Source: an optimization exercise on an open RTL-to-GDS flow (aim: small area and a short achievable clock period). Production flows keep margins and buffers that such runs may drop. RTL that was checked went through simulation tests only; none was proved equivalent to the original. Not every run is shown, and edits may drop behaviour that the tests do not exercise. Function not checked in runs 10 to 15: the RTL went through the layout flow alone. The clock cells of runs 11 to 13 and 15 come from the design's own scripts or RTL, not from TritonCTS. No driver is modelled on the clock port, so clock power and skew are understated where the tree is cut down; a real chip needs a root buffer or a tree.

run_1/wires.png
Only two layers are drawn.
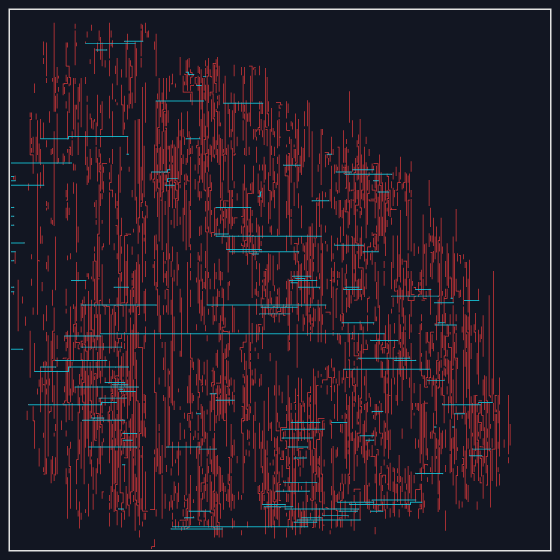
run_1/power_grid.png
The bar under the picture is 50 um long. Pins as bars on the die edge. Tap cells in gray.
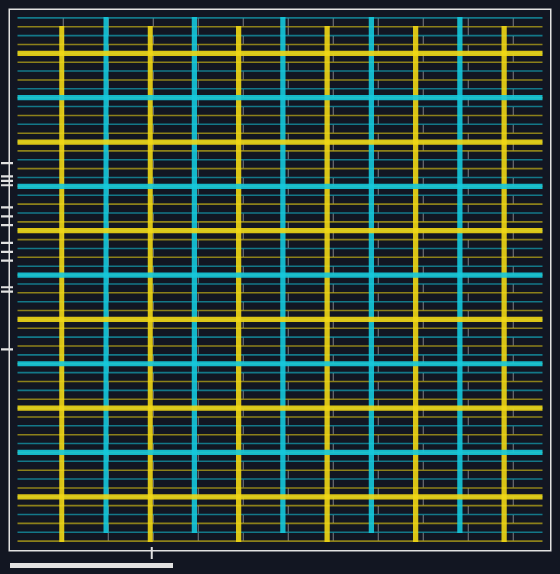
run_1/io_fan.png
The bar under the picture is 50 um long.
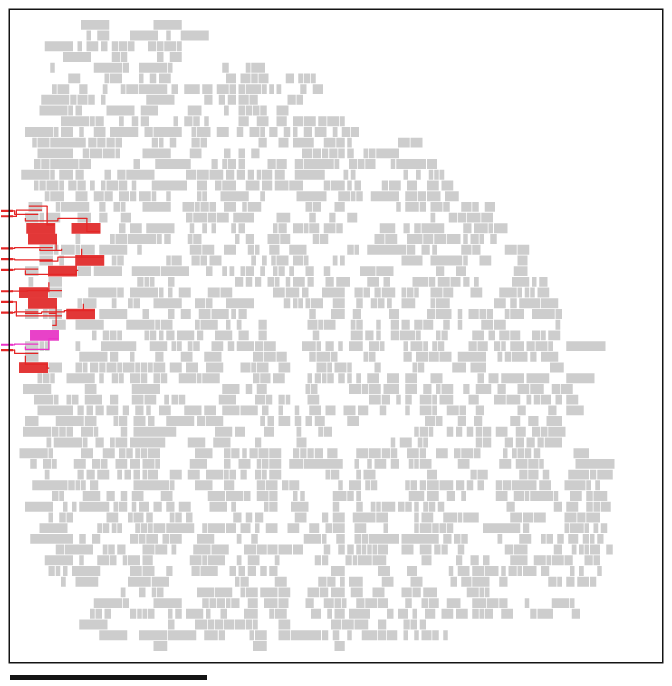
===== design/flow/design.v =====
`timescale 1ns / 1ps
module ultrasonido(clk, trig, echo, distancia, init, done);
input init;
input clk;
input echo;
output reg trig;
output reg [8:0] distancia;
output reg done;
reg [22:0] cont;
reg [22:0] cont_t;
reg [8:0] dist_cm;
always @(posedge clk) begin
if(!init) begin
	cont = 0;
	dist_cm = 0;
	cont_t = 0;
	done = 0;
	trig = 0;
	distancia <= 0;
end
else begin
	cont = cont + 1;
	if (cont<1024)
		trig = 1'b1;
	else begin
		trig = 1'b0;
		if (echo == 1)begin
			cont_t = cont_t + 1;
			dist_cm = (cont_t*34/200_000);
			end
		else if (echo == 0)begin
			done = 1;
			cont_t = 0;
			distancia <= dist_cm;
			end
		end
end
end
endmodule

===== design/flow/run.sh =====
#!/bin/bash
# synth_recipe.tcl (not shown) runs the flow's synth.tcl, then flattens the netlist and writes it again
# the make line also repeats each setting of config.mk as NAME=value (left out here)
make -C /OpenROAD-flow-scripts/flow DESIGN_CONFIG=/design/flow/config.mk WORK_HOME=/design/flow/orfs CLKGATE_MAP_FILE= SYNTH_SCRIPT=/design/flow/synth_recipe.tcl finish

===== design/flow/config.mk =====
export PLATFORM = sky130hd
export DESIGN_NAME = ultrasonido
export DESIGN_NICKNAME = ultrasonido
export VERILOG_FILES = /design/flow/design.v
export SDC_FILE = /design/flow/constraint.sdc
export NUM_CORES = 4
export LEC_CHECK = 0
export CAP_MARGIN = 20
export CORE_MARGIN = 2
export CORE_UTILIZATION = 40
export SLEW_MARGIN = 20

===== design/flow/constraint.sdc =====
create_clock -name core_clock -period 18.0 [get_ports {clk}]
set_input_delay 3.6000 -clock core_clock [delete_from_list [all_inputs] [get_ports {clk}]]
set_output_delay 3.6000 -clock core_clock [all_outputs]
set_load 0.01 [all_outputs]

==> results.sh, run 1 <==
export IMPL_outcome="complete, no violations"
export IMPL_gr_total_overflow=0
export IMPL_regArea_um2=1320
export IMPL_path_class="reg -> reg"
export IMPL_clock_latency_ps=330
export IMPL_routedWlPerCell_um=16.9
export IMPL_synth_cell_type_count=128
export IMPL_period_needed_ps=16250
export IMPL_synth_top_cell_by_area="dfxtp_1"
export IMPL_finClkSkew_ps=7.06
export IMPL_grt_total_usage=0.205
export IMPL_cts_sinks=66
export IMPL_nNetsFinal=1435
export IMPL_cts_resized=0
export IMPL_first_pass_iters=5
export IMPL_synth_warning_count=1
export IMPL_hp_class="reg -> reg"
export IMPL_async_flop_share=0
export IMPL_multi_input_area_um2=8710
export IMPL_clock_path_buffers=2
export IMPL_drt_wl_total_um=29300
export IMPL_ys_ff_latch=66
export IMPL_critPathArrivalTime_ps=16440
export IMPL_rows=59
export IMPL_cts_buffers_inserted=9
export IMPL_antenna_found_initial=0
export IMPL_routed_via_density=6.18
export IMPL_drv_slew=0
export IMPL_r2r_start="cont_t[0]"
export IMPL_synth_seq_area_share=0.126
-- wires.png (at the start) --
cyan -> metal 3  # wire length 1120 um
red -> metal 2  # wire length 13100 um

-- power_grid.png (at the start) --
yellow -> VSS
cyan -> VDD
tap cells = 335
met4 straps = 11
rows = 59
met5 straps = 11
signal pins = 14
Die Height: 166 um
core box area: 25800 um^2

-- io_fan.png (at the start) --
magenta -> done  # bits 1, direction output, end cells 1, wire 18.5 um
red -> distancia  # bits 9, direction output, end cells 9, wire 205 um
I/O Pins: 14
port bufs: 13

run 1: flip-flops by register name (all words and copies together), names as in the netlist:
register	count
trig	1
distancia	9
cont	23
dist_cm	9
cont_t	23
done	1
run 1: final timing paths:
check	to	slack [ps]	cells after the start
worst min register to register	dist_cm[8]	460	2
worst min-delay path	dist_cm[8]	460	2
worst max-delay path	dist_cm[0]	1750	48
worst max register to register	dist_cm[0]	1750	48
run 1: cell usage in the layout (no fill, tap or decap), types with 13 or more instances in the layout:
| master | instances |
|---|---|
| nor2_1 | 156 |
| nand2_1 | 144 |
| a21oi_1 | 99 |
| xnor2_1 | 80 |
| nand3_1 | 76 |
| dfxtp_1 | 66 |
| nor3_1 | 49 |
| o21ai_0 | 48 |
| ha_1 | 36 |
| xor2_1 | 35 |
| mux2i_1 | 31 |
| inv_1 | 26 |
| o211ai_1 | 26 |
| nand4_1 | 24 |
| and3_1 | 23 |
| o21ai_1 | 23 |
| or3_1 | 22 |
| and2_1 | 20 |
| a211oi_1 | 18 |
| o21a_1 | 16 |
| a21o_1 | 15 |
| a31oi_1 | 14 |
| clkdlybuf4s50_1 | 13 |
run 1: worst max-delay path: cells and delay by family, from the launching register on:
kind                       cells  cell delay, ps
xor gates and xnor gates       2             490
muxes                          4            1470
adders and majority gates      3            1110
and+or+nand+nor               15            4140
buffers and inverters          1             230
DFF                            1             510
AOI/OAI and AO/OA             23            8130
run 1: cell families after synthesis:
family | after synthesis | synth area share
AND/OR/NAND/NOR | 616 | 0.299
adder cells (fa/ha/maj) | 39 | 0.0469
multiplexers | 38 | 0.0383
buffers and inverters | 90 | 0.0402
XOR/XNOR | 121 | 0.107
flip-flops | 66 | 0.126
AO/OA/AOI/OAI | 458 | 0.343
run 1: cell type report:
cell class	instances	share of cell area
flip-flops and latches	66	0.120
repair buffers	19	0.0159
clock buffers	11	0.0220
well taps	335	0.0380
multi-input cells	1272	0.789
clock inverters	3	0.00590
inverters	27	0.00930
run 1: metrics by stage:
step / cell area [um^2] / setup slack [ps] / cells / hold slack [ps]
final: 11000 / 1750 / 1733 / 457
after floorplan: 10400 / 5500 / 1428 / 426
after CTS: 11000 / 1910 / 1733 / 460
after global placement: 10700 / 2390 / 1719 / 438
after detailed placement: 10700 / 1990 / 1719 / 447
after global routing: 11000 / 377 / 1733 / 484
run 1: metal layers:
metal	GRT usage	part of all wire	routed length, um	vias to the layer above
met5	0	0	0	-
met4	0.0352	0.0090	265	0
met2	0.324	0.45	13100	249
li1	-	-	-	5359
met3	0.0191	0.038	1120	19
met1	0.305	0.51	14800	5088
## Run 2: what changed since run 1
==> design/flow/design.v (replaced) <==
`timescale 1ns / 1ps
module ultrasonido(clk, trig, echo, distancia, init, done);
input init;
input clk;
input echo;
output reg trig;
output reg [8:0] distancia;
output reg done;
reg [22:0] cont;
reg [10:0] q;
reg [16:0] r;
reg clr;
wire [22:0] cont_n = cont + 23'd1;
wire win = (cont_n[22:10] == 13'd0);
wire last = (q == 11'd1426) && (r == 17'd6319);
wire [16:0] r_add = r + 17'd17;
wire carry = (r >= 17'd99983);
wire [16:0] r_step = carry ? {12'd0, r_add[4:0]} : r_add;
wire [10:0] q_step = q + {10'd0, carry};
always @(posedge clk) begin
	if (!init) begin
		cont <= 23'd0;
		trig <= 1'b0;
		done <= 1'b0;
		distancia <= 9'd0;
		q <= 11'd0;
		r <= 17'd0;
		clr <= 1'b0;
	end else begin
		cont <= cont_n;
		trig <= win;
		if (!win) begin
			if (echo) begin
				clr <= 1'b0;
				if (clr) begin
					q <= 11'd0;
					r <= 17'd17;
				end else if (last) begin
					q <= 11'd0;
					r <= 17'd0;
				end else begin
					q <= q_step;
					r <= r_step;
				end
			end else begin
				done <= 1'b1;
				clr <= 1'b1;
				distancia <= q[8:0];
			end
		end
	end
end
endmodule
run_2/io_placement.png
The bar under the picture is 20 um long. Pins as bars across the die edge, other pins in gray.
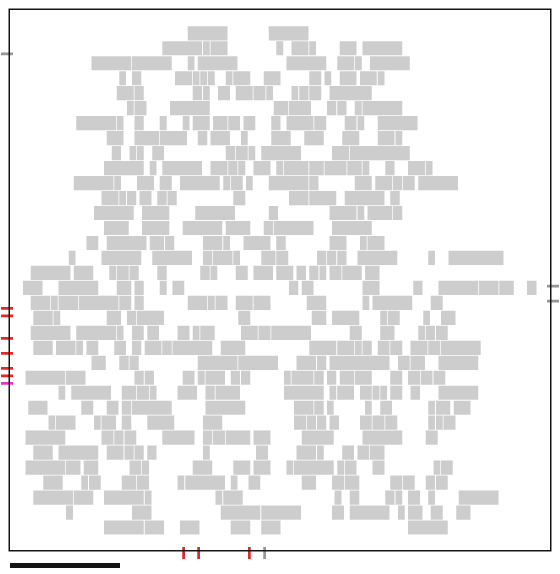
red -> distancia  # pins 9, direction output, edge 6 left, 3 bottom
magenta -> done  # pins 1, direction output, edge left
all pins by edge = 8 left, 4 bottom, 2 right

run_2/wires.png
Only two layers are drawn.
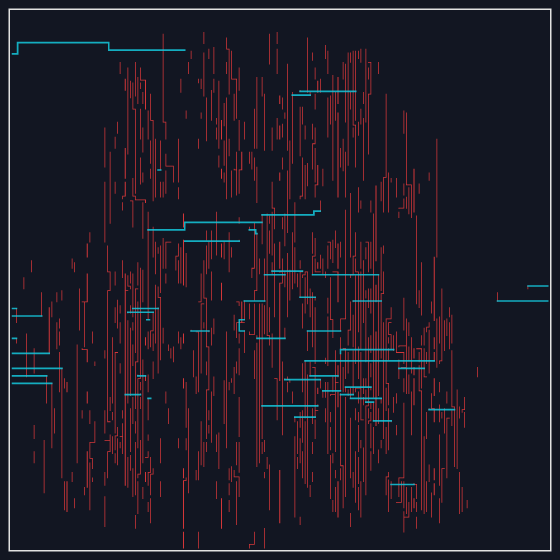
wire length per cell: 15.7 um
Total GRT Usage: 0.179
routed via count: 3212
final WL: 8390 um

==> run 2 against run 1 <==
Net effect:
- clock skew grew 10 ps
- die area is 65% lower
==> results.sh, run 2 <==
export IMPL_gr_total_overflow=0
export IMPL_die_h_um=98.1
export IMPL_r2r_cells=8
export IMPL_relSlewSlack=0.471
export IMPL_largest_reg_flops=23
export IMPL_die_x_um=98.1
export IMPL_r2r_start="cont[0]"
export IMPL_nNetsFinal=429
export IMPL_period_needed_ps=5780
export IMPL_synth_top_cell_by_area="dfxtp_1"
export IMPL_r2r_end="r[15]"
export IMPL_antenna_found_initial=0
export IMPL_place_hpwl_um=5400
export IMPL_fin_hold_ws_ps=461
export IMPL_multi_input_area_um2=2100
export IMPL_holdPathStages=2
export IMPL_finClkSkew_ps=17.1
export IMPL_rrSetupSlack_ps=14850
export IMPL_path_class="in -> reg"
export IMPL_routed_via_density=6.00
export IMPL_io_pins=14
export IMPL_layout_commonest_cell="dfxtp_1"
export IMPL_clock_path_buffers=2
export IMPL_setup_violations=0
export IMPL_hp_class="reg -> reg"
export IMPL_ys_ff_latch=63
export IMPL_outcome="complete, no violations"
export IMPL_regArea_um2=1260
export IMPL_clock_latency_ps=340
export IMPL_min_to="distancia[7]"
export IMPL_min_delay_start="distancia[7]"
export IMPL_async_flop_share=0
export IMPL_regMostFlops="cont"
export IMPL_cts_resized=0
export IMPL_hold_viol=0
export IMPL_final_cell_mix="dfxtp_1 (63), nand2_1 (43), nor2_1 (36)"
export IMPL_coreArea_um2=8640
export IMPL_ant_nets=0
export IMPL_synth_seq_area_share=0.356
export IMPL_syn_nets=431
export IMPL_cts_buffers_inserted=9
export IMPL_crit_fanout=20
export IMPL_io_buffers=13
export IMPL_drive_gt1_frac=0.0820
export IMPL_cts_sinks=63
export IMPL_cts_htree_levels=3
export IMPL_initial_core_util=0.410
export IMPL_synth_warning_count=1
export IMPL_gp_congestion=0.834
export IMPL_drv_slew=0
export IMPL_synth_cell_type_count=66
export IMPL_first_pass_iters=5
export IMPL_critPathArrivalTime_ps=6030
run_2/placement.png
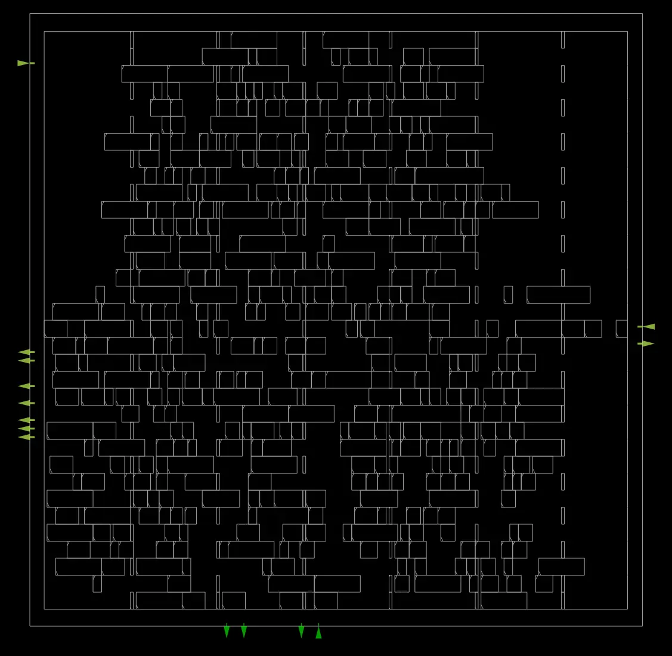
Rows: 34
Layout fillers: 875
seq_cells: 63

## run 2: worst max path at each step
stage | from | endpoint | slack, ps | cells after the start
floorplan | init | r[6] | 13170 | 4
global placement | echo | r[12] | 12010 | 5
detailed placement | echo | r[12] | 11950 | 5
CTS | echo | r[12] | 12280 | 5
global route | echo | r[12] | 12100 | 5
finish | echo | r[12] | 12220 | 5
## run 2: layer usage
layer | vias to the layer above | wire length (um) | GRT usage
met5 | - | 0 | 0
met4 | 0 | 59 | 0.0556
met3 | 6 | 299 | 0.0286
met2 | 83 | 3720 | 0.278
met1 | 1541 | 4310 | 0.256
li1 | 1582 | - | -
## run 2: area by class of cell
type,instances,area share
clock inverter,3,0.0167
sequential,63,0.323
timing repair buffer,15,0.0411
inverter,5,0.00481
multi-input combinational,328,0.539
clock buffer,13,0.0408
tap,108,0.0347
## run 2: logic make-up after synthesis
family	share of synthesized area
fa+ha+maj	0.0141
flops	0.356
compound gates	0.175
buf+inv	0.0505
mux	0.0399
xor+xnor	0.0445
simple gates	0.320
## run 2: critical path, cell delays in order
cell and delay, ps:
clkdlybuf4s50_1 940, inv_1 560, or3_1 470, or3_1 310, o211ai_1 160
## run 2: per-stage QoR
step / instance area, um^2 / utilization / worst slack, ps / instances
after floorplan: 3540 / - / 13170 / 424
after global placement: 3650 / 0.422 / 12010 / 518
after detailed placement: 3650 / 0.422 / 11950 / 518
after CTS: 3870 / 0.448 / 12280 / 534
after global routing: 3900 / 0.451 / 12100 / 535
final: 3900 / 0.451 / 12220 / 535
## Run 3: what changed since run 2
==> design/flow/design.v (replaced) <==
`timescale 1ns / 1ps
module ultrasonido(clk, trig, echo, distancia, init, done);
input init;
input clk;
input echo;
output reg trig;
output reg [8:0] distancia;
output reg done;
reg [22:0] s;
wire zero22 = (s[21:0] == 22'd0);
wire fb = s[22] ^ s[17] ^ zero22;
wire cur_z = zero22 & ~s[22];           
wire next_z = zero22 & s[22];           
wire end_w = s[22] & s[20] & s[19] & s[11] & s[10] & ~s[6];
wire in_w = trig | cur_z;               
wire win = next_z | (in_w & ~end_w);    
reg [10:0] q;
reg [16:0] R;
reg h;
localparam [16:0] ROFF = 17'd31072;
wire act = ~win & echo;
wire lowev = ~win & ~echo;
wire last = q[10] & q[8] & q[7] & q[4] & q[1]
          & R[15] & R[12] & R[9] & R[3] & R[2] & R[1] & R[0];
wire [17:0] S = {1'b0, R} + 18'd17;
wire co = S[17];
wire keep = ~lowev & ~(act & last);
wire [16:0] R_step = act ? (co ? (S[16:0] | ROFF) : S[16:0]) : R;
wire [10:0] q_step = q + {10'd0, act & co};
always @(posedge clk) begin
	s <= init ? {s[21:0], fb} : 23'd0;
	trig <= init & win;
	done <= init & (done | lowev);
	if (!init) distancia <= 9'd0;
	else if (lowev & h) distancia <= q[8:0];
	h <= init & (act | (h & ~lowev));
	if (!init || !keep) begin
		q <= 11'd0;
		R <= ROFF;
	end else begin
		q <= q_step;
		R <= R_step;
	end
end
endmodule
run_3/placement.png
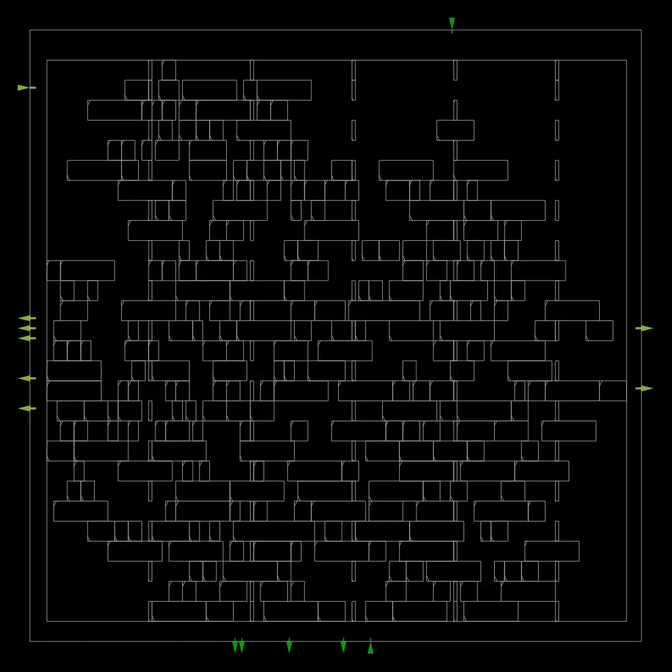
Layout fillers: 565
Final Util: 0.482

run_3/io_fan.png
The bar under the picture is 20 um long.
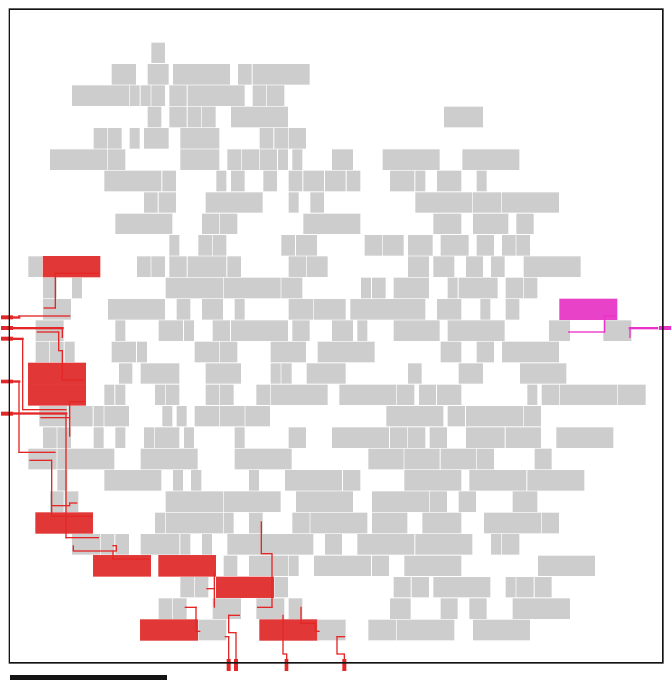

==> run 3 against run 2 <==
Net effect:
- die area fell by 28%
- routed wire length fell by 45%
- critical path depth rose by 5
- setup slack improved by 120 ps
- sequential share of layout area rose by 11 points
- core utilization rose by 3.0 points
- highest routed layer unchanged
==> results.sh, run 3 <==
export IMPL_synth_cell_type_count=40
export IMPL_fin_hold_ws_ps=461
export IMPL_initial_core_util=0.416
export IMPL_hp_class="reg -> reg"
export IMPL_io_pins=14
export IMPL_path_class="in -> reg"
export IMPL_regMostFlops="s"
export IMPL_setup_ws_ps=12340
export IMPL_synth_warning_count=1
export IMPL_max_freq_mhz=177
export IMPL_synth_seq_area_share=0.506
export IMPL_synth_top_cell_area_share=0.506
export IMPL_clock_latency_ps=340
export IMPL_routedWlPerCell_um=12.8
export IMPL_finClkSkew_ps=7.88
export IMPL_setup_violations=0
export IMPL_crit_fanout=8
export IMPL_synth_top_cell_by_area="dfxtp_1"
export IMPL_rows=28
export IMPL_gp_congestion=0.740
export IMPL_critPathArrivalTime_ps=5890
export IMPL_routed_via_density=5.17
export IMPL_nNetsFinal=286
export IMPL_coreArea_um2=5990
export IMPL_layout_commonest_cell="dfxtp_1"
export IMPL_drt_wl_total_um=4610
export IMPL_drv_slew=0
export IMPL_root_buffer="clkbuf_8"
export IMPL_cts_resized=0
export IMPL_antenna_found_initial=0
export IMPL_regArea_um2=1260
export IMPL_syn_nets=272
export IMPL_place_hpwl_um=3050
export IMPL_drive_gt1_frac=0.0951
export IMPL_async_flop_share=0
export IMPL_cts_buffers_inserted=9
export IMPL_cts_tree="built"
export IMPL_cts_htree_levels=3
export IMPL_cts_sinks=63
export IMPL_relSlewSlack=0.450
export IMPL_worst_slew_pin_transition_ps=821
export IMPL_ys_ff_latch=63
export IMPL_outcome="complete, no violations"
export IMPL_pre_cts_ws_ps=12040
export IMPL_multi_input_area_um2=1160
export IMPL_num_vias=1856
export IMPL_first_pass_iters=4
export IMPL_hold_viol=0
export IMPL_grt_total_usage=0.146
export IMPL_clock_path_buffers=2
export IMPL_final_cell_mix="dfxtp_1 (63), nand2_1 (24), nand3_1 (24), and2_1 (24), o21ai_0 (18)"
run_3/io_placement.png
The bar under the picture is 20 um long. Pins as bars across the die edge, other pins in gray.
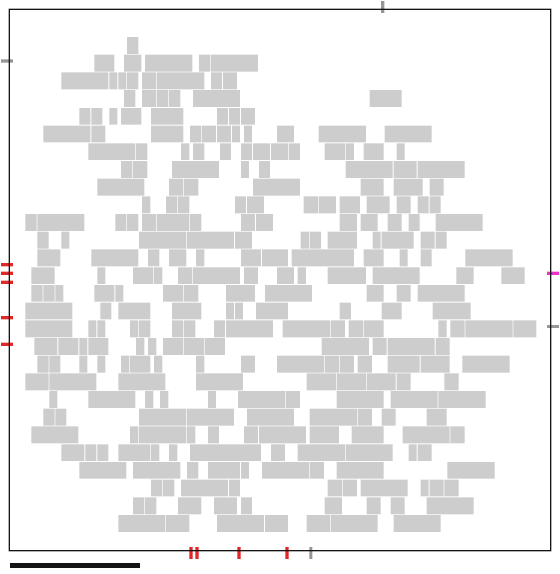
Die Span X: 83.0 um
Die Height: 83.0 um

run 3: cell types whose count changed in the layout (fill, tap and decap cells not counted), moves of 10 or more:
cell,change
a31oi_1,-10
and2_1,+20
mux2i_1,-12
nand2_1,-19
nand4_1,-14
nor2_1,-19
nor3_1,-14
run 3: worst paths after layout:
path / startpoint / end / slack (ps) / depth (start not counted)
setup / recovery: echo / q[10] / 12340 / 10
hold / removal: distancia[8] / distancia[8] / 460 / 2
setup reg to reg: s[6] / q[10] / 15310 / 11
hold reg to reg: distancia[8] / distancia[8] / 460 / 2
run 3: cell type report:
cell class,count,share of cell area
Multi-Input combinational cell,187,0.403
Sequential cell,63,0.437
Clock buffer,11,0.0525
Tap cell,75,0.0325
Inverter,4,0.00520
Clock inverter,4,0.0191
Timing Repair Buffer,15,0.0503
run 3: kinds of logic after synthesis:
| group | after synthesis | synth area share |
|---|---|---|
| xor+xnor | 12 | 0.0421 |
| mux | 1 | 0.00401 |
| fa+ha+maj | 3 | 0.0150 |
| flops | 63 | 0.506 |
| compound gates | 46 | 0.129 |
| simple gates | 125 | 0.276 |
| buf+inv | 16 | 0.0281 |
run 3: metal layers:
| metal | GRT usage | vias up | share of wire |
|---|---|---|---|
| met2 | 0.208 | 21 | 0.43 |
| met3 | 0.0368 | 11 | 0.025 |
| li1 | - | 962 | - |
| met4 | 0.0909 | 0 | 0.027 |
| met1 | 0.196 | 862 | 0.52 |
| met5 | 0 | - | 0 |
run 3: worst max-delay path, cell delays in order:
cell,delay [ps]
clkdlybuf4s50_1,640
nand4_1,160
nor4_1,200
ha_1,250
ha_1,200
nand3_1,140
nor3_1,340
nand3_1,140
xor2_1,160
nor2_1,50
run 3: through the flow:
step | instance area, um^2 | util | instances
finish | 2890 | 0.482 | 359
global route | 2890 | 0.482 | 359
CTS | 2890 | 0.482 | 359
detailed placement | 2680 | 0.447 | 344
global placement | 2680 | 0.447 | 344
floorplan | 2490 | - | 266
## Run 4: what changed since run 3
==> design/flow/design.v (replaced) <==
`timescale 1ns / 1ps
module ultrasonido(clk, trig, echo, distancia, init, done);
input init;
input clk;
input echo;
output reg trig;
output reg [8:0] distancia;
output reg done;
reg pr;       
reg pa;       
reg pl;       
reg [22:0] t;
localparam [22:0] INV = 23'h2AAAAA;
wire [22:0] s = t ^ INV;
wire zero22 = (s[21:0] == 22'd0);
wire fb = s[22] ^ s[17] ^ zero22;
wire cur_z = zero22 & ~s[22];           
wire next_z = zero22 & s[22];           
wire end_w = s[22] & s[20] & s[19] & s[11] & s[10] & ~s[6];
wire in_w = trig | cur_z;               
wire win = pr | next_z | (in_w & ~end_w);
wire [22:0] s_nx = pr ? 23'd1 : {s[21:0], fb};
reg [10:0] q;
reg [16:0] R;
reg h;
localparam [16:0] ROFF = 17'd31072;
wire last = q[10] & q[8] & q[7] & q[4] & q[1]
          & R[15] & R[12] & R[9] & R[3] & R[2] & R[1] & R[0];
wire [17:0] S = {1'b0, R} + 18'd17;
wire co = S[17];
wire clr = pr | pl | (pa & last);
wire [16:0] R_nx = clr ? ROFF : pa ? (co ? (S[16:0] | ROFF) : S[16:0]) : R;
wire [10:0] q_nx = clr ? 11'd0 : q + {10'd0, pa & co};
wire h_now = ~pr & (pa | (h & ~pl));    
wire act = ~win & echo;
wire lowev = ~win & ~echo;
always @(posedge clk) begin
	pr <= ~init;
	pa <= init & act;
	pl <= init & lowev;
	t <= s_nx ^ INV;
	q <= q_nx;
	R <= R_nx;
	h <= h_now;
	trig <= init & win;
	done <= init & (done | lowev);
	if (!init) distancia <= 9'd0;
	else if (lowev & h_now) distancia <= q_nx[8:0];
end
endmodule
run_4/wires.png
Only two layers are drawn.
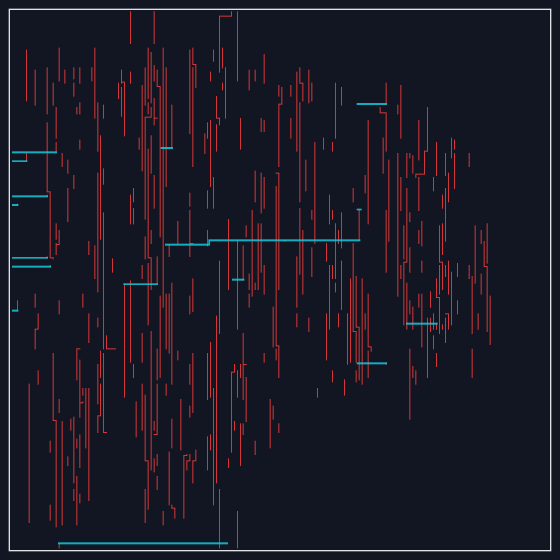
Total GRT Usage: 0.143
final WL: 4480 um
wire length per cell: 12.8 um
routed via count: 1698

run_4/power_grid.png
The bar under the picture is 20 um long. Pins as bars on the die edge. Tap cells in gray.
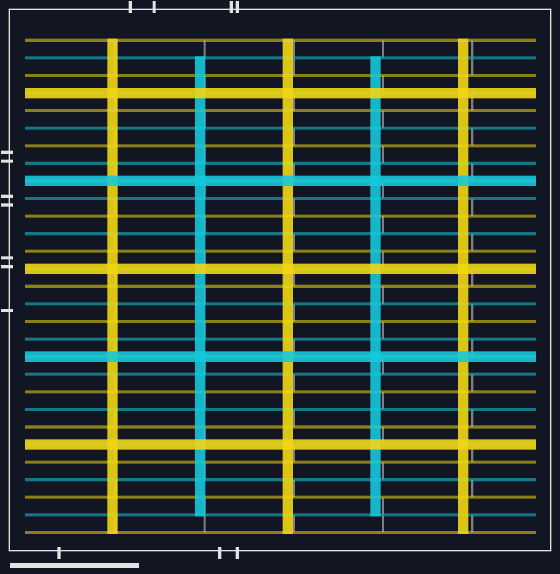
cyan -> VDD
yellow -> VSS
met5 straps = 5
rows = 28

==> run 4 against run 3 <==
Net effect:
- register-to-register slack lost 130 ps
- global-route usage decreased by 0.28 points
- maximum frequency up 17%
- non-clock buffer count decreased by 2
- die area rose by 1.4%
- first-iteration DRC count decreased by 66%
- sequential share of layout area is 2.3 points higher
- critical path depth fell by 9
- highest routed layer unchanged
==> results.sh, run 4 <==
export IMPL_outcome="complete, no violations"
export IMPL_rows=28
export IMPL_io_pins=14
export IMPL_cp_top_family="buffers and inverters"
export IMPL_cts_htree_levels=3
export IMPL_cts_sinks=66
export IMPL_worst_slew_pin_transition_ps=849
export IMPL_drive_gt1_frac=0.116
export IMPL_coreArea_um2=6030
export IMPL_cts_tree="built"
export IMPL_relSlewSlack=0.433
export IMPL_synth_seq_area_share=0.522
export IMPL_critPathArrivalTime_ps=1250
export IMPL_routed_via_density=4.85
export IMPL_place_hpwl_um=3050
export IMPL_place_area_um2=2690
export IMPL_path_class="reg -> out"
export IMPL_crit_fanout=2
export IMPL_async_flop_share=0
export IMPL_first_pass_iters=4
export IMPL_nNetsFinal=276
export IMPL_drv_slew=0
export IMPL_cp_cell_sequence="clkdlybuf4s50_1"
export IMPL_fin_util=0.477
export IMPL_synth_warning_count=1
export IMPL_setup_violations=0
export IMPL_n_fill_cell=584
export IMPL_clock_path_buffers=2
export IMPL_regArea_um2=1320
export IMPL_synth_top_cell_area_share=0.522
export IMPL_clock_latency_ps=340
export IMPL_cts_buffers_inserted=9
export IMPL_initial_core_util=0.420
export IMPL_gp_congestion=0.704
export IMPL_cts_resized=0
export IMPL_ys_ff_latch=66
export IMPL_max_freq_mhz=206
export IMPL_fin_hold_ws_ps=395
export IMPL_die_h_um=83.6
export IMPL_antenna_found_initial=0
export IMPL_stdcell_count=350
export IMPL_finClkSkew_ps=8.39
run_4/io_fan.png
The bar under the picture is 20 um long.
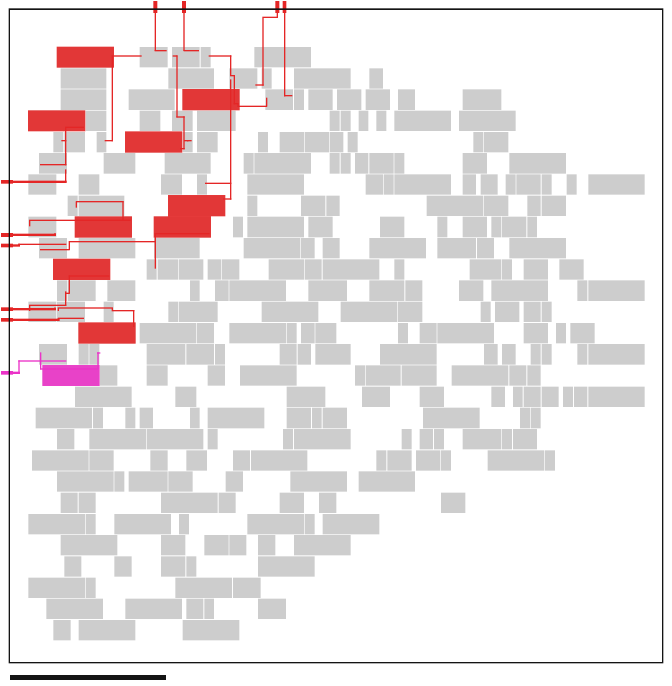
magenta -> done  # bits 1, direction output, end cells 1, wire 19.7 um
red -> distancia  # bits 9, direction output, end cells 9, wire 224 um

-- run 4: cell types whose count changed after synthesis, moves of 5 or more --
cell      before  now
and2_1        24    3
buf_2          5    0
a21oi_1        7    2
o21ai_0       18    2
nand3_1       24    9
nor2_1        17   42
a21o_1         0    7
or3_1         11    1
xor2_1         5   10
xnor2_1        7   15
nand2b_1       0   12
o41ai_2        0    7
-- run 4: worst register-to-register path: cells and delay by family (launching register included) --
kind                     cells  cell delay, ps
AO/OA/AOI/OAI                2             530
adder cells (fa/ha/maj)      2             440
AND/OR/NAND/NOR              4            1190
flip-flops                   1             430
XOR/XNOR                     1             160
-- run 4: final cells by class --
cell class / count / area share
sequential: 66 / 0.460
multi-input combinational: 174 / 0.391
timing repair buffer: 13 / 0.0453
clock buffer: 9 / 0.0431
tap: 75 / 0.0327
clock inverter: 7 / 0.0205
inverter: 6 / 0.00784
-- run 4: worst paths after layout --
path | start | endpoint | slack [ps] | cells past startpoint
worst min register to register | t[16] | t[17] | 400 | 1
worst min-delay path | t[16] | t[17] | 400 | 1
worst max-delay path | trig | trig | 13150 | 1
worst max register to register | R[2] | distancia[8] | 15180 | 9
-- run 4: cells by family (layout without fill, tap and decap cells) --
logic type                 count (synthesis)  after routing  share of synthesized area
DFF                                       66             66                      0.522
and+or+nand+nor                          121            121                      0.243
muxes                                      3              3                     0.0119
adders and majority gates                  3              3                     0.0148
AOI/OAI and AO/OA                         22             22                     0.0865
xor gates and xnor gates                  25             25                     0.0865
buffers and inverters                     15             35                     0.0356
-- run 4: through the flow --
stage          setup WS, ps
3_5_place_dp          12930
5_1_grt               13110
6_report              13150
4_1_cts               13120
2_1_floorplan         13660
3_3_place_gp          12950
-- run 4: metal layers --
metal	routed length, um	track usage	vias to the layer above	share of wire
met5	0	0	-	0
met2	1960	0.217	21	0.44
li1	-	-	893	-
met1	2330	0.183	776	0.52
met3	104	0.0396	8	0.023
met4	92	0.0792	0	0.021
## Run 5: what changed since run 4
==> design/flow/flow/run.sh (new file) <==
#!/bin/bash
# Standard layout with faster port buffers and extra setup margin for repair_timing.
bash standard.sh BUFFER_PORTS_ARGS="-buffer_cell sky130_fd_sc_hd__buf_2" SETUP_SLACK_MARGIN=13.8 finish > standard.log 2>&1
==> design/flow/standard.sh (new file) <==
#!/bin/bash
# synth_recipe.tcl (not shown) runs the flow's synth.tcl, then flattens the netlist and writes it again
# the make line also repeats each setting of config.mk as NAME=value (left out here)
make -C /OpenROAD-flow-scripts/flow DESIGN_CONFIG=/design/flow/config.mk WORK_HOME=/design/flow/orfs CLKGATE_MAP_FILE= SYNTH_SCRIPT=/design/flow/synth_recipe.tcl "${@:-finish}"
removed: design/flow/run.sh
run_5/placement.png
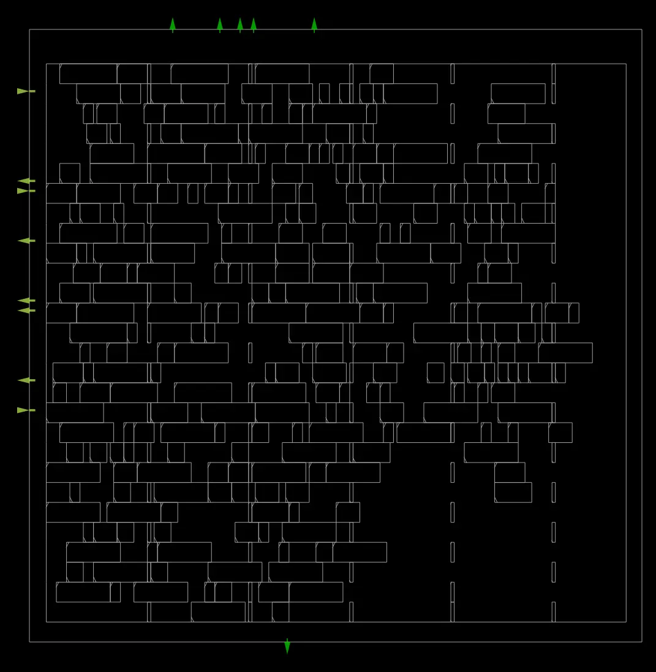
seq_cells: 66
fin cells: 352
Layout fillers: 575
core box area: 6030 um^2
Rows: 28

run_5/io_fan.png
The bar under the picture is 20 um long.
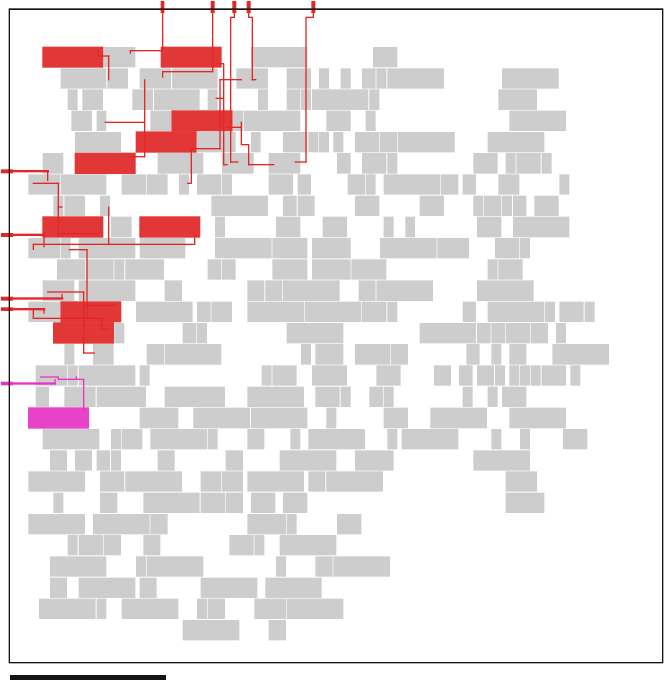
red -> distancia  # bits 9, direction output, end cells 9, wire 251 um
magenta -> done  # bits 1, direction output, end cells 1, wire 16.1 um

==> run 5 against run 4 <==
Net effect:
- hold slack improved by 1.1 ps
- largest cell class unchanged
- non-clock buffer count rose by 2
- maximum frequency rose by 10%
- register-to-register slack improved by 40 ps
- die area did not move
- cell area rose by 2.1%
- critical endpoint unchanged
- synthesized area did not move
- cell count rose by 0.57%
- synthesized cell count did not move
==> results.sh, run 5 <==
export IMPL_ys_ff_latch=66
export IMPL_finClkSkew_ps=10.0
export IMPL_routed_via_density=4.94
export IMPL_cts_tree="built"
export IMPL_crit_fanout=2
export IMPL_die_h_um=83.6
export IMPL_path_class="reg -> out"
export IMPL_cts_htree_levels=3
export IMPL_gp_congestion=0.747
export IMPL_drv_slew=0
export IMPL_cp_top_family="flip-flops"
export IMPL_initial_core_util=0.420
export IMPL_nNetsFinal=278
export IMPL_async_flop_share=0
export IMPL_grt_total_usage=0.146
export IMPL_critPathArrivalTime_ps=810
export IMPL_outcome="complete, no violations"
export IMPL_drive_gt1_frac=0.217
export IMPL_worst_slew_pin_transition_ps=864
export IMPL_clock_latency_ps=350
export IMPL_max_freq_mhz=227
export IMPL_antenna_found_initial=0
export IMPL_cts_buffers_inserted=9
export IMPL_cts_sinks=66
export IMPL_pre_cts_ws_ps=13320
export IMPL_clock_path_buffers=2
export IMPL_synth_top_cell_area_share=0.522
export IMPL_synth_warning_count=1
export IMPL_setup_violations=0
export IMPL_io_pins=14
export IMPL_drt_wl_total_um=4520
export IMPL_relSlewSlack=0.423
run_5/wires.png
Only two layers are drawn.
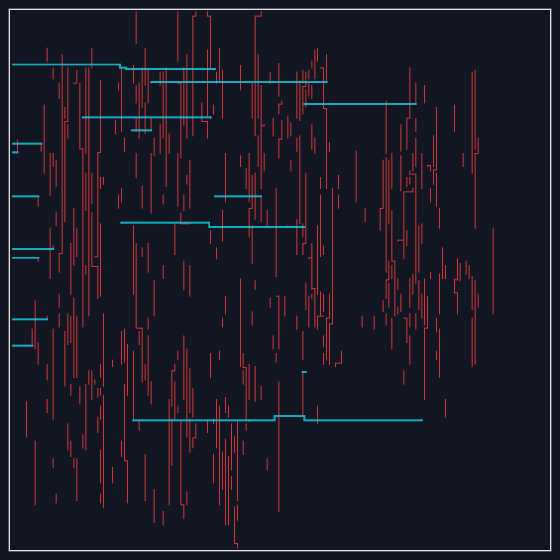
cyan -> metal 3  # wire length 209 um
red -> metal 2  # wire length 1950 um

run 5: stage by stage:
stage	hold slack [ps]	cell area, um^2
after floorplan	370	2550
after global placement	377	2640
after detailed placement	381	2640
after CTS	400	2920
after global routing	411	2930
final	396	2930
run 5: final timing paths:
check	start	cells after the start	slack (ps)	endpoint
setup / recovery	trig	1	13590	trig
hold / removal	t[12]	1	400	t[13]
setup reg to reg	R[2]	9	15220	distancia[8]
hold reg to reg	t[12]	1	400	t[13]
run 5: cells by family (layout without fill, tap and decap cells):
| logic type | Yosys count | count (layout) | synth area share |
|---|---|---|---|
| fa+ha+maj | 3 | 3 | 0.0148 |
| xor+xnor | 25 | 25 | 0.0865 |
| compound gates | 22 | 22 | 0.0865 |
| mux | 3 | 3 | 0.0119 |
| flops | 66 | 66 | 0.522 |
| simple gates | 121 | 121 | 0.243 |
| buf+inv | 15 | 37 | 0.0356 |
run 5: layer usage:
metal | GRT usage | vias up | wire, um
met3 | 0.0534 | 7 | 208
met5 | 0 | - | 0
met2 | 0.204 | 22 | 1950
li1 | - | 895 | -
met4 | 0.0704 | 0 | 75
met1 | 0.198 | 814 | 2290
run 5: cell type report:
class | instances | area, um^2
timing repair buffer | 15 | 151
tap | 75 | 93.8
clock inverter | 7 | 61.3
multi-input combinational | 174 | 1150
sequential | 66 | 1340
fill | 575 | 3090
clock buffer | 9 | 124
inverter | 6 | 22.5
run 5: repair_timing:
action / CTS / global route
pin swaps: 0 / 0
gates resized for setup: 24 / 1
endpoints found under the setup margin: 20 / 13
setup buffers: 1 / 1
run 5: worst register-to-register path: cells and delay by family, from the launching register on:
family / cells / cell delay, ps
simple gates: 4 / 1200
compound gates: 2 / 500
fa+ha+maj: 2 / 420
flops: 1 / 420
xor+xnor: 1 / 150
## Run 6: what changed since run 5
==> design/flow/flow/run.sh (replaced) <==
#!/bin/bash
# Standard layout with faster port buffers and extra setup margin for repair_timing.
bash standard.sh BUFFER_PORTS_ARGS="-buffer_cell sky130_fd_sc_hd__buf_2" SETUP_SLACK_MARGIN=13.0 finish > standard.log 2>&1
run_6/io_placement.png
The bar under the picture is 20 um long. Pins as bars across the die edge, other pins in gray.
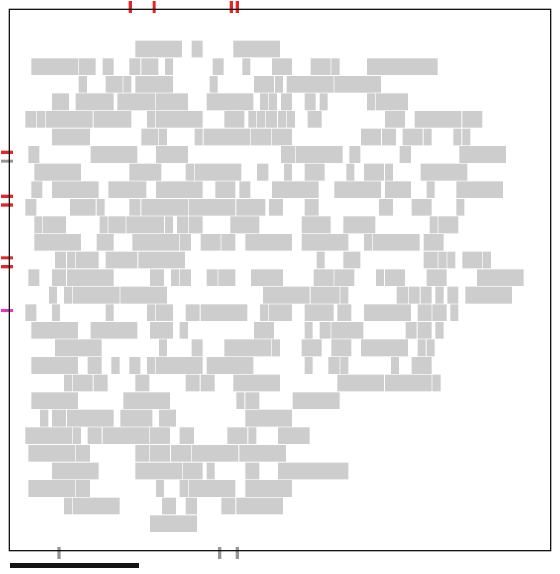
red -> distancia  # pins 9, direction output, edge 5 left, 4 top
magenta -> done  # pins 1, direction output, edge left

run_6/wires.png
Only two layers are drawn.
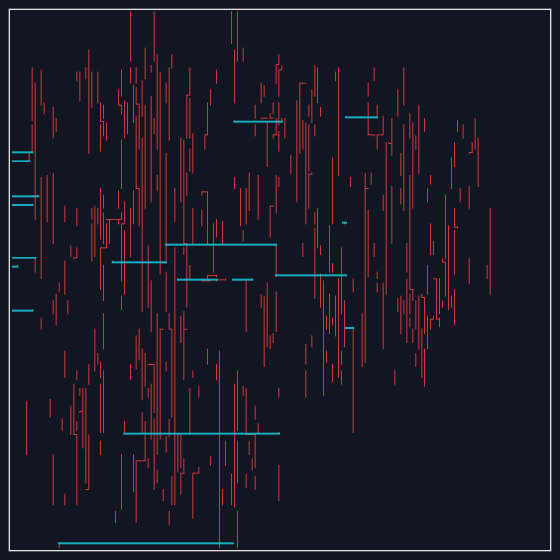
red -> metal 2  # wire length 1940 um
cyan -> metal 3  # wire length 129 um
final WL: 4470 um
wire length per cell: 12.8 um
routed via count: 1721
Total GRT Usage: 0.141

==> run 6 against run 5 <==
Net effect:
- cell count is 0.57% lower
- sequential cell count is the same
- critical path depth did not move
- via count shrank 0.98%
- routed wire length decreased by 1.1%
- first-iteration DRC count fell by 57%
- synthesized cell count stayed put
- highest routed layer unchanged
- setup slack worse by 23 ps
- die area stayed put
- non-clock buffer count decreased by 2
- cell area decreased by 3.1%
==> results.sh, run 6 <==
export IMPL_regArea_um2=1320
export IMPL_worst_slew_pin_transition_ps=755
export IMPL_setup_violations=0
export IMPL_pre_cts_ws_ps=13240
export IMPL_cts_buffers_inserted=9
export IMPL_antenna_found_initial=0
export IMPL_clock_path_buffers=2
export IMPL_critPathArrivalTime_ps=830
export IMPL_nNetsFinal=276
export IMPL_routed_via_density=4.92
export IMPL_outcome="complete, no violations"
export IMPL_cp_top_family="flip-flops"
export IMPL_io_pins=14
export IMPL_drive_gt1_frac=0.160
export IMPL_cts_setup_buffers=0
export IMPL_initial_core_util=0.420
export IMPL_cts_tree="built"
export IMPL_multi_input_area_um2=1120
export IMPL_clock_latency_ps=340
export IMPL_die_h_um=83.6
export IMPL_drv_slew=0
export IMPL_async_flop_share=0
export IMPL_fin_hold_ws_ps=396
export IMPL_max_freq_mhz=226
export IMPL_coreArea_um2=6030
export IMPL_cts_sinks=66
export IMPL_cts_resized=0
export IMPL_ys_ff_latch=66
export IMPL_relSlewSlack=0.496
export IMPL_path_class="reg -> out"
export IMPL_synth_top_cell_area_share=0.522
run_6/placement.png
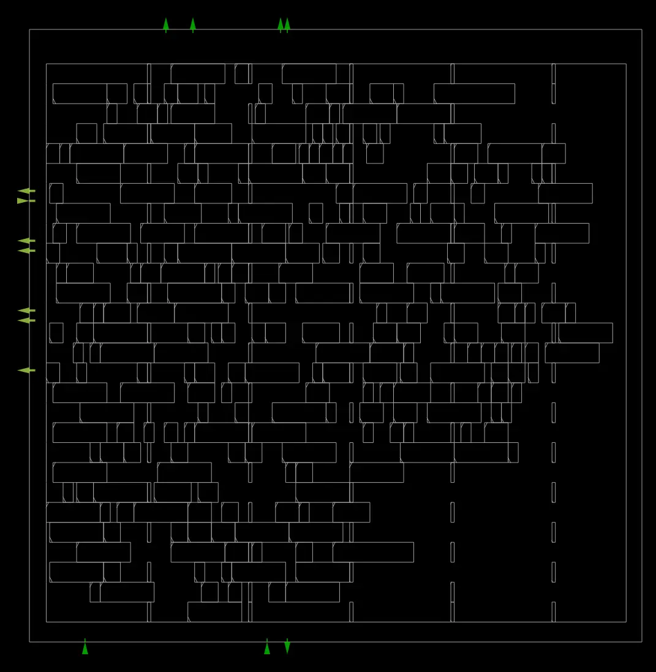
Tapcells: 75
Seq area share: 0.465

-- run 6: per-stage QoR --
stage          utilization  cell area [um^2]  std cells
2_1_floorplan            -              2530        255
3_3_place_gp         0.435              2620        334
3_5_place_dp         0.435              2620        334
4_1_cts              0.472              2840        350
5_1_grt              0.472              2840        350
6_report             0.472              2840        350
-- run 6: final cells by class --
type                    count  area share
inverters                   6     0.00792
clock inverters             5      0.0273
repair buffers             13      0.0229
flip-flops and latches     66       0.465
multi-input cells         174       0.395
clock buffers              11      0.0497
well taps                  75      0.0330
-- run 6: cell families (layout without fill, tap and decap cells) --
kind of cell / count (synthesis) / in the layout / share of synthesized area
buffers and inverters: 15 / 35 / 0.0356
multiplexers: 3 / 3 / 0.0119
AND/OR/NAND/NOR: 121 / 121 / 0.243
AO/OA/AOI/OAI: 22 / 22 / 0.0865
adder cells (fa/ha/maj): 3 / 3 / 0.0148
XOR/XNOR: 25 / 25 / 0.0865
flip-flops: 66 / 66 / 0.522
-- run 6: layer usage --
layer / up-vias / track usage / part of all wire / wire length, um
met3: 6 / 0.0445 / 0.029 / 129
met2: 23 / 0.204 / 0.43 / 1940
met1: 796 / 0.188 / 0.52 / 2330
met5: - / 0 / 0 / 0
met4: 0 / 0.0748 / 0.016 / 73
li1: 896 / - / - / -
-- run 6: final timing paths --
check        cells after the start  from           end
min reg2reg                      1  t[7]          t[8]
min                              1  t[7]          t[8]
max reg2reg                      9  R[2]  distancia[8]
max                              1  trig          trig
## Run 7: what changed since run 6
==> design/flow/flow/run.sh (replaced) <==
#!/bin/bash
# Standard ORFS layout (standard.sh) with extra make settings.
bash standard.sh BUFFER_PORTS_ARGS="-buffer_cell sky130_fd_sc_hd__buf_2" SETUP_SLACK_MARGIN=13.0 CORE_UTILIZATION=70 finish > standard.log 2>&1
run_7/io_placement.png
The bar under the picture is 20 um long. Pins as bars across the die edge, other pins in gray.
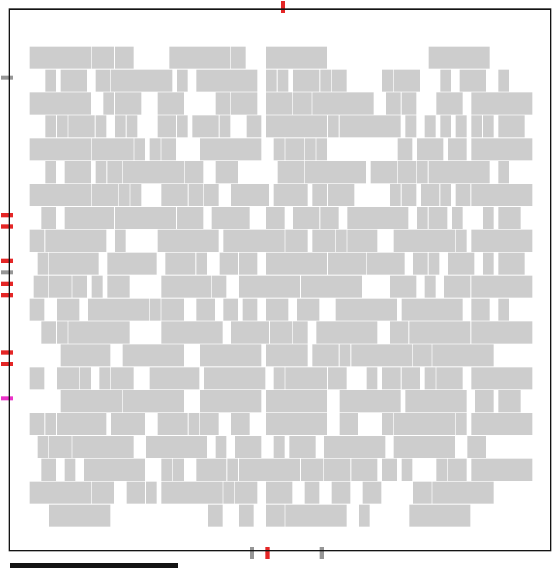
Die Height: 64.1 um
Die Span X: 64.1 um

run_7/wires.png
Only two layers are drawn.
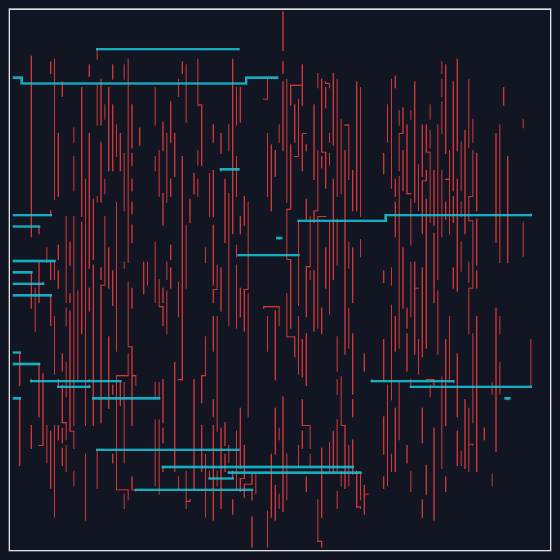
cyan -> metal 3  # wire length 231 um
red -> metal 2  # wire length 2180 um

==> run 7 against run 6 <==
Net effect:
- core utilization up 32 points
- via count up 4.3%
- first-iteration DRC count rose to 3.3 times the previous value
- critical path depth unchanged
- die area down 41%
- cell count down 8.3%
- setup slack worse by 66 ps
- count of clock-buffer cells in the layout up 3
- critical path type unchanged
- critical endpoint is now distancia[2]
- largest cell class unchanged
==> results.sh, run 7 <==
export IMPL_max_cap_violations=0
export IMPL_worst_slew_pin_transition_ps=828
export IMPL_drive_gt1_frac=0.156
export IMPL_crit_end="distancia[2]"
export IMPL_r2r_end="distancia[8]"
export IMPL_largest_reg_flops=23
export IMPL_setup_violations=0
export IMPL_regArea_um2=1320
export IMPL_max_freq_mhz=222
export IMPL_nNetsFinal=276
export IMPL_io_pins=14
export IMPL_num_vias=1795
export IMPL_path_depth=1
export IMPL_grt_pass1_wl_um=8000
export IMPL_final_cell_mix="dfxtp_1 (66), nor2_1 (42), nand2_1 (23)"
export IMPL_cp_top_family="flip-flops"
export IMPL_cts_tree="built"
export IMPL_antenna_found_initial=0
export IMPL_drv_slew=0
export IMPL_place_area_um2=2590
export IMPL_clock_path_buffers=2
export IMPL_hp_class="reg -> reg"
export IMPL_crit_start="distancia[2]"
export IMPL_drt_wl_total_um=4650
export IMPL_grt_total_usage=0.257
export IMPL_r2r_start="R[2]"
export IMPL_relSlewSlack=0.448
export IMPL_synth_top_cell_area_share=0.522
export IMPL_path_class="reg -> out"
export IMPL_syn_area_per_cell_um2=9.93
export IMPL_fin_util=0.795
export IMPL_gr_total_overflow=0
export IMPL_routedWlPerCell_um=14.5
export IMPL_routed_via_density=5.59
export IMPL_cts_resized=0
export IMPL_outcome="complete, no violations"
export IMPL_critPathArrivalTime_ps=900
export IMPL_finClkSkew_ps=13.8
export IMPL_cts_buffers_inserted=9
export IMPL_cts_setup_buffers=0
export IMPL_ys_ff_latch=66
export IMPL_multi_input_area_um2=1120
export IMPL_final_cell_area_um2=2720
export IMPL_rows=21
export IMPL_clock_latency_ps=400
export IMPL_cts_sinks=66
run_7/power_grid.png
The bar under the picture is 20 um long. Pins as bars on the die edge. Tap cells in gray.
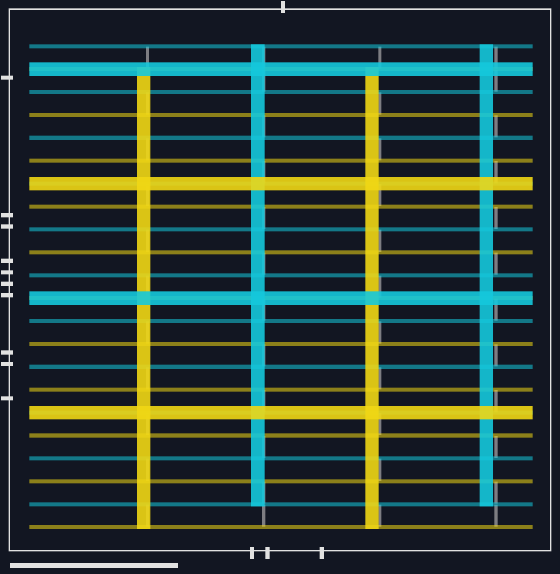
cyan -> VDD
yellow -> VSS
rows = 21
met1 rails = 22
core box area: 3420 um^2

-- run 7: cell counts after synthesis --
Identical to the previous run, type by type.
-- run 7: worst register-to-register path: cells and delay by family, from the launching register on --
kind / cells / cell delay [ps]
DFF: 1 / 460
adders and majority gates: 2 / 440
and+or+nand+nor: 4 / 1170
AOI/OAI and AO/OA: 2 / 530
xor gates and xnor gates: 1 / 150
-- run 7: routing by layer --
metal	wire length [um]	up-vias	share of wire	global-route usage
met4	88	0	0.019	0.106
met3	231	8	0.050	0.0827
met1	2150	856	0.46	0.318
li1	-	893	-	-
met2	2180	38	0.47	0.414
met5	0	-	0	0
-- run 7: worst min-delay path by stage --
stage,start,to,slack (ps),cells past startpoint
5_1_grt,t[0],t[1],420,1
2_1_floorplan,t[8],t[9],370,1
3_5_place_dp,t[2],t[3],380,1
4_1_cts,t[8],t[9],410,1
3_3_place_gp,t[12],t[13],370,1
6_report,t[2],t[3],400,1
-- run 7: final cells by class --
class	instances	area share
Timing Repair Buffer	13	0.0240
Clock buffer	14	0.0429
Multi-Input combinational cell	174	0.413
Clock inverter	2	0.00369
Sequential cell	66	0.487
Inverter	6	0.00829
Tap cell	46	0.0212
-- run 7: cells by family (layout without fill, tap and decap cells) --
| kind of cell | Yosys count | after routing | synth area share |
|---|---|---|---|
| and+or+nand+nor | 121 | 121 | 0.243 |
| DFF | 66 | 66 | 0.522 |
| xor gates and xnor gates | 25 | 25 | 0.0865 |
| AOI/OAI and AO/OA | 22 | 22 | 0.0865 |
| buffers and inverters | 15 | 35 | 0.0356 |
| adders and majority gates | 3 | 3 | 0.0148 |
| muxes | 3 | 3 | 0.0119 |
-- run 7: per-stage QoR --
stage               hold slack [ps]  cells  setup WS, ps
finish                          401    321         13500
global route                    424    321         13460
CTS                             408    321         13490
detailed placement              384    305         13270
global placement                375    305         13350
floorplan                       370    255         13660
## Run 8: what changed since run 7
==> design/flow/flow/run.sh (replaced) <==
#!/bin/bash
# Standard ORFS layout (standard.sh) with extra make settings.
bash standard.sh BUFFER_PORTS_ARGS="-buffer_cell sky130_fd_sc_hd__buf_2" SETUP_SLACK_MARGIN=13.0 CTS_ARGS="-sink_clustering_enable -repair_clock_nets -dont_use_dummy_load -sink_clustering_size 30" finish > standard.log 2>&1
run_8/wires.png
Only two layers are drawn.
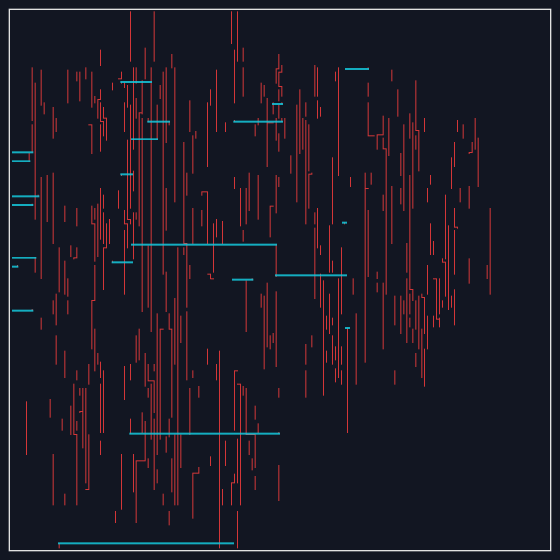
cyan -> metal 3  # wire length 135 um
red -> metal 2  # wire length 1930 um

run_8/placement.png
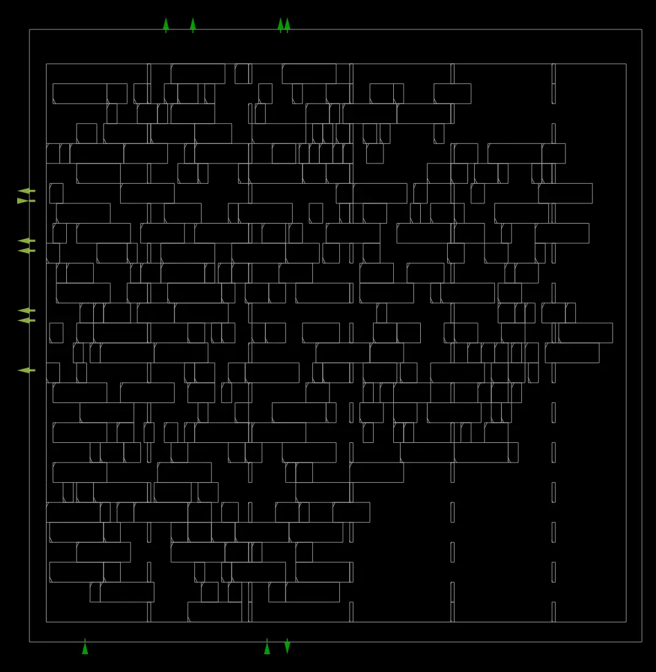
Final Util: 0.456
Layout fillers: 611
core box area: 6030 um^2

==> run 8 against run 7 <==
Net effect:
- hold slack got worse by 5.5 ps
- maximum frequency increased by 1.6%
- register-to-register slack got worse by 20 ps
- die area increased by 70%
- count of clock-buffer cells in the layout decreased by 5
- still clean
- synthesized cell count unchanged
- critical path type unchanged
- routed wire length decreased by 4.1%
- setup slack improved by 70 ps
- via count decreased by 4.8%
==> results.sh, run 8 <==
export IMPL_critPathArrivalTime_ps=830
export IMPL_holdPathStages=1
export IMPL_place_area_um2=2620
export IMPL_r2r_start="pa"
export IMPL_syn_area_per_cell_um2=9.93
export IMPL_relSlewSlack=0.492
export IMPL_pre_cts_ws_ps=13240
export IMPL_cts_buffers_inserted=9
export IMPL_hp_class="reg -> reg"
export IMPL_clock_latency_ps=340
export IMPL_largest_reg_flops=23
export IMPL_drv_slew=0
export IMPL_drive_gt1_frac=0.142
export IMPL_routed_via_density=4.98
export IMPL_drt_wl_total_um=4460
export IMPL_min_delay_start="t[7]"
export IMPL_die_x_um=83.6
export IMPL_stdcell_count=343
export IMPL_finClkSkew_ps=17.0
export IMPL_final_cell_mix="dfxtp_1 (66), nor2_1 (42), nand2_1 (23)"
export IMPL_nNetsFinal=276
export IMPL_use_met3=0.0445
export IMPL_placed_cells=334
export IMPL_die_h_um=83.6
export IMPL_use_met2=0.200
export IMPL_r2r_end="distancia[8]"
export IMPL_max_freq_mhz=226
export IMPL_met1_usage=0.189
export IMPL_max_cap_violations=0
export IMPL_outcome="complete, no violations"
export IMPL_routedWlPerCell_um=13.0
export IMPL_cts_sinks=66
export IMPL_synth_top_cell_area_share=0.522
export IMPL_setup_ws_ps=13570
export IMPL_gr_total_overflow=0
export IMPL_fin_hold_ws_ps=395
export IMPL_clock_path_buffers=2
export IMPL_io_pins=14
export IMPL_ys_ff_latch=66
run_8/io_placement.png
The bar under the picture is 20 um long. Pins as bars across the die edge, other pins in gray.
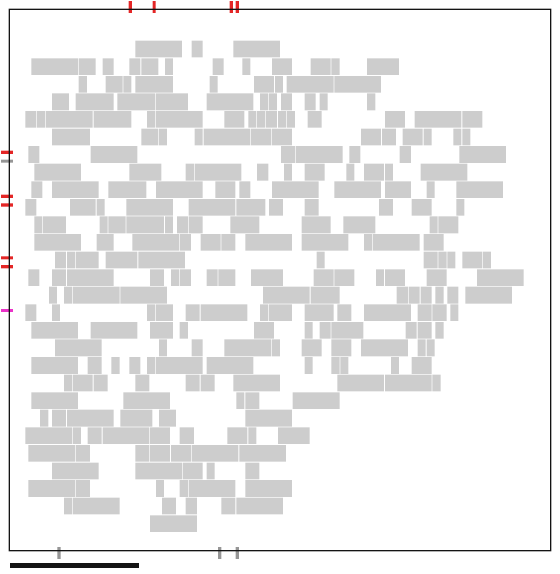
red -> distancia  # pins 9, direction output, edge 5 left, 4 top
magenta -> done  # pins 1, direction output, edge left

run 8: changes by cell type in the layout (fill, tap and decap cells not counted):
cell,before,now
clkbuf_8,3,9
clkbuf_1,2,0
clkbuf_4,9,0
clkinv_2,2,0
run 8: routing by layer:
layer  wire, um  share of wire
met2       1930           0.43
met4         99          0.022
met5          0              0
met1       2290           0.51
met3        134          0.030
run 8: kinds of logic (layout without fill, tap and decap cells):
family	count (synthesis)	in the layout	share of synthesized area
xor gates and xnor gates	25	25	0.0865
and+or+nand+nor	121	121	0.243
DFF	66	66	0.522
adders and majority gates	3	3	0.0148
muxes	3	3	0.0119
buffers and inverters	15	28	0.0356
AOI/OAI and AO/OA	22	22	0.0865
run 8: worst max-delay path by stage:
stage | startpoint | to | slack [ps] | cells after the start
after floorplan | echo | distancia[2] | 13660 | 5
after global placement | echo | distancia[7] | 13310 | 5
after detailed placement | echo | distancia[6] | 13240 | 5
after CTS | trig | trig | 13540 | 1
after global routing | echo | distancia[2] | 13530 | 5
final | trig | trig | 13570 | 1
run 8: layout make-up:
class | count | area, um^2 | share of cell area
clock buffer | 9 | 124 | 0.0451
sequential | 66 | 1320 | 0.481
inverter | 6 | 22.5 | 0.00819
timing repair buffer | 13 | 65.1 | 0.0237
multi-input combinational | 174 | 1120 | 0.408
tap | 75 | 93.8 | 0.0341
## Run 9: what changed since run 8
==> design/flow/flow/run.sh (replaced) <==
#!/bin/bash
# Standard ORFS layout (standard.sh) with extra make settings.
bash standard.sh BUFFER_PORTS_ARGS="-buffer_cell sky130_fd_sc_hd__buf_2" SETUP_SLACK_MARGIN=13.0 CORE_UTILIZATION=70 CTS_ARGS="-sink_clustering_enable -repair_clock_nets -dont_use_dummy_load" finish > standard.log 2>&1
run_9/io_placement.png
The bar under the picture is 20 um long. Pins as bars across the die edge, other pins in gray.
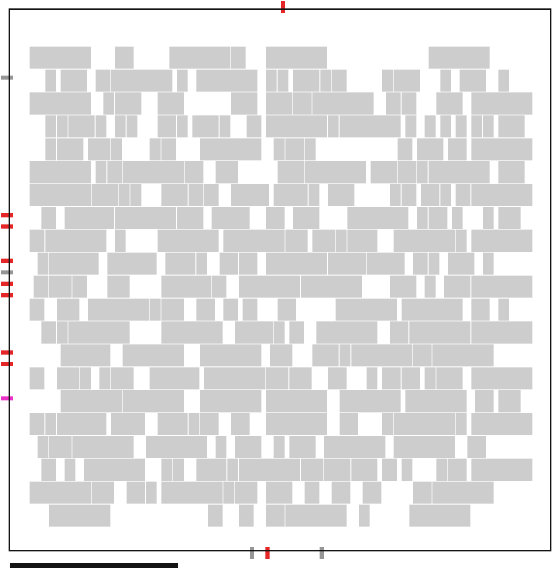
magenta -> done  # pins 1, direction output, edge left
red -> distancia  # pins 9, direction output, edge 7 left, 1 bottom, 1 top
all pins by edge = 10 left, 3 bottom, 1 top

run_9/placement.png
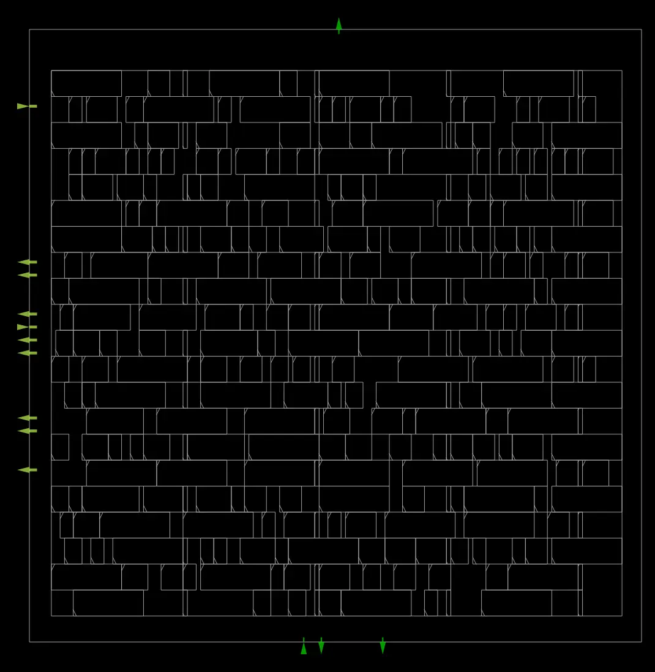
fin cells: 314
Seq area share: 0.497
core box area: 3420 um^2

==> run 9 against run 8 <==
Net effect:
- setup slack worse by 46 ps
- hold slack better by 3.4 ps
- register-to-register slack worse by 20 ps
- critical path type unchanged
- critical endpoint is now distancia[4]
- highest routed layer unchanged
==> results.sh, run 9 <==
export IMPL_synth_adder_area_share=0.0148
export IMPL_synth_compound_area_frac=0.0865
export IMPL_nNetsFinal=276
export IMPL_max_freq_mhz=224
export IMPL_cts_buffers_inserted=9
export IMPL_synth_top_cell_area_share=0.522
export IMPL_outcome="complete, no violations"
export IMPL_min_delay_start="t[2]"
export IMPL_synth_mux_area_frac=0.0119
export IMPL_max_cap_violations=0
export IMPL_clock_latency_ps=390
export IMPL_die_x_um=64.1
export IMPL_n_fill_cell=263
export IMPL_syn_area_per_cell_um2=9.93
export IMPL_ys_ff_latch=66
export IMPL_r2r_end="distancia[8]"
export IMPL_relSlewSlack=0.473
export IMPL_final_cell_mix="dfxtp_1 (66), nor2_1 (42), nand2_1 (23)"
export IMPL_io_pins=14
export IMPL_routedWlPerCell_um=14.5
export IMPL_drv_slew=0
export IMPL_drive_gt1_frac=0.142
export IMPL_gr_total_overflow=0
export IMPL_fin_hold_ws_ps=399
export IMPL_hp_class="reg -> reg"
run_9/wires.png
Only two layers are drawn.
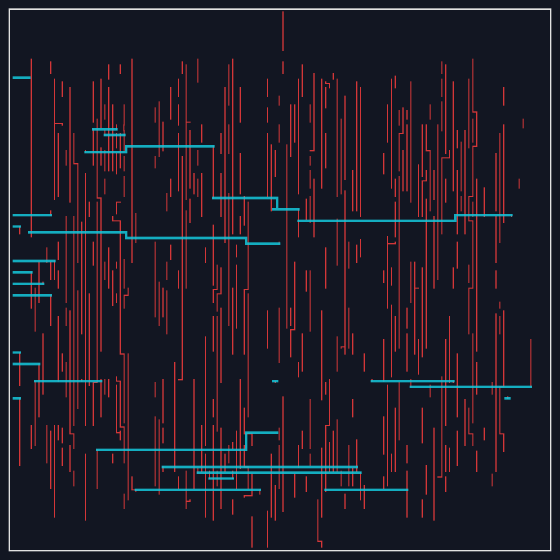
cyan -> metal 3  # wire length 241 um
red -> metal 2  # wire length 2080 um
final WL: 4550 um
routed via count: 1759
Total GRT Usage: 0.251

[run 9: cell counts after synthesis]
No cell type changed its count.
[run 9: worst max-delay path by stage]
stage                       from      endpoint  slack (ps)  cells after the start
global route        distancia[7]  distancia[7]       13480                      1
detailed placement          echo  distancia[6]       13270                      5
finish              distancia[4]  distancia[4]       13530                      1
global placement            echo  distancia[5]       13350                      5
CTS                 distancia[3]  distancia[3]       13510                      1
floorplan                   echo  distancia[2]       13660                      5
[run 9: kinds of logic (layout without fill, tap and decap cells)]
| group | count (synthesis) | in the layout |
|---|---|---|
| compound gates | 22 | 22 |
| flops | 66 | 66 |
| simple gates | 121 | 121 |
| xor+xnor | 25 | 25 |
| mux | 3 | 3 |
| fa+ha+maj | 3 | 3 |
| buf+inv | 15 | 28 |
[run 9: metal layers]
layer,track usage,share of wire,vias to the layer above
li1,-,-,889
met1,0.315,0.47,820
met2,0.408,0.46,43
met3,0.0775,0.053,7
met4,0.0904,0.015,0
met5,0,0,-
[run 9: metrics by stage]
stage / instance area, um^2 / instances / util / setup WS [ps]
after global routing: 2660 / 314 / 0.778 / 13480
after detailed placement: 2590 / 305 / 0.758 / 13270
after CTS: 2660 / 314 / 0.777 / 13510
final: 2660 / 314 / 0.778 / 13530
after floorplan: 2530 / 255 / - / 13660
after global placement: 2590 / 305 / 0.758 / 13350
[run 9: cell type report]
class | count | area [um^2] | share of cell area
inverters | 6 | 22.5 | 0.00848
flip-flops and latches | 66 | 1320 | 0.497
well taps | 46 | 57.6 | 0.0217
clock buffers | 9 | 67.6 | 0.0254
repair buffers | 13 | 65.1 | 0.0245
multi-input cells | 174 | 1120 | 0.423
## Run 10: what changed since run 9
--- a/design/flow/design.v
+++ b/design/flow/design.v
@@ -14,10 +14,11 @@
 wire [22:0] s = t ^ INV;
-wire zero22 = (s[21:0] == 22'd0);
-wire fb = s[22] ^ s[17] ^ zero22;
-wire cur_z = zero22 & ~s[22];           
-wire next_z = zero22 & s[22];           
-wire end_w = s[22] & s[20] & s[19] & s[11] & s[10] & ~s[6];
-wire in_w = trig | cur_z;               
-wire win = pr | next_z | (in_w & ~end_w);
-wire [22:0] s_nx = pr ? 23'd1 : {s[21:0], fb};
+reg W;
+wire [22:0] s_nx = pr ? 23'd1 : {s[21:0], s[22] ^ s[17] ^ (s[21:0] == 22'd0)};
+wire zero22 = (s_nx[21:0] == 22'd0);
+wire next_z = zero22 & s_nx[22];        
+wire cur_z = zero22 & ~s_nx[22];        
+wire end_w = s_nx[22] & s_nx[20] & s_nx[19] & s_nx[11] & s_nx[10] & ~s_nx[6];
+wire trig_nx = init & W;
+wire W_nx = ~init | next_z | ((trig_nx | cur_z) & ~end_w);
+wire win = W;
 reg [10:0] q;
@@ -44,3 +45,4 @@
 	h <= h_now;
-	trig <= init & win;
+	trig <= trig_nx;
+	W <= W_nx;
 	done <= init & (done | lowev);
run_10/placement.png
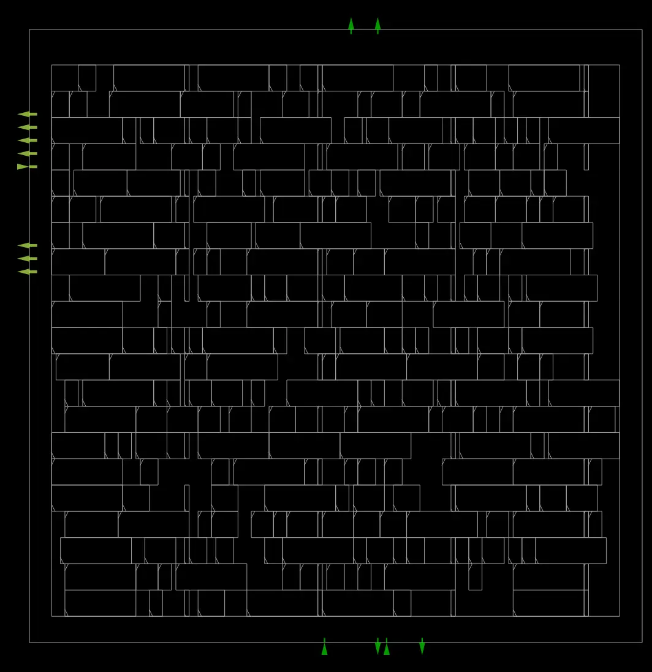
Layout fillers: 252
Tapcells: 46
core box area: 3360 um^2

run_10/wires.png
Only two layers are drawn.
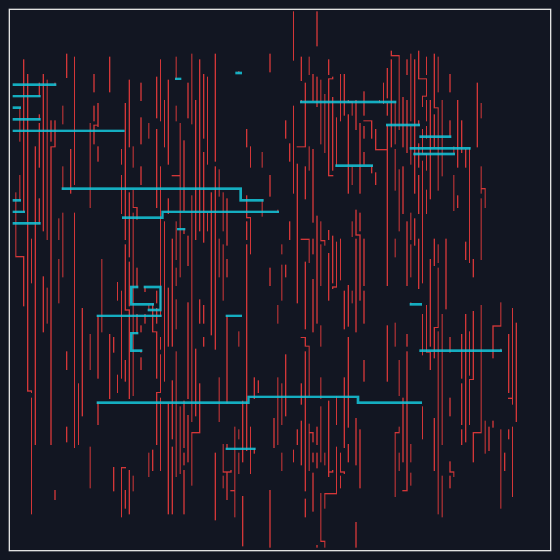
cyan -> metal 3  # wire length 185 um
red -> metal 2  # wire length 2140 um

==> run 10 against run 9 <==
Net effect:
- setup slack got worse by 110 ps
- critical endpoint is now distancia[4]
- critical path depth rose by 4
- sequential cell count rose by 1
- largest cell class unchanged
- global-route usage rose by 0.72 points
- highest routed layer unchanged
==> results.sh, run 10 <==
export IMPL_nNetsFinal=267
export IMPL_synthTopCellsByArea="dfxtp_1 (54%), xnor2_1 (6.7%), nor2_1 (5.8%)"
export IMPL_drtIter0Drc=86
export IMPL_cts_buffers_inserted=9
export IMPL_hp_class="reg -> reg"
export IMPL_multi_input_area_um2=1070
export IMPL_synthesis_area_um2=2480
export IMPL_outcome="complete, no violations"
export IMPL_grt_total_usage=0.258
export IMPL_worst_slew_pin_transition_ps=684
export IMPL_cts_hold_buf=0
export IMPL_ys_ff_latch=67
export IMPL_finClkSkew_ps=23.3
export IMPL_grt_pass1_vias=1702
export IMPL_fin_hold_ws_ps=382
export IMPL_relSlewSlack=0.544
export IMPL_synth_warning_count=1
export IMPL_synth_seq_area_share=0.541
export IMPL_clock_latency_ps=400
export IMPL_num_vias=1744
export IMPL_syn_inst=244
export IMPL_cts_reportedPaths_clkPinSlew_ps=100
export IMPL_gr_total_overflow=0
export IMPL_grt_pass1_wl_um=7800
export IMPL_syn_area_per_cell_um2=10.2
export IMPL_setup_tns_ps=0
export IMPL_io_buffers=13
export IMPL_synth_edf_count=0
export IMPL_drv_slew=0
export IMPL_routed_via_density=5.72
export IMPL_cts_setup_buffers=0
export IMPL_regArea_um2=1340
export IMPL_root_buffer="clkbuf_4"
export IMPL_route_detailed_drc=0
export IMPL_placed_cells=296
export IMPL_area_growth_pct=5.70
export IMPL_final_cell_mix="dfxtp_1 (67), nor2_1 (38), nand2_1 (29)"
export IMPL_regMostFlops="t"
export IMPL_drt_wl_total_um=4490
export IMPL_n_antenna_cell=0
export IMPL_max_cap_violations=0
export IMPL_yosysMostFrequentCell="dfxtp_1"
export IMPL_synth_top_cell_area_share=0.541
export IMPL_die_area_um2=4030
export IMPL_stdcell_count=305
export IMPL_largest_reg_flops=23
export IMPL_routedWlPerCell_um=14.7
export IMPL_dominantRegCellSynth="dfxtp_1"
export IMPL_grt_max_degree=20
export IMPL_async_flop_share=0
export IMPL_rsz0062_at_grt="no"
export IMPL_rows=21
export IMPL_path_class="in -> reg"
export IMPL_max_freq_mhz=218
export IMPL_drive_gt1_frac=0.143
export IMPL_io_pins=14
run_10/power_grid.png
The bar under the picture is 20 um long. Pins as bars on the die edge. Tap cells in gray.
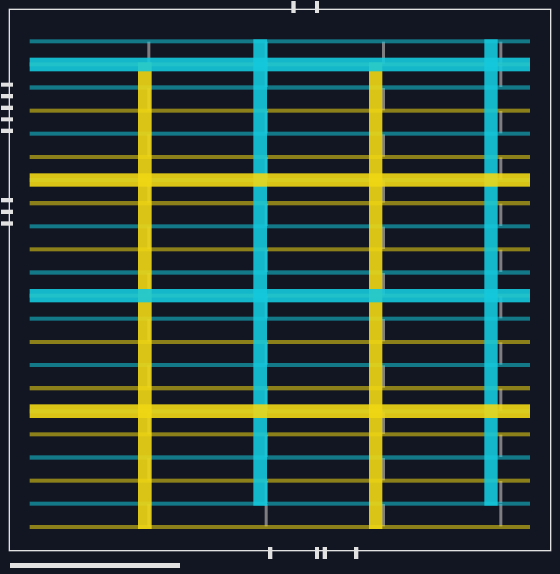
Die Height: 63.5 um
Die Span X: 63.5 um

[run 10: changes by cell type in the layout (fill, tap and decap cells not counted), sizes merged, moves of 5 or more]
cell	before	now
o2bb2ai	0	9
nor2	45	38
a21o	7	1
nand2b	12	0
nand2	24	29
o41ai	7	1
[run 10: through the flow]
stage	utilization	area [um^2]	setup slack, ps
CTS	0.779	2620	13430
detailed placement	0.759	2550	12990
finish	0.779	2620	13420
floorplan	-	2480	13450
global route	0.779	2620	13370
global placement	0.759	2550	13090
[run 10: worst paths after layout]
path	start	endpoint	slack [ps]	cells past startpoint
worst min-delay path	t[2]	t[3]	380	1
worst min register to register	t[2]	t[3]	380	1
worst max register to register	pa	q[10]	15240	9
worst max-delay path	echo	distancia[4]	13420	5
[run 10: logic make-up after synthesis]
family                     Yosys count  synth area share
adders and majority gates            3            0.0151
and+or+nand+nor                    116             0.233
muxes                                1           0.00404
DFF                                 67             0.541
buffers and inverters               12            0.0272
xor gates and xnor gates            26            0.0918
AOI/OAI and AO/OA                   19            0.0883
[run 10: area by class of cell]
class	instances	share of cell area
Clock buffer	9	0.0258
Inverter	5	0.00716
Multi-Input combinational cell	165	0.409
Sequential cell	67	0.512
Tap cell	46	0.0220
Timing Repair Buffer	13	0.0248
[run 10: worst max-delay path, stage by stage]
cell	delay, ps
buf_2	120
nor3_1	110
o21ai_0	130
or4_1	700
o2bb2ai_2	250
[run 10: routing by layer]
layer / vias up / wire [um] / GRT usage
met2: 41 / 2140 / 0.405
met5: - / 0 / 0
met4: 0 / 87 / 0.106
met3: 11 / 185 / 0.104
met1: 824 / 2080 / 0.314
li1: 868 / - / -
## Run 11: what changed since run 10
==> design/flow/flow/run.sh (replaced) <==
#!/bin/bash
# The standard ORFS layout (standard.sh) with: faster port buffers, extra
# setup margin for repair_timing, and the clock tree replaced after CTS by a
# few clock buffers on the clock port (flow/clock_leaves.tcl).
export FLOW_FLOW_DIR=$PWD/flow
bash standard.sh BUFFER_PORTS_ARGS="-buffer_cell sky130_fd_sc_hd__buf_2" CORE_UTILIZATION=70 CTS_ARGS="-sink_clustering_enable -repair_clock_nets -dont_use_dummy_load" SETUP_SLACK_MARGIN=13.5 POST_CTS_TCL=$PWD/flow/post_cts.tcl finish > standard.log 2>&1
==> design/flow/flow/clock_leaves.tcl (new file) <==
# POST_CTS hook: replace the clock tree that CTS built by a few clock buffers
# driven straight from the clock port, each driving one vertical stripe of the
# registers (registers sorted by x, cut into equal groups). All registers then
# see the same one-buffer clock path.
proc leaf_clock_tree { master_name nleaves } {
  set block [ord::get_db_block]
  set master [[ord::get_db] findMaster $master_name]
  set clk_net [[$block findBTerm clk] getNet]
  set sinks {}
  foreach inst [$block getInsts] {
    if {![[$inst getMaster] isSequential]} { continue }
    foreach it [$inst getITerms] {
      if {[[$it getMTerm] getName] == "CLK"} { lappend sinks [list [lindex [$inst getLocation] 0] [lindex [$inst getLocation] 1] $it] }
    }
  }
  # the buffers CTS made: every non-register instance whose output net carries the clock
  set dead {}
  foreach inst [$block getInsts] {
    if {[[$inst getMaster] isSequential]} { continue }
    foreach it [$inst getITerms] {
      if {[$it isInputSignal] && [$it getNet] != "NULL" && [[$it getNet] getSigType] == "CLOCK"} { lappend dead $inst; break }
    }
  }
  foreach s $sinks { [lindex $s 2] disconnect }
  foreach inst $dead {
    set nets {}
    foreach it [$inst getITerms] { if {[$it getNet] != "NULL" && [$it getNet] != $clk_net} { lappend nets [$it getNet] } }
    odb::dbInst_destroy $inst
    foreach n $nets { if {[llength [$n getITerms]] == 0 && [llength [$n getBTerms]] == 0} { odb::dbNet_destroy $n } }
  }
  set sinks [lsort -integer -index 0 $sinks]
  set n [llength $sinks]
  for {set k 0} {$k < $nleaves} {incr k} {
    set lo [expr {$k * $n / $nleaves}]; set hi [expr {($k + 1) * $n / $nleaves}]
    set buf [odb::dbInst_create $block $master clkleaf_$k]
    set net [odb::dbNet_create $block clknet_leaf_$k]
    $net setSigType CLOCK
    [$buf findITerm A] connect $clk_net
    [$buf findITerm X] connect $net
    set xs 0; set ys 0
    foreach s [lrange $sinks $lo [expr {$hi - 1}]] {
      [lindex $s 2] connect $net
      set xs [expr {$xs + [lindex $s 0]}]; set ys [expr {$ys + [lindex $s 1]}]
    }
    set m [expr {$hi - $lo}]
    $buf setLocation [expr {int($xs / $m)}] [expr {int($ys / $m)}]
    $buf setPlacementStatus PLACED
  }
  puts "leaf_clock_tree: $n registers on $nleaves x $master_name, removed [llength $dead] cells"
}
==> design/flow/flow/post_cts.tcl (new file) <==
# Runs at the end of ORFS's CTS step (POST_CTS_TCL).
source $::env(FLOW_FLOW_DIR)/clock_leaves.tcl
leaf_clock_tree sky130_fd_sc_hd__clkbuf_16 3
detailed_placement
estimate_parasitics -placement
run_11/wires.png
Only two layers are drawn.
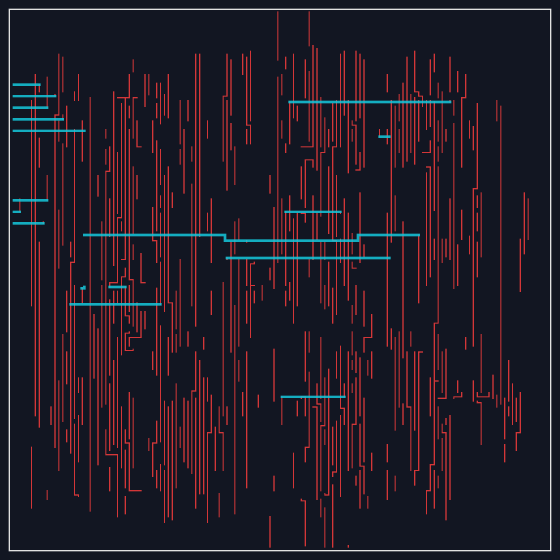
red -> metal 2  # wire length 2480 um
cyan -> metal 3  # wire length 140 um

run_11/placement.png
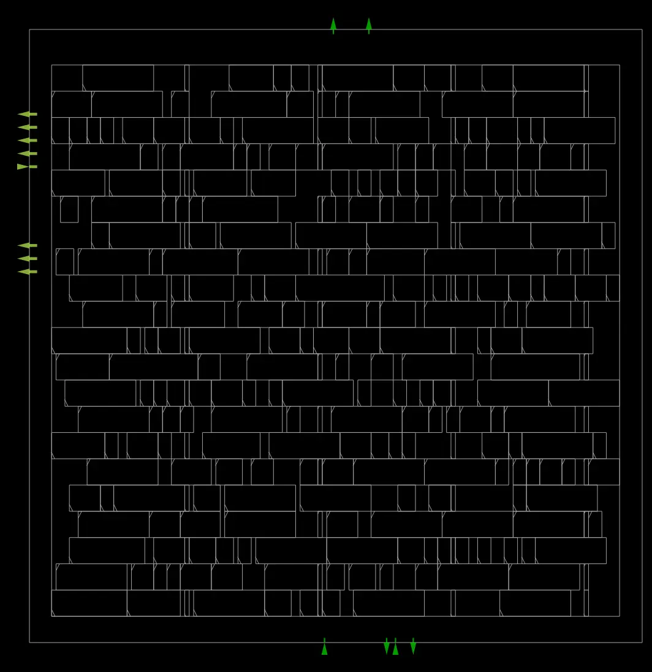
Final Util: 0.807
Layout fillers: 238
Rows: 21
fin cells: 304

==> run 11 against run 10 <==
Net effect:
- critical endpoint is now distancia[7]
- setup slack better by 78 ps
- via count up 0.34%
- still clean on timing, DRC and antenna
- clock skew down 18 ps
- routed wire length up 8.7%
- synthesized cell count unchanged
==> results.sh, run 11 <==
export IMPL_outcome="complete, no violations"
export IMPL_fin_hold_ws_ps=399
export IMPL_coreArea_um2=3360
export IMPL_cp_top_family="simple AND/OR/NAND/NOR gates"
export IMPL_yosysMostFrequentCell="dfxtp_1"
export IMPL_die_area_um2=4030
export IMPL_drive_gt1_frac=0.182
export IMPL_grt_max_degree=24
export IMPL_die_x_um=63.5
export IMPL_rsz0062_at_grt="yes"
export IMPL_pre_cts_ws_ps=13100
export IMPL_path_class="in -> reg"
export IMPL_nNetsFinal=266
export IMPL_routedWlPerCell_um=16.0
export IMPL_clock_latency_ps=150
export IMPL_num_vias=1750
export IMPL_grt_pass1_wl_um=8270
export IMPL_syn_area_per_cell_um2=10.2
export IMPL_largest_reg_flops=23
export IMPL_synth_warning_count=1
export IMPL_cts_reportedPaths_clkPinSlew_ps=80
export IMPL_slowest_stage="or4_4"
export IMPL_max_cap_violations=0
export IMPL_drv_slew=0
export IMPL_met1_usage=0.330
export IMPL_path_depth=5
export IMPL_dominantRegCellSynth="dfxtp_1"
export IMPL_crit_end="distancia[7]"
export IMPL_synth_edf_count=0
export IMPL_worst_slew_pin_transition_ps=719
export IMPL_max_freq_mhz=222
export IMPL_max_stage_delay_ps=510
export IMPL_synth_seq_area_share=0.541
run_11/power_grid.png
The bar under the picture is 20 um long. Pins as bars on the die edge. Tap cells in gray.
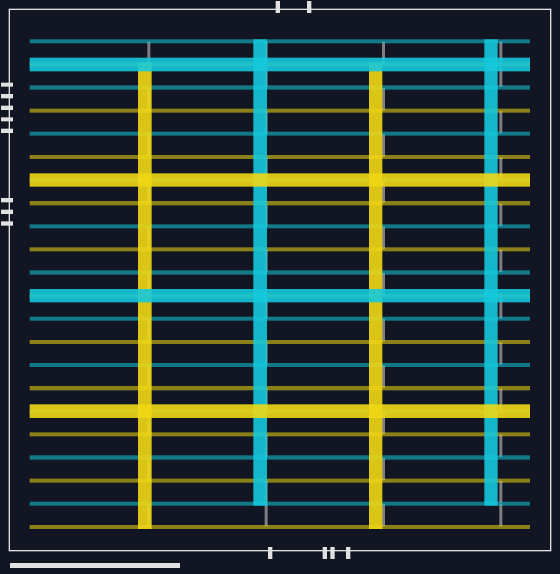

## run 11: worst min path at each step
stage          start     to  slack, ps  depth (start not counted)
3_3_place_gp    t[0]   t[1]        370                          1
3_5_place_dp    t[2]   t[3]        380                          1
5_1_grt         t[2]   t[3]        420                          1
2_1_floorplan  t[12]  t[13]        370                          1
6_report        t[2]   t[3]        400                          1
## run 11: cells by family after synthesis
| logic type | synth area share |
|---|---|
| XOR/XNOR | 0.0918 |
| multiplexers | 0.00404 |
| AND/OR/NAND/NOR | 0.233 |
| adder cells (fa/ha/maj) | 0.0151 |
| flip-flops | 0.541 |
| AO/OA/AOI/OAI | 0.0883 |
| buffers and inverters | 0.0272 |
## run 11: cell type report
| class | count | area [um^2] |
|---|---|---|
| Buffer | 3 | 75.1 |
| Multi-Input combinational cell | 166 | 1100 |
| Inverter | 5 | 18.8 |
| Sequential cell | 67 | 1350 |
| Tap cell | 46 | 57.6 |
| Fill cell | 238 | 649 |
| Timing Repair Buffer | 17 | 111 |
## run 11: routing by layer
metal	routed length (um)	vias up	share of wire
li1	-	865	-
met1	2230	857	0.46
met2	2480	23	0.51
met3	140	5	0.029
met4	32	0	0.0066
met5	0	-	0
## run 11: worst reg2reg max path, cell delays in order, from the launching register on
cell and delay [ps]:
dfxtp_1 640, nand4_2 360, nor3_1 450, and2_1 200
ha_1 200, ha_1 250, nand2_1 110, nor3_1 300
xnor2_1 220, nor2_1 70
## run 11: per-stage QoR
step	util	area [um^2]
6_report	0.807	2710
2_1_floorplan	-	2480
5_1_grt	0.807	2710
3_5_place_dp	0.761	2560
3_3_place_gp	0.761	2560
## Run 12: what changed since run 11
--- a/design/flow/design.v
+++ b/design/flow/design.v
@@ -34,5 +34,7 @@
 wire [10:0] q_nx = clr ? 11'd0 : q + {10'd0, pa & co};
-wire h_now = ~pr & (pa | (h & ~pl));    
 wire act = ~win & echo;
 wire lowev = ~win & ~echo;
+wire h_nx = init & (act | (h & ~lowev));
+reg G;
+wire ld = ~echo & G;
 always @(posedge clk) begin
@@ -44,3 +46,4 @@
 	R <= R_nx;
-	h <= h_now;
+	h <= h_nx;
+	G <= ~W_nx & h_nx;
 	trig <= trig_nx;
@@ -49,3 +52,3 @@
 	if (!init) distancia <= 9'd0;
-	else if (lowev & h_now) distancia <= q_nx[8:0];
+	else if (ld) distancia <= q_nx[8:0];
 end
run_12/placement.png
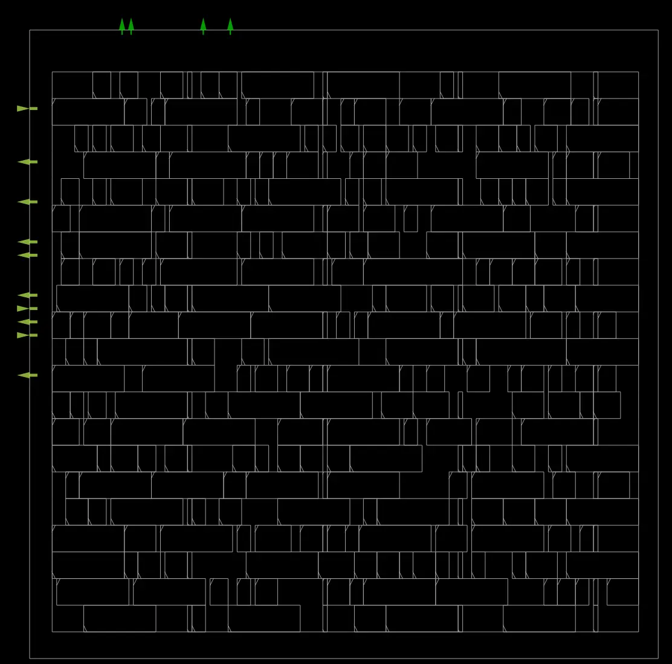
Seq area share: 0.504
fin cells: 316
seq_cells: 68
Final Util: 0.792

run_12/wires.png
Only two layers are drawn.
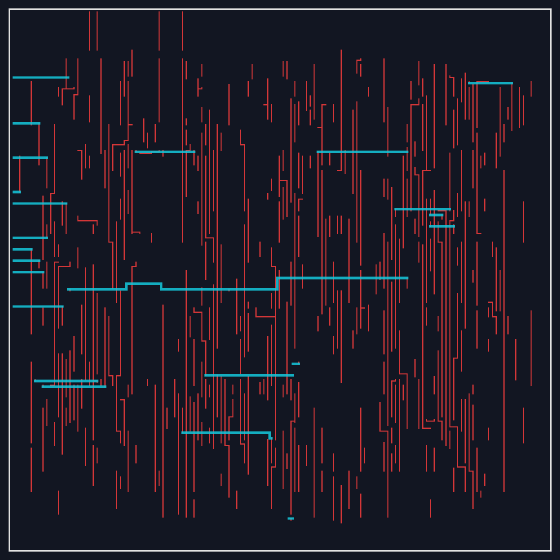
cyan -> metal 3  # wire length 152 um
red -> metal 2  # wire length 2100 um
final WL: 4480 um
wire length per cell: 14.2 um
Total GRT Usage: 0.230
routed via count: 1832

==> run 12 against run 11 <==
Net effect:
- critical path depth unchanged
- critical endpoint is now G
- sequential cell count increased by 1
- synthesized cell count increased by 7.8%
- setup slack improved by 140 ps
- cell count increased by 3.9%
- highest routed layer unchanged
- register-to-register slack improved by 130 ps
- largest cell class unchanged
- still clean on timing, DRC and antenna
==> results.sh, run 12 <==
export IMPL_synth_mux_area_frac=0.00792
export IMPL_n_fill_cell=243
export IMPL_synth_cell_type_count=44
export IMPL_die_area_um2=4110
export IMPL_synth_warning_count=1
export IMPL_hold_viol=0
export IMPL_crit_fanout=14
export IMPL_max_cap_violations=0
export IMPL_max_freq_mhz=229
export IMPL_rsz0062_at_grt="no"
export IMPL_dominantRegCellSynth="dfxtp_1"
export IMPL_cts_reportedPaths_clkPinSlew_ps=80
export IMPL_place_hpwl_um=3130
export IMPL_rows=21
export IMPL_synth_seq_area_share=0.538
export IMPL_drive_gt1_frac=0.107
export IMPL_die_x_um=64.1
export IMPL_syn_area_per_cell_um2=9.61
export IMPL_outcome="complete, no violations"
export IMPL_setup_violations=0
export IMPL_drv_slew=0
export IMPL_grt_pass1_wl_um=7670
export IMPL_synth_adder_area_share=0.0148
export IMPL_clock_latency_ps=150
export IMPL_largest_reg_flops=23
export IMPL_final_cell_area_um2=2710
export IMPL_synth_xor_area_frac=0.0727
export IMPL_synth_top_family_by_area="simple AND/OR/NAND/NOR gates"
export IMPL_synth_edf_count=0
export IMPL_coreArea_um2=3420
export IMPL_synth_compound_area_frac=0.0802
export IMPL_critPathLaunchType="primary input"
export IMPL_io_buffers=13
export IMPL_path_class="in -> reg"
export IMPL_period_needed_ps=4360
export IMPL_critPathArrivalTime_ps=4420
export IMPL_synth_simple_area_share=0.258
export IMPL_worst_slew_pin_transition_ps=712
export IMPL_syn_nets=269
export IMPL_grt_max_degree=28
export IMPL_nNetsFinal=278
export IMPL_layout_commonest_cell="dfxtp_1"
export IMPL_yosys_top_cells_count="dfxtp_1 (68), nor2_1 (35), nand2_1 (30)"
export IMPL_place_area_um2=2620
export IMPL_synth_top_cell_by_area="dfxtp_1"
export IMPL_yosysMostFrequentCell="dfxtp_1"
run_12/io_fan.png
The bar under the picture is 20 um long.
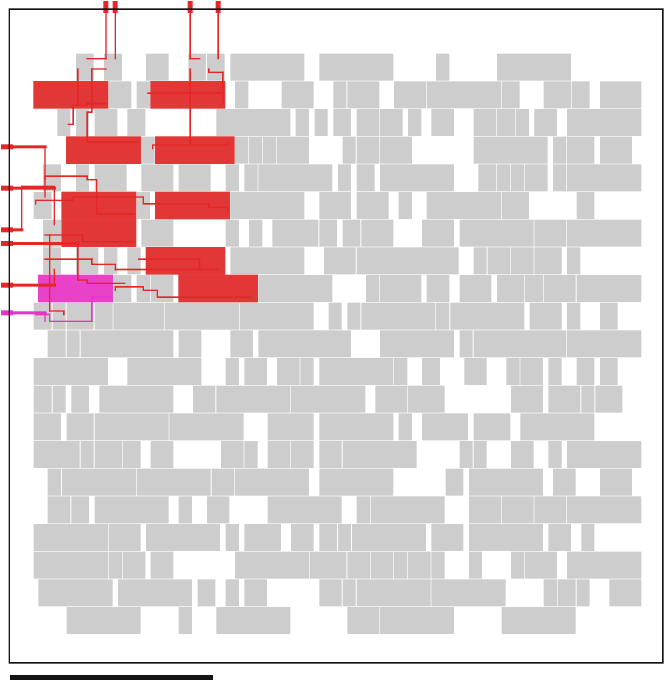
magenta -> done  # bits 1, direction output, end cells 1, wire 14.3 um
red -> distancia  # bits 9, direction output, end cells 9, wire 208 um

run 12: path summary, 6_finish.rpt:
| check | startpoint | to | slack [ps] | cells past startpoint |
|---|---|---|---|---|
| setup reg to reg | pa | distancia[8] | 15200 | 9 |
| hold / removal | t[6] | t[7] | 400 | 1 |
| hold reg to reg | t[6] | t[7] | 400 | 1 |
| setup / recovery | init | G | 13640 | 5 |
run 12: kinds of logic (layout without fill, tap and decap cells):
family / count (synthesis) / count (layout)
AO/OA/AOI/OAI: 27 / 27
AND/OR/NAND/NOR: 128 / 128
XOR/XNOR: 21 / 21
adder cells (fa/ha/maj): 3 / 3
multiplexers: 2 / 2
flip-flops: 68 / 68
buffers and inverters: 14 / 21
run 12: worst max-delay path, cell delays in order:
cell and delay (ps):
buf_2 220, inv_1 130, nor3b_2 210, a21oi_1 80
a211oi_1 170
run 12: stage by stage:
| step | setup slack [ps] | cells | utilization | hold WS, ps |
|---|---|---|---|---|
| final | 13640 | 316 | 0.792 | 397 |
| after global routing | 13510 | 316 | 0.792 | 408 |
| after detailed placement | 13110 | 313 | 0.766 | 379 |
| after global placement | 13150 | 313 | 0.766 | 372 |
| after floorplan | 13640 | 263 | - | 370 |
run 12: cell type report:
type / instances / area, um^2 / share of cell area
Inverter: 4 / 15.0 / 0.00555
Tap cell: 46 / 57.6 / 0.0213
Buffer: 3 / 75.1 / 0.0277
Multi-Input combinational cell: 181 / 1120 / 0.414
Timing Repair Buffer: 14 / 72.6 / 0.0268
Sequential cell: 68 / 1370 / 0.504
run 12: layer usage:
metal,routed length [um],track usage,vias up
met5,0,0,-
met4,43,0.0426,0
met3,151,0.0370,5
met2,2100,0.389,34
met1,2180,0.316,870
li1,-,-,923
## Run 13: what changed since run 12
==> design/flow/flow/run.sh (replaced) <==
#!/bin/bash
# The standard ORFS layout (standard.sh) with: faster port buffers, extra
# setup margin for repair_timing, and the clock tree replaced after CTS by a
# few clock buffers on the clock port (flow/clock_leaves.tcl).
export FLOW_FLOW_DIR=$PWD/flow
bash standard.sh BUFFER_PORTS_ARGS="-buffer_cell sky130_fd_sc_hd__buf_2" CORE_UTILIZATION=70 CTS_ARGS="-sink_clustering_enable -repair_clock_nets -dont_use_dummy_load" SETUP_SLACK_MARGIN=13.0 POST_CTS_TCL=$PWD/flow/post_cts.tcl finish > standard.log 2>&1
run_13/io_fan.png
The bar under the picture is 20 um long.
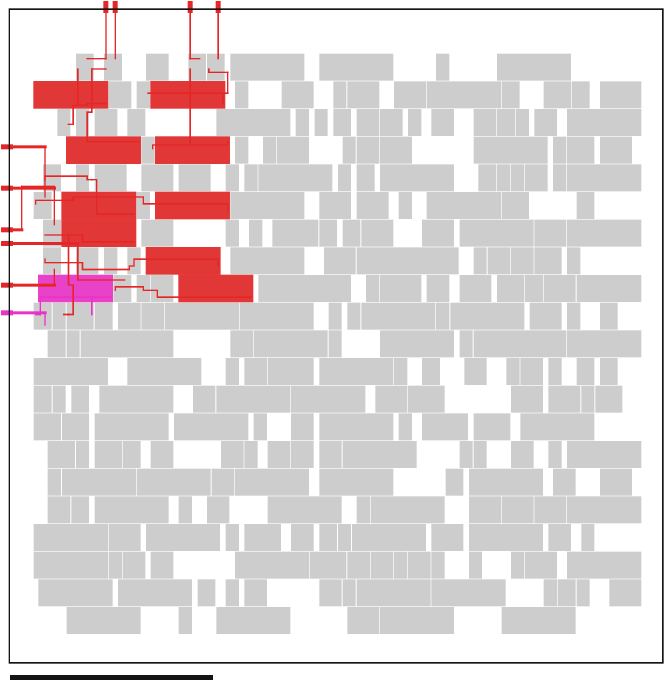

run_13/placement.png
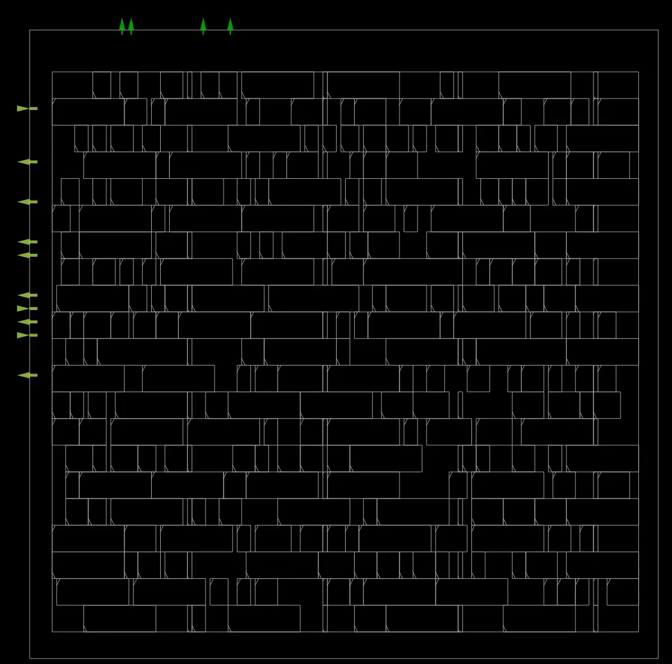
Seq area share: 0.506
core box area: 3420 um^2
Final Util: 0.788
Layout fillers: 250

==> run 13 against run 12 <==
Net effect:
- clock skew up 1.6 ps
- hold slack better by 0.96 ps
- sequential cell count unchanged
- highest routed layer unchanged
- setup slack worse by 360 ps
==> results.sh, run 13 <==
export IMPL_outcome="complete, no violations"
export IMPL_synth_cell_type_count=44
export IMPL_place_area_um2=2620
export IMPL_pre_cts_ws_ps=13110
export IMPL_ys_ff_latch=68
export IMPL_drive_gt1_frac=0.0889
export IMPL_path_class="in -> reg"
export IMPL_crit_fanout=11
export IMPL_num_vias=1820
export IMPL_synth_warning_count=1
export IMPL_rrSetupSlack_ps=15220
export IMPL_synth_edf_count=0
export IMPL_rows=21
export IMPL_path_buf_inv=1
export IMPL_layout_commonest_cell="dfxtp_1"
export IMPL_setup_violations=0
export IMPL_yosys_top_cells_count="dfxtp_1 (68), nor2_1 (35), nand2_1 (30)"
export IMPL_clock_latency_ps=150
export IMPL_grt_max_degree=28
export IMPL_nNetsFinal=278
export IMPL_final_cell_area_um2=2690
export IMPL_largest_reg_flops=23
export IMPL_max_freq_mhz=212
export IMPL_io_buffers=13
export IMPL_max_cap_violations=0
export IMPL_critPathLaunchType="primary input"
export IMPL_placed_cells=313
export IMPL_setup_ws_ps=13280
export IMPL_dominantRegCellSynth="dfxtp_1"
export IMPL_rsz0062_at_grt="no"
export IMPL_slowest_stage="nor2b_1"
export IMPL_period_needed_ps=4720
export IMPL_yosysMostFrequentCell="dfxtp_1"
export IMPL_stdcell_count=316
export IMPL_synth_top_cell_by_area="dfxtp_1"
export IMPL_place_hpwl_um=3130
export IMPL_syn_area_per_cell_um2=9.61
export IMPL_routedWlPerCell_um=13.9
export IMPL_worst_slew_pin_transition_ps=726
export IMPL_drt_wl_total_um=4390
export IMPL_cp_top_family="simple AND/OR/NAND/NOR gates"
export IMPL_die_area_um2=4110
export IMPL_syn_nets=269
export IMPL_drv_slew=0
export IMPL_grt_total_usage=0.229
export IMPL_io_pins=14
export IMPL_cts_reportedPaths_clkPinSlew_ps=90
export IMPL_synth_seq_area_share=0.538
export IMPL_critPathArrivalTime_ps=4770
export IMPL_hold_viol=0
run_13/io_placement.png
The bar under the picture is 20 um long. Pins as bars across the die edge, other pins in gray.
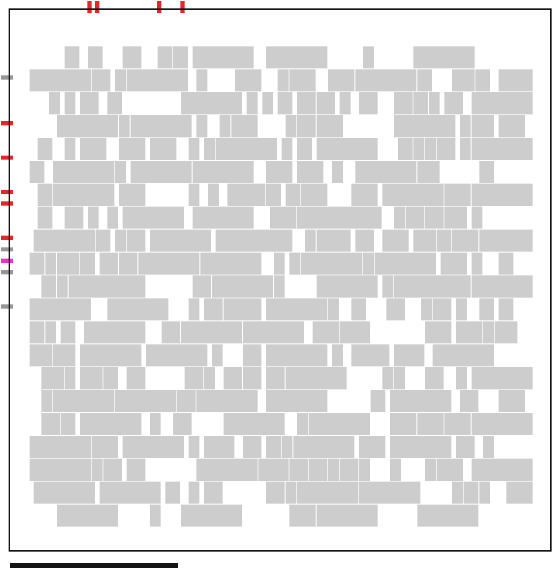
Die Span X: 64.1 um
Die Height: 64.1 um

==> run 13: cell counts after synthesis <==
Identical to the previous run, type by type.
==> run 13: final timing paths <==
kind              start            to  cells after the start
hold reg to reg    t[6]          t[7]                      1
setup / recovery   echo  distancia[5]                      4
hold / removal     t[6]          t[7]                      1
setup reg to reg     pa  distancia[8]                      9
==> run 13: metal layers <==
| metal | up-vias | routed length [um] | track usage |
|---|---|---|---|
| li1 | 922 | - | - |
| met1 | 862 | 2140 | 0.314 |
| met2 | 28 | 2070 | 0.382 |
| met3 | 8 | 118 | 0.0335 |
| met4 | 0 | 59 | 0.0559 |
| met5 | - | 0 | 0 |
==> run 13: kinds of logic after synthesis <==
| kind of cell | after synthesis | synth area share |
|---|---|---|
| compound gates | 27 | 0.0802 |
| xor+xnor | 21 | 0.0727 |
| fa+ha+maj | 3 | 0.0148 |
| buf+inv | 14 | 0.0277 |
| flops | 68 | 0.538 |
| mux | 2 | 0.00792 |
| simple gates | 128 | 0.258 |
==> run 13: through the flow <==
step           utilization  hold WS [ps]
2_1_floorplan            -           370
3_3_place_gp         0.766           372
3_5_place_dp         0.766           379
5_1_grt              0.788           407
6_report             0.788           398
==> run 13: cell type report <==
type / count / area, um^2
multi-input cells: 181 / 1110
fillers: 250 / 726
plain buffers: 3 / 75.1
flip-flops and latches: 68 / 1360
repair buffers: 14 / 72.6
well taps: 46 / 57.6
inverters: 4 / 15.0
## Run 14: what changed since run 13
==> design/flow/flow/run.sh (replaced) <==
#!/bin/bash
# The standard ORFS layout (standard.sh) with: faster port buffers, extra
# setup margin for repair_timing, and the clock tree replaced after CTS by a
# few clock buffers on the clock port (flow/clock_leaves.tcl).
export FLOW_FLOW_DIR=$PWD/flow
bash standard.sh BUFFER_PORTS_ARGS="-buffer_cell sky130_fd_sc_hd__buf_2" CTS_ARGS="-sink_clustering_enable -repair_clock_nets -dont_use_dummy_load" CORE_UTILIZATION=85 SETUP_SLACK_MARGIN=13.5 POST_CTS_TCL=$PWD/flow/post_cts.tcl finish > standard.log 2>&1
==> run 14 against run 13 <==
Net effect:
- the run now fails in global routing (5_1_grt)
- synthesized area unchanged
- synthesized cell count did not move
==> results.sh, run 14 <==
export IMPL_placed_cells=298
export IMPL_stop_stage="global routing (5_1_grt)"
export IMPL_outcome="stopped before the end"
export IMPL_grt_max_degree=28
export IMPL_initial_core_util=0.909
export IMPL_synth_cell_type_count=44
export IMPL_grt_total_usage=0.671
export IMPL_io_buffers=13
export IMPL_gp_congestion=0.846
export IMPL_place_area_um2=2600
export IMPL_place_hpwl_um=3790
export IMPL_yosysMostFrequentCell="dfxtp_1"
export IMPL_die_h_um=58.5
export IMPL_rows=19
export IMPL_die_x_um=58.5
export IMPL_synth_top_cell_by_area="dfxtp_1"
export IMPL_syn_inst=263
export IMPL_synth_top_cell_area_share=0.538
export IMPL_ys_ff_latch=68
export IMPL_synth_warning_count=1
export IMPL_syn_nets=269
export IMPL_io_pins=14
export IMPL_synthTopCellsByArea="dfxtp_1 (54%), nor2_1 (5.2%), xor2_1 (4.8%)"
export IMPL_dominantRegCellSynth="dfxtp_1"
export IMPL_cts_sinks=68
export IMPL_synth_seq_area_share=0.538
export IMPL_tool_error="[ERROR GRT-0232] Routing congestion too high. Check the congestion heatmap in the GUI."
export IMPL_syn_area_per_cell_um2=9.61
export IMPL_synthesis_area_um2=2530
export IMPL_synth_edf_count=0
export IMPL_yosys_top_cells_count="dfxtp_1 (68), nor2_1 (35), nand2_1 (30)"
export IMPL_pre_cts_ws_ps=12940
-- run 14: worst min-delay path by stage --
stage	start	end	slack [ps]	cells past startpoint
after detailed placement	t[20]	t[21]	380	1
after global placement	t[0]	t[1]	370	1
after floorplan	t[12]	t[13]	370	1
-- run 14: per-stage QoR --
step                       util  hold WS (ps)
after floorplan               -           370
after global placement    0.933           372
after detailed placement  0.933           378
-- run 14: metal layers --
metal | GRT overflow | track usage
met1 | 0 | 0.700
met2 | 13 | 0.859
met3 | 0 | 0.435
met4 | 9 | 0.701
met5 | 0 | 0.0476
-- run 14: logic make-up after synthesis --
logic type	Yosys count	share of synthesized area
adder cells (fa/ha/maj)	3	0.0148
AO/OA/AOI/OAI	27	0.0802
multiplexers	2	0.00792
AND/OR/NAND/NOR	128	0.258
flip-flops	68	0.538
XOR/XNOR	21	0.0727
buffers and inverters	14	0.0277
## Run 15: what changed since run 14
==> design/flow/flow/run.sh (replaced) <==
#!/bin/bash
# The standard ORFS layout (standard.sh) with: faster port buffers, extra
# setup margin for repair_timing, and the clock tree replaced after CTS by a
# few clock buffers on the clock port (flow/clock_leaves.tcl).
export FLOW_FLOW_DIR=$PWD/flow
bash standard.sh BUFFER_PORTS_ARGS="-buffer_cell sky130_fd_sc_hd__buf_2" CTS_ARGS="-sink_clustering_enable -repair_clock_nets -dont_use_dummy_load" CORE_UTILIZATION=70 SETUP_SLACK_MARGIN=13.7 POST_CTS_TCL=$PWD/flow/post_cts.tcl finish > standard.log 2>&1
run_15/io_fan.png
The bar under the picture is 20 um long.
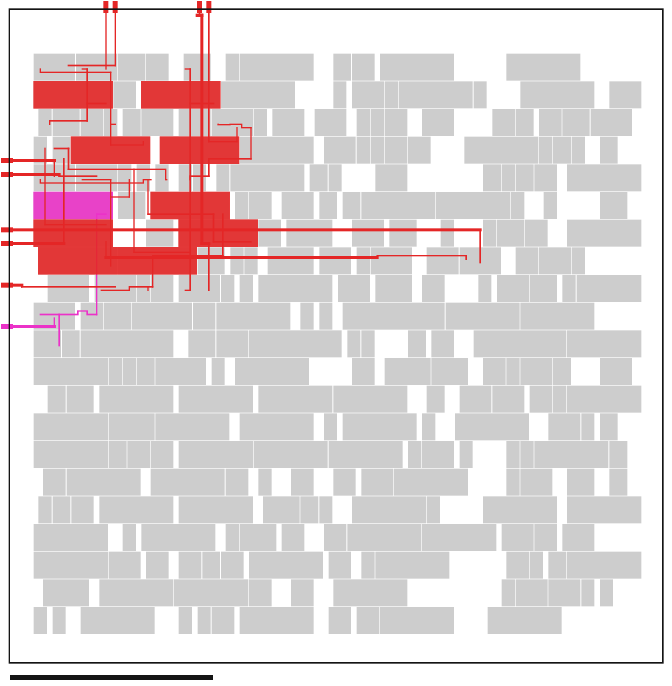
magenta -> done  # bits 1, direction output, end cells 1, wire 24.8 um
red -> distancia  # bits 9, direction output, end cells 9, wire 357 um

run_15/placement.png
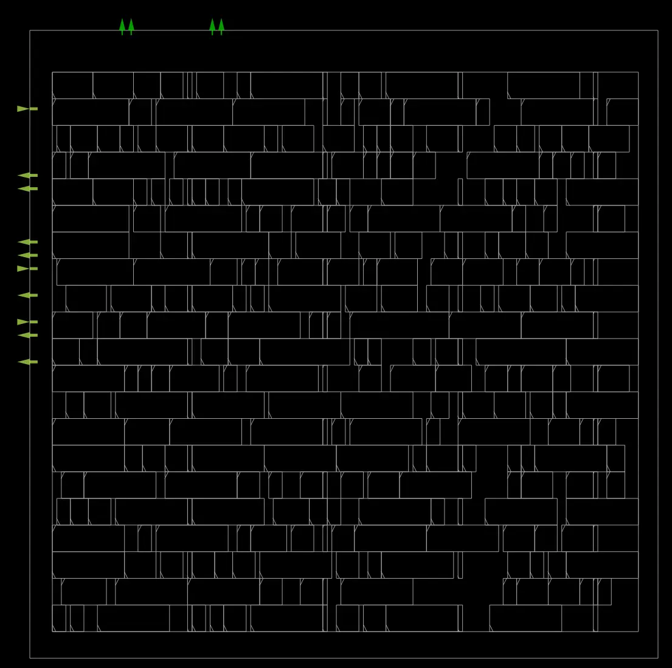
Layout fillers: 212
fin cells: 323

==> run 15 against run 14 <==
Net effect:
- synthesized cell count unchanged
- synthesized area is the same
- now clean on timing, DRC and antenna
==> results.sh, run 15 <==
export IMPL_outcome="complete, no violations"
export IMPL_synth_top_cell_area_share=0.538
export IMPL_synth_edf_count=0
export IMPL_max_stage_delay_ps=280
export IMPL_required_ps=18040
export IMPL_io_buffers=13
export IMPL_synth_warning_count=1
export IMPL_placed_cells=313
export IMPL_die_x_um=64.1
export IMPL_synth_cell_type_count=44
export IMPL_clock_latency_ps=150
export IMPL_ys_ff_latch=68
export IMPL_syn_area_per_cell_um2=9.61
export IMPL_setup_violations=0
export IMPL_crit_start="echo"
export IMPL_dominantRegCellSynth="dfxtp_1"
export IMPL_place_hpwl_um=3160
export IMPL_yosys_top_cells_count="dfxtp_1 (68), nor2_1 (35), nand2_1 (30)"
export IMPL_num_vias=1861
export IMPL_gp_congestion=0.806
export IMPL_grt_max_degree=28
export IMPL_setup_tns_ps=0
export IMPL_initial_core_util=0.740
export IMPL_synthesis_area_um2=2530
export IMPL_syn_nets=269
export IMPL_slowest_stage="o32ai_1"
export IMPL_die_h_um=64.1
export IMPL_yosysMostFrequentCell="dfxtp_1"
export IMPL_grt_total_usage=0.247
export IMPL_synth_seq_area_share=0.538
export IMPL_drv_slew=0
export IMPL_synth_top_cell_by_area="dfxtp_1"
export IMPL_crit_fanout=8
export IMPL_cts_sinks=68
export IMPL_io_pins=14
export IMPL_n_antenna_cell=0
export IMPL_syn_inst=263
export IMPL_rows=21
export IMPL_synthTopCellsByArea="dfxtp_1 (54%), nor2_1 (5.2%), xor2_1 (4.8%)"
export IMPL_fin_hold_ws_ps=401
run_15/io_placement.png
The bar under the picture is 20 um long. Pins as bars across the die edge, other pins in gray.
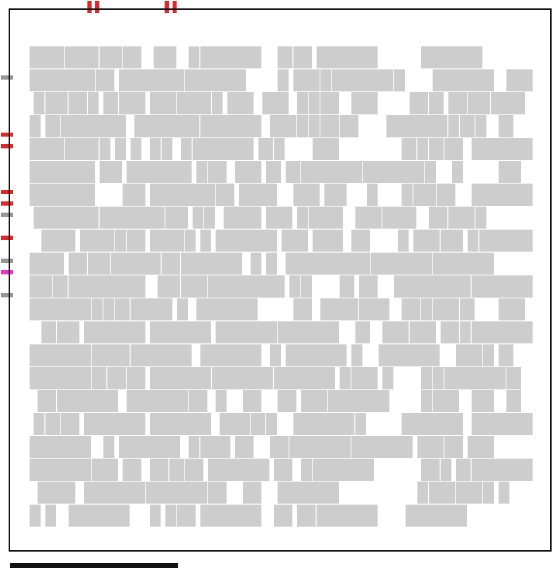
magenta -> done  # pins 1, direction output, edge left
red -> distancia  # pins 9, direction output, edge 5 left, 4 top
all pins by edge = 10 left, 4 top

-- run 15: cell counts after synthesis --
Identical to the previous run, type by type.
-- run 15: cell families (layout without fill, tap and decap cells) --
logic type,count (synthesis),count (layout),share of synthesized area
simple gates,128,128,0.258
flops,68,68,0.538
compound gates,27,27,0.0802
xor+xnor,21,21,0.0727
buf+inv,14,28,0.0277
fa+ha+maj,3,3,0.0148
mux,2,2,0.00792
-- run 15: metal layers --
layer  global-route usage  wire length (um)  vias up
met5                    0                 0        -
met4               0.0426                47        0
met3               0.0352               203        4
met2                0.451              2570       30
met1                0.314              2260      888
li1                     -                 -      939
-- run 15: final cells by class --
class                   instances  share of cell area
inverters                       4             0.00528
multi-input cells             181               0.399
plain buffers                   3              0.0264
well taps                      46              0.0202
repair buffers                 21              0.0660
flip-flops and latches         68               0.483
-- run 15: final timing paths --
kind	end	slack (ps)	cells past startpoint
min	t[21]	400	1
min reg2reg	t[21]	400	1
max	distancia[4]	13660	4
max reg2reg	distancia[8]	15300	9
-- run 15: through the flow --
step | area (um^2) | setup WS (ps)
floorplan | 2530 | 13750
global placement | 2620 | 13150
detailed placement | 2620 | 13070
global route | 2850 | 13620
finish | 2850 | 13660
-- run 15: worst reg2reg max path: cells and delay by family (launching register included) --
| family | cells | cell delay (ps) |
|---|---|---|
| simple gates | 5 | 1230 |
| flops | 1 | 580 |
| fa+ha+maj | 2 | 420 |
| xor+xnor | 1 | 260 |
| compound gates | 1 | 100 |

==> gallery <==
Supply network.
The bar under the picture is 20 um long. Pins as bars on the die edge. Tap cells in gray.
panel A
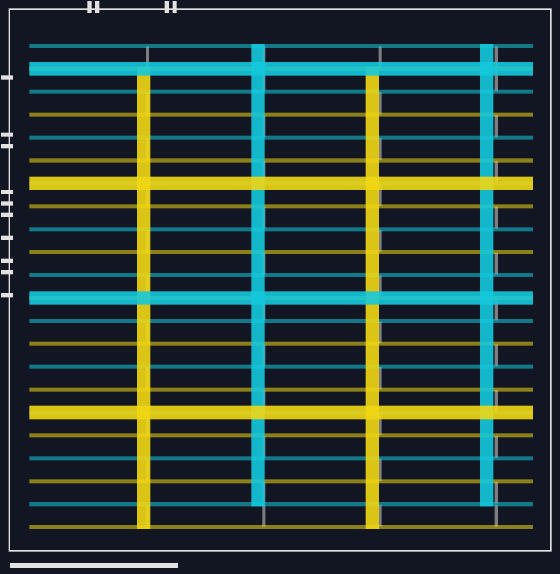
panel B
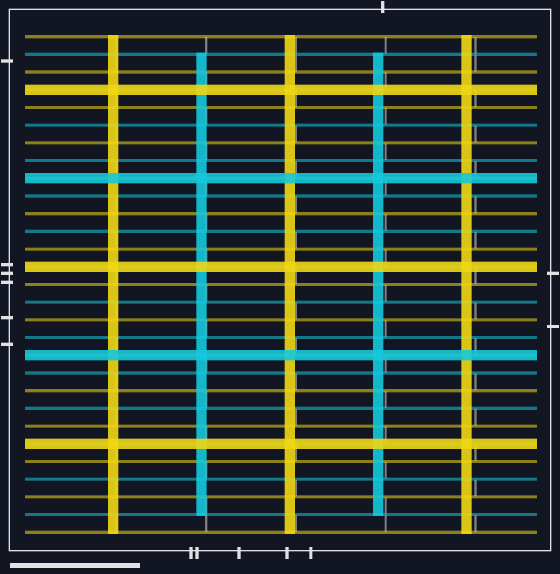
panel C
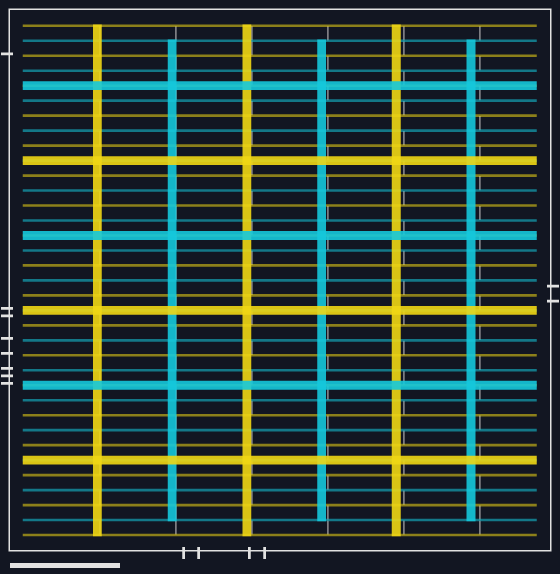
- panel B = run 3
- panel C = run 2
- panel A = run 15

Key to panel C:
cyan -> VDD
yellow -> VSS
signal pins = 14
met5 straps = 6


==> gallery <==
Supply network.
The bar under the picture is 20 um long. Pins as bars on the die edge. Tap cells in gray.
image #1
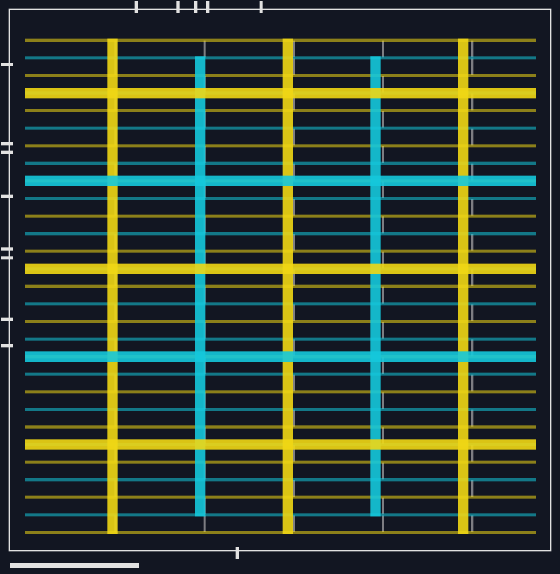
image #2
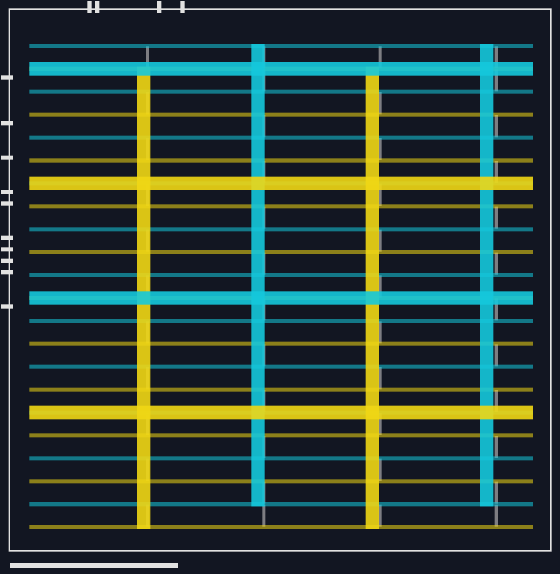
run 13 -> image #2
run 5 -> image #1

what the ideal ports hide:
No port has a modelled driver above. Below, the same layouts with a new extraction and two added sets of constraints.
Step 1 (the two cells are an assumption about what drives the block):
set clk [get_ports {clk}]
set_driving_cell -lib_cell sky130_fd_sc_hd__clkbuf_16 $clk
set_driving_cell -lib_cell sky130_fd_sc_hd__buf_2 [delete_from_list [all_inputs] $clk]
Step 2, shift: input delay + t, output delay - t, t = (earliest + latest rising clock arrival at the registers) / 2. This alone moves slack from input paths to output paths.
a / b / c = ideal / step 1 / step 2; a / b = the first two.
run | t, ns | setup slack, ns | latest minus earliest clock arrival (ns) | worst register clock-pin slew, ns
run 1 | 0.358 | 1.754 / 1.754 / 1.754 | 0.007 / 0.008 | 0.05 / 0.05
run 2 | 0.359 | 12.216 / 12.224 / 11.865 | 0.017 / 0.018 | 0.08 / 0.08
run 3 | 0.363 | 12.339 / 12.331 / 11.968 | 0.008 / 0.008 | 0.07 / 0.07
run 4 | 0.365 | 13.151 / 13.123 / 12.914 | 0.011 / 0.011 | 0.08 / 0.08
run 5 | 0.376 | 13.593 / 13.566 / 13.510 | 0.010 / 0.011 | 0.08 / 0.08
run 6 | 0.359 | 13.570 / 13.543 / 13.236 | 0.007 / 0.007 | 0.07 / 0.07
run 7 | 0.417 | 13.505 / 13.480 / 13.301 | 0.013 / 0.014 | 0.11 / 0.11
run 8 | 0.358 | 13.574 / 13.547 / 13.241 | 0.017 / 0.017 | 0.07 / 0.07
run 9 | 0.401 | 13.529 / 13.505 / 13.289 | 0.018 / 0.018 | 0.10 / 0.10
run 10 | 0.412 | 13.423 / 13.422 / 13.009 | 0.024 / 0.023 | 0.10 / 0.10
run 11 | 0.201 | 13.501 / 13.506 / 13.306 | 0.005 / 0.005 | 0.08 / 0.08
run 12 | 0.202 | 13.643 / 13.671 / 13.469 | 0.008 / 0.009 | 0.09 / 0.09
run 13 | 0.201 | 13.281 / 13.316 / 13.115 | 0.010 / 0.009 | 0.09 / 0.09
run 15 | 0.202 | 13.659 / 13.681 / 13.480 | 0.005 / 0.005 | 0.09 / 0.09
After both steps every run listed still meets setup and hold. The setup slack of run 10, which loses most, moves by -0.001 ns with the drivers and by -0.414 ns with both steps.
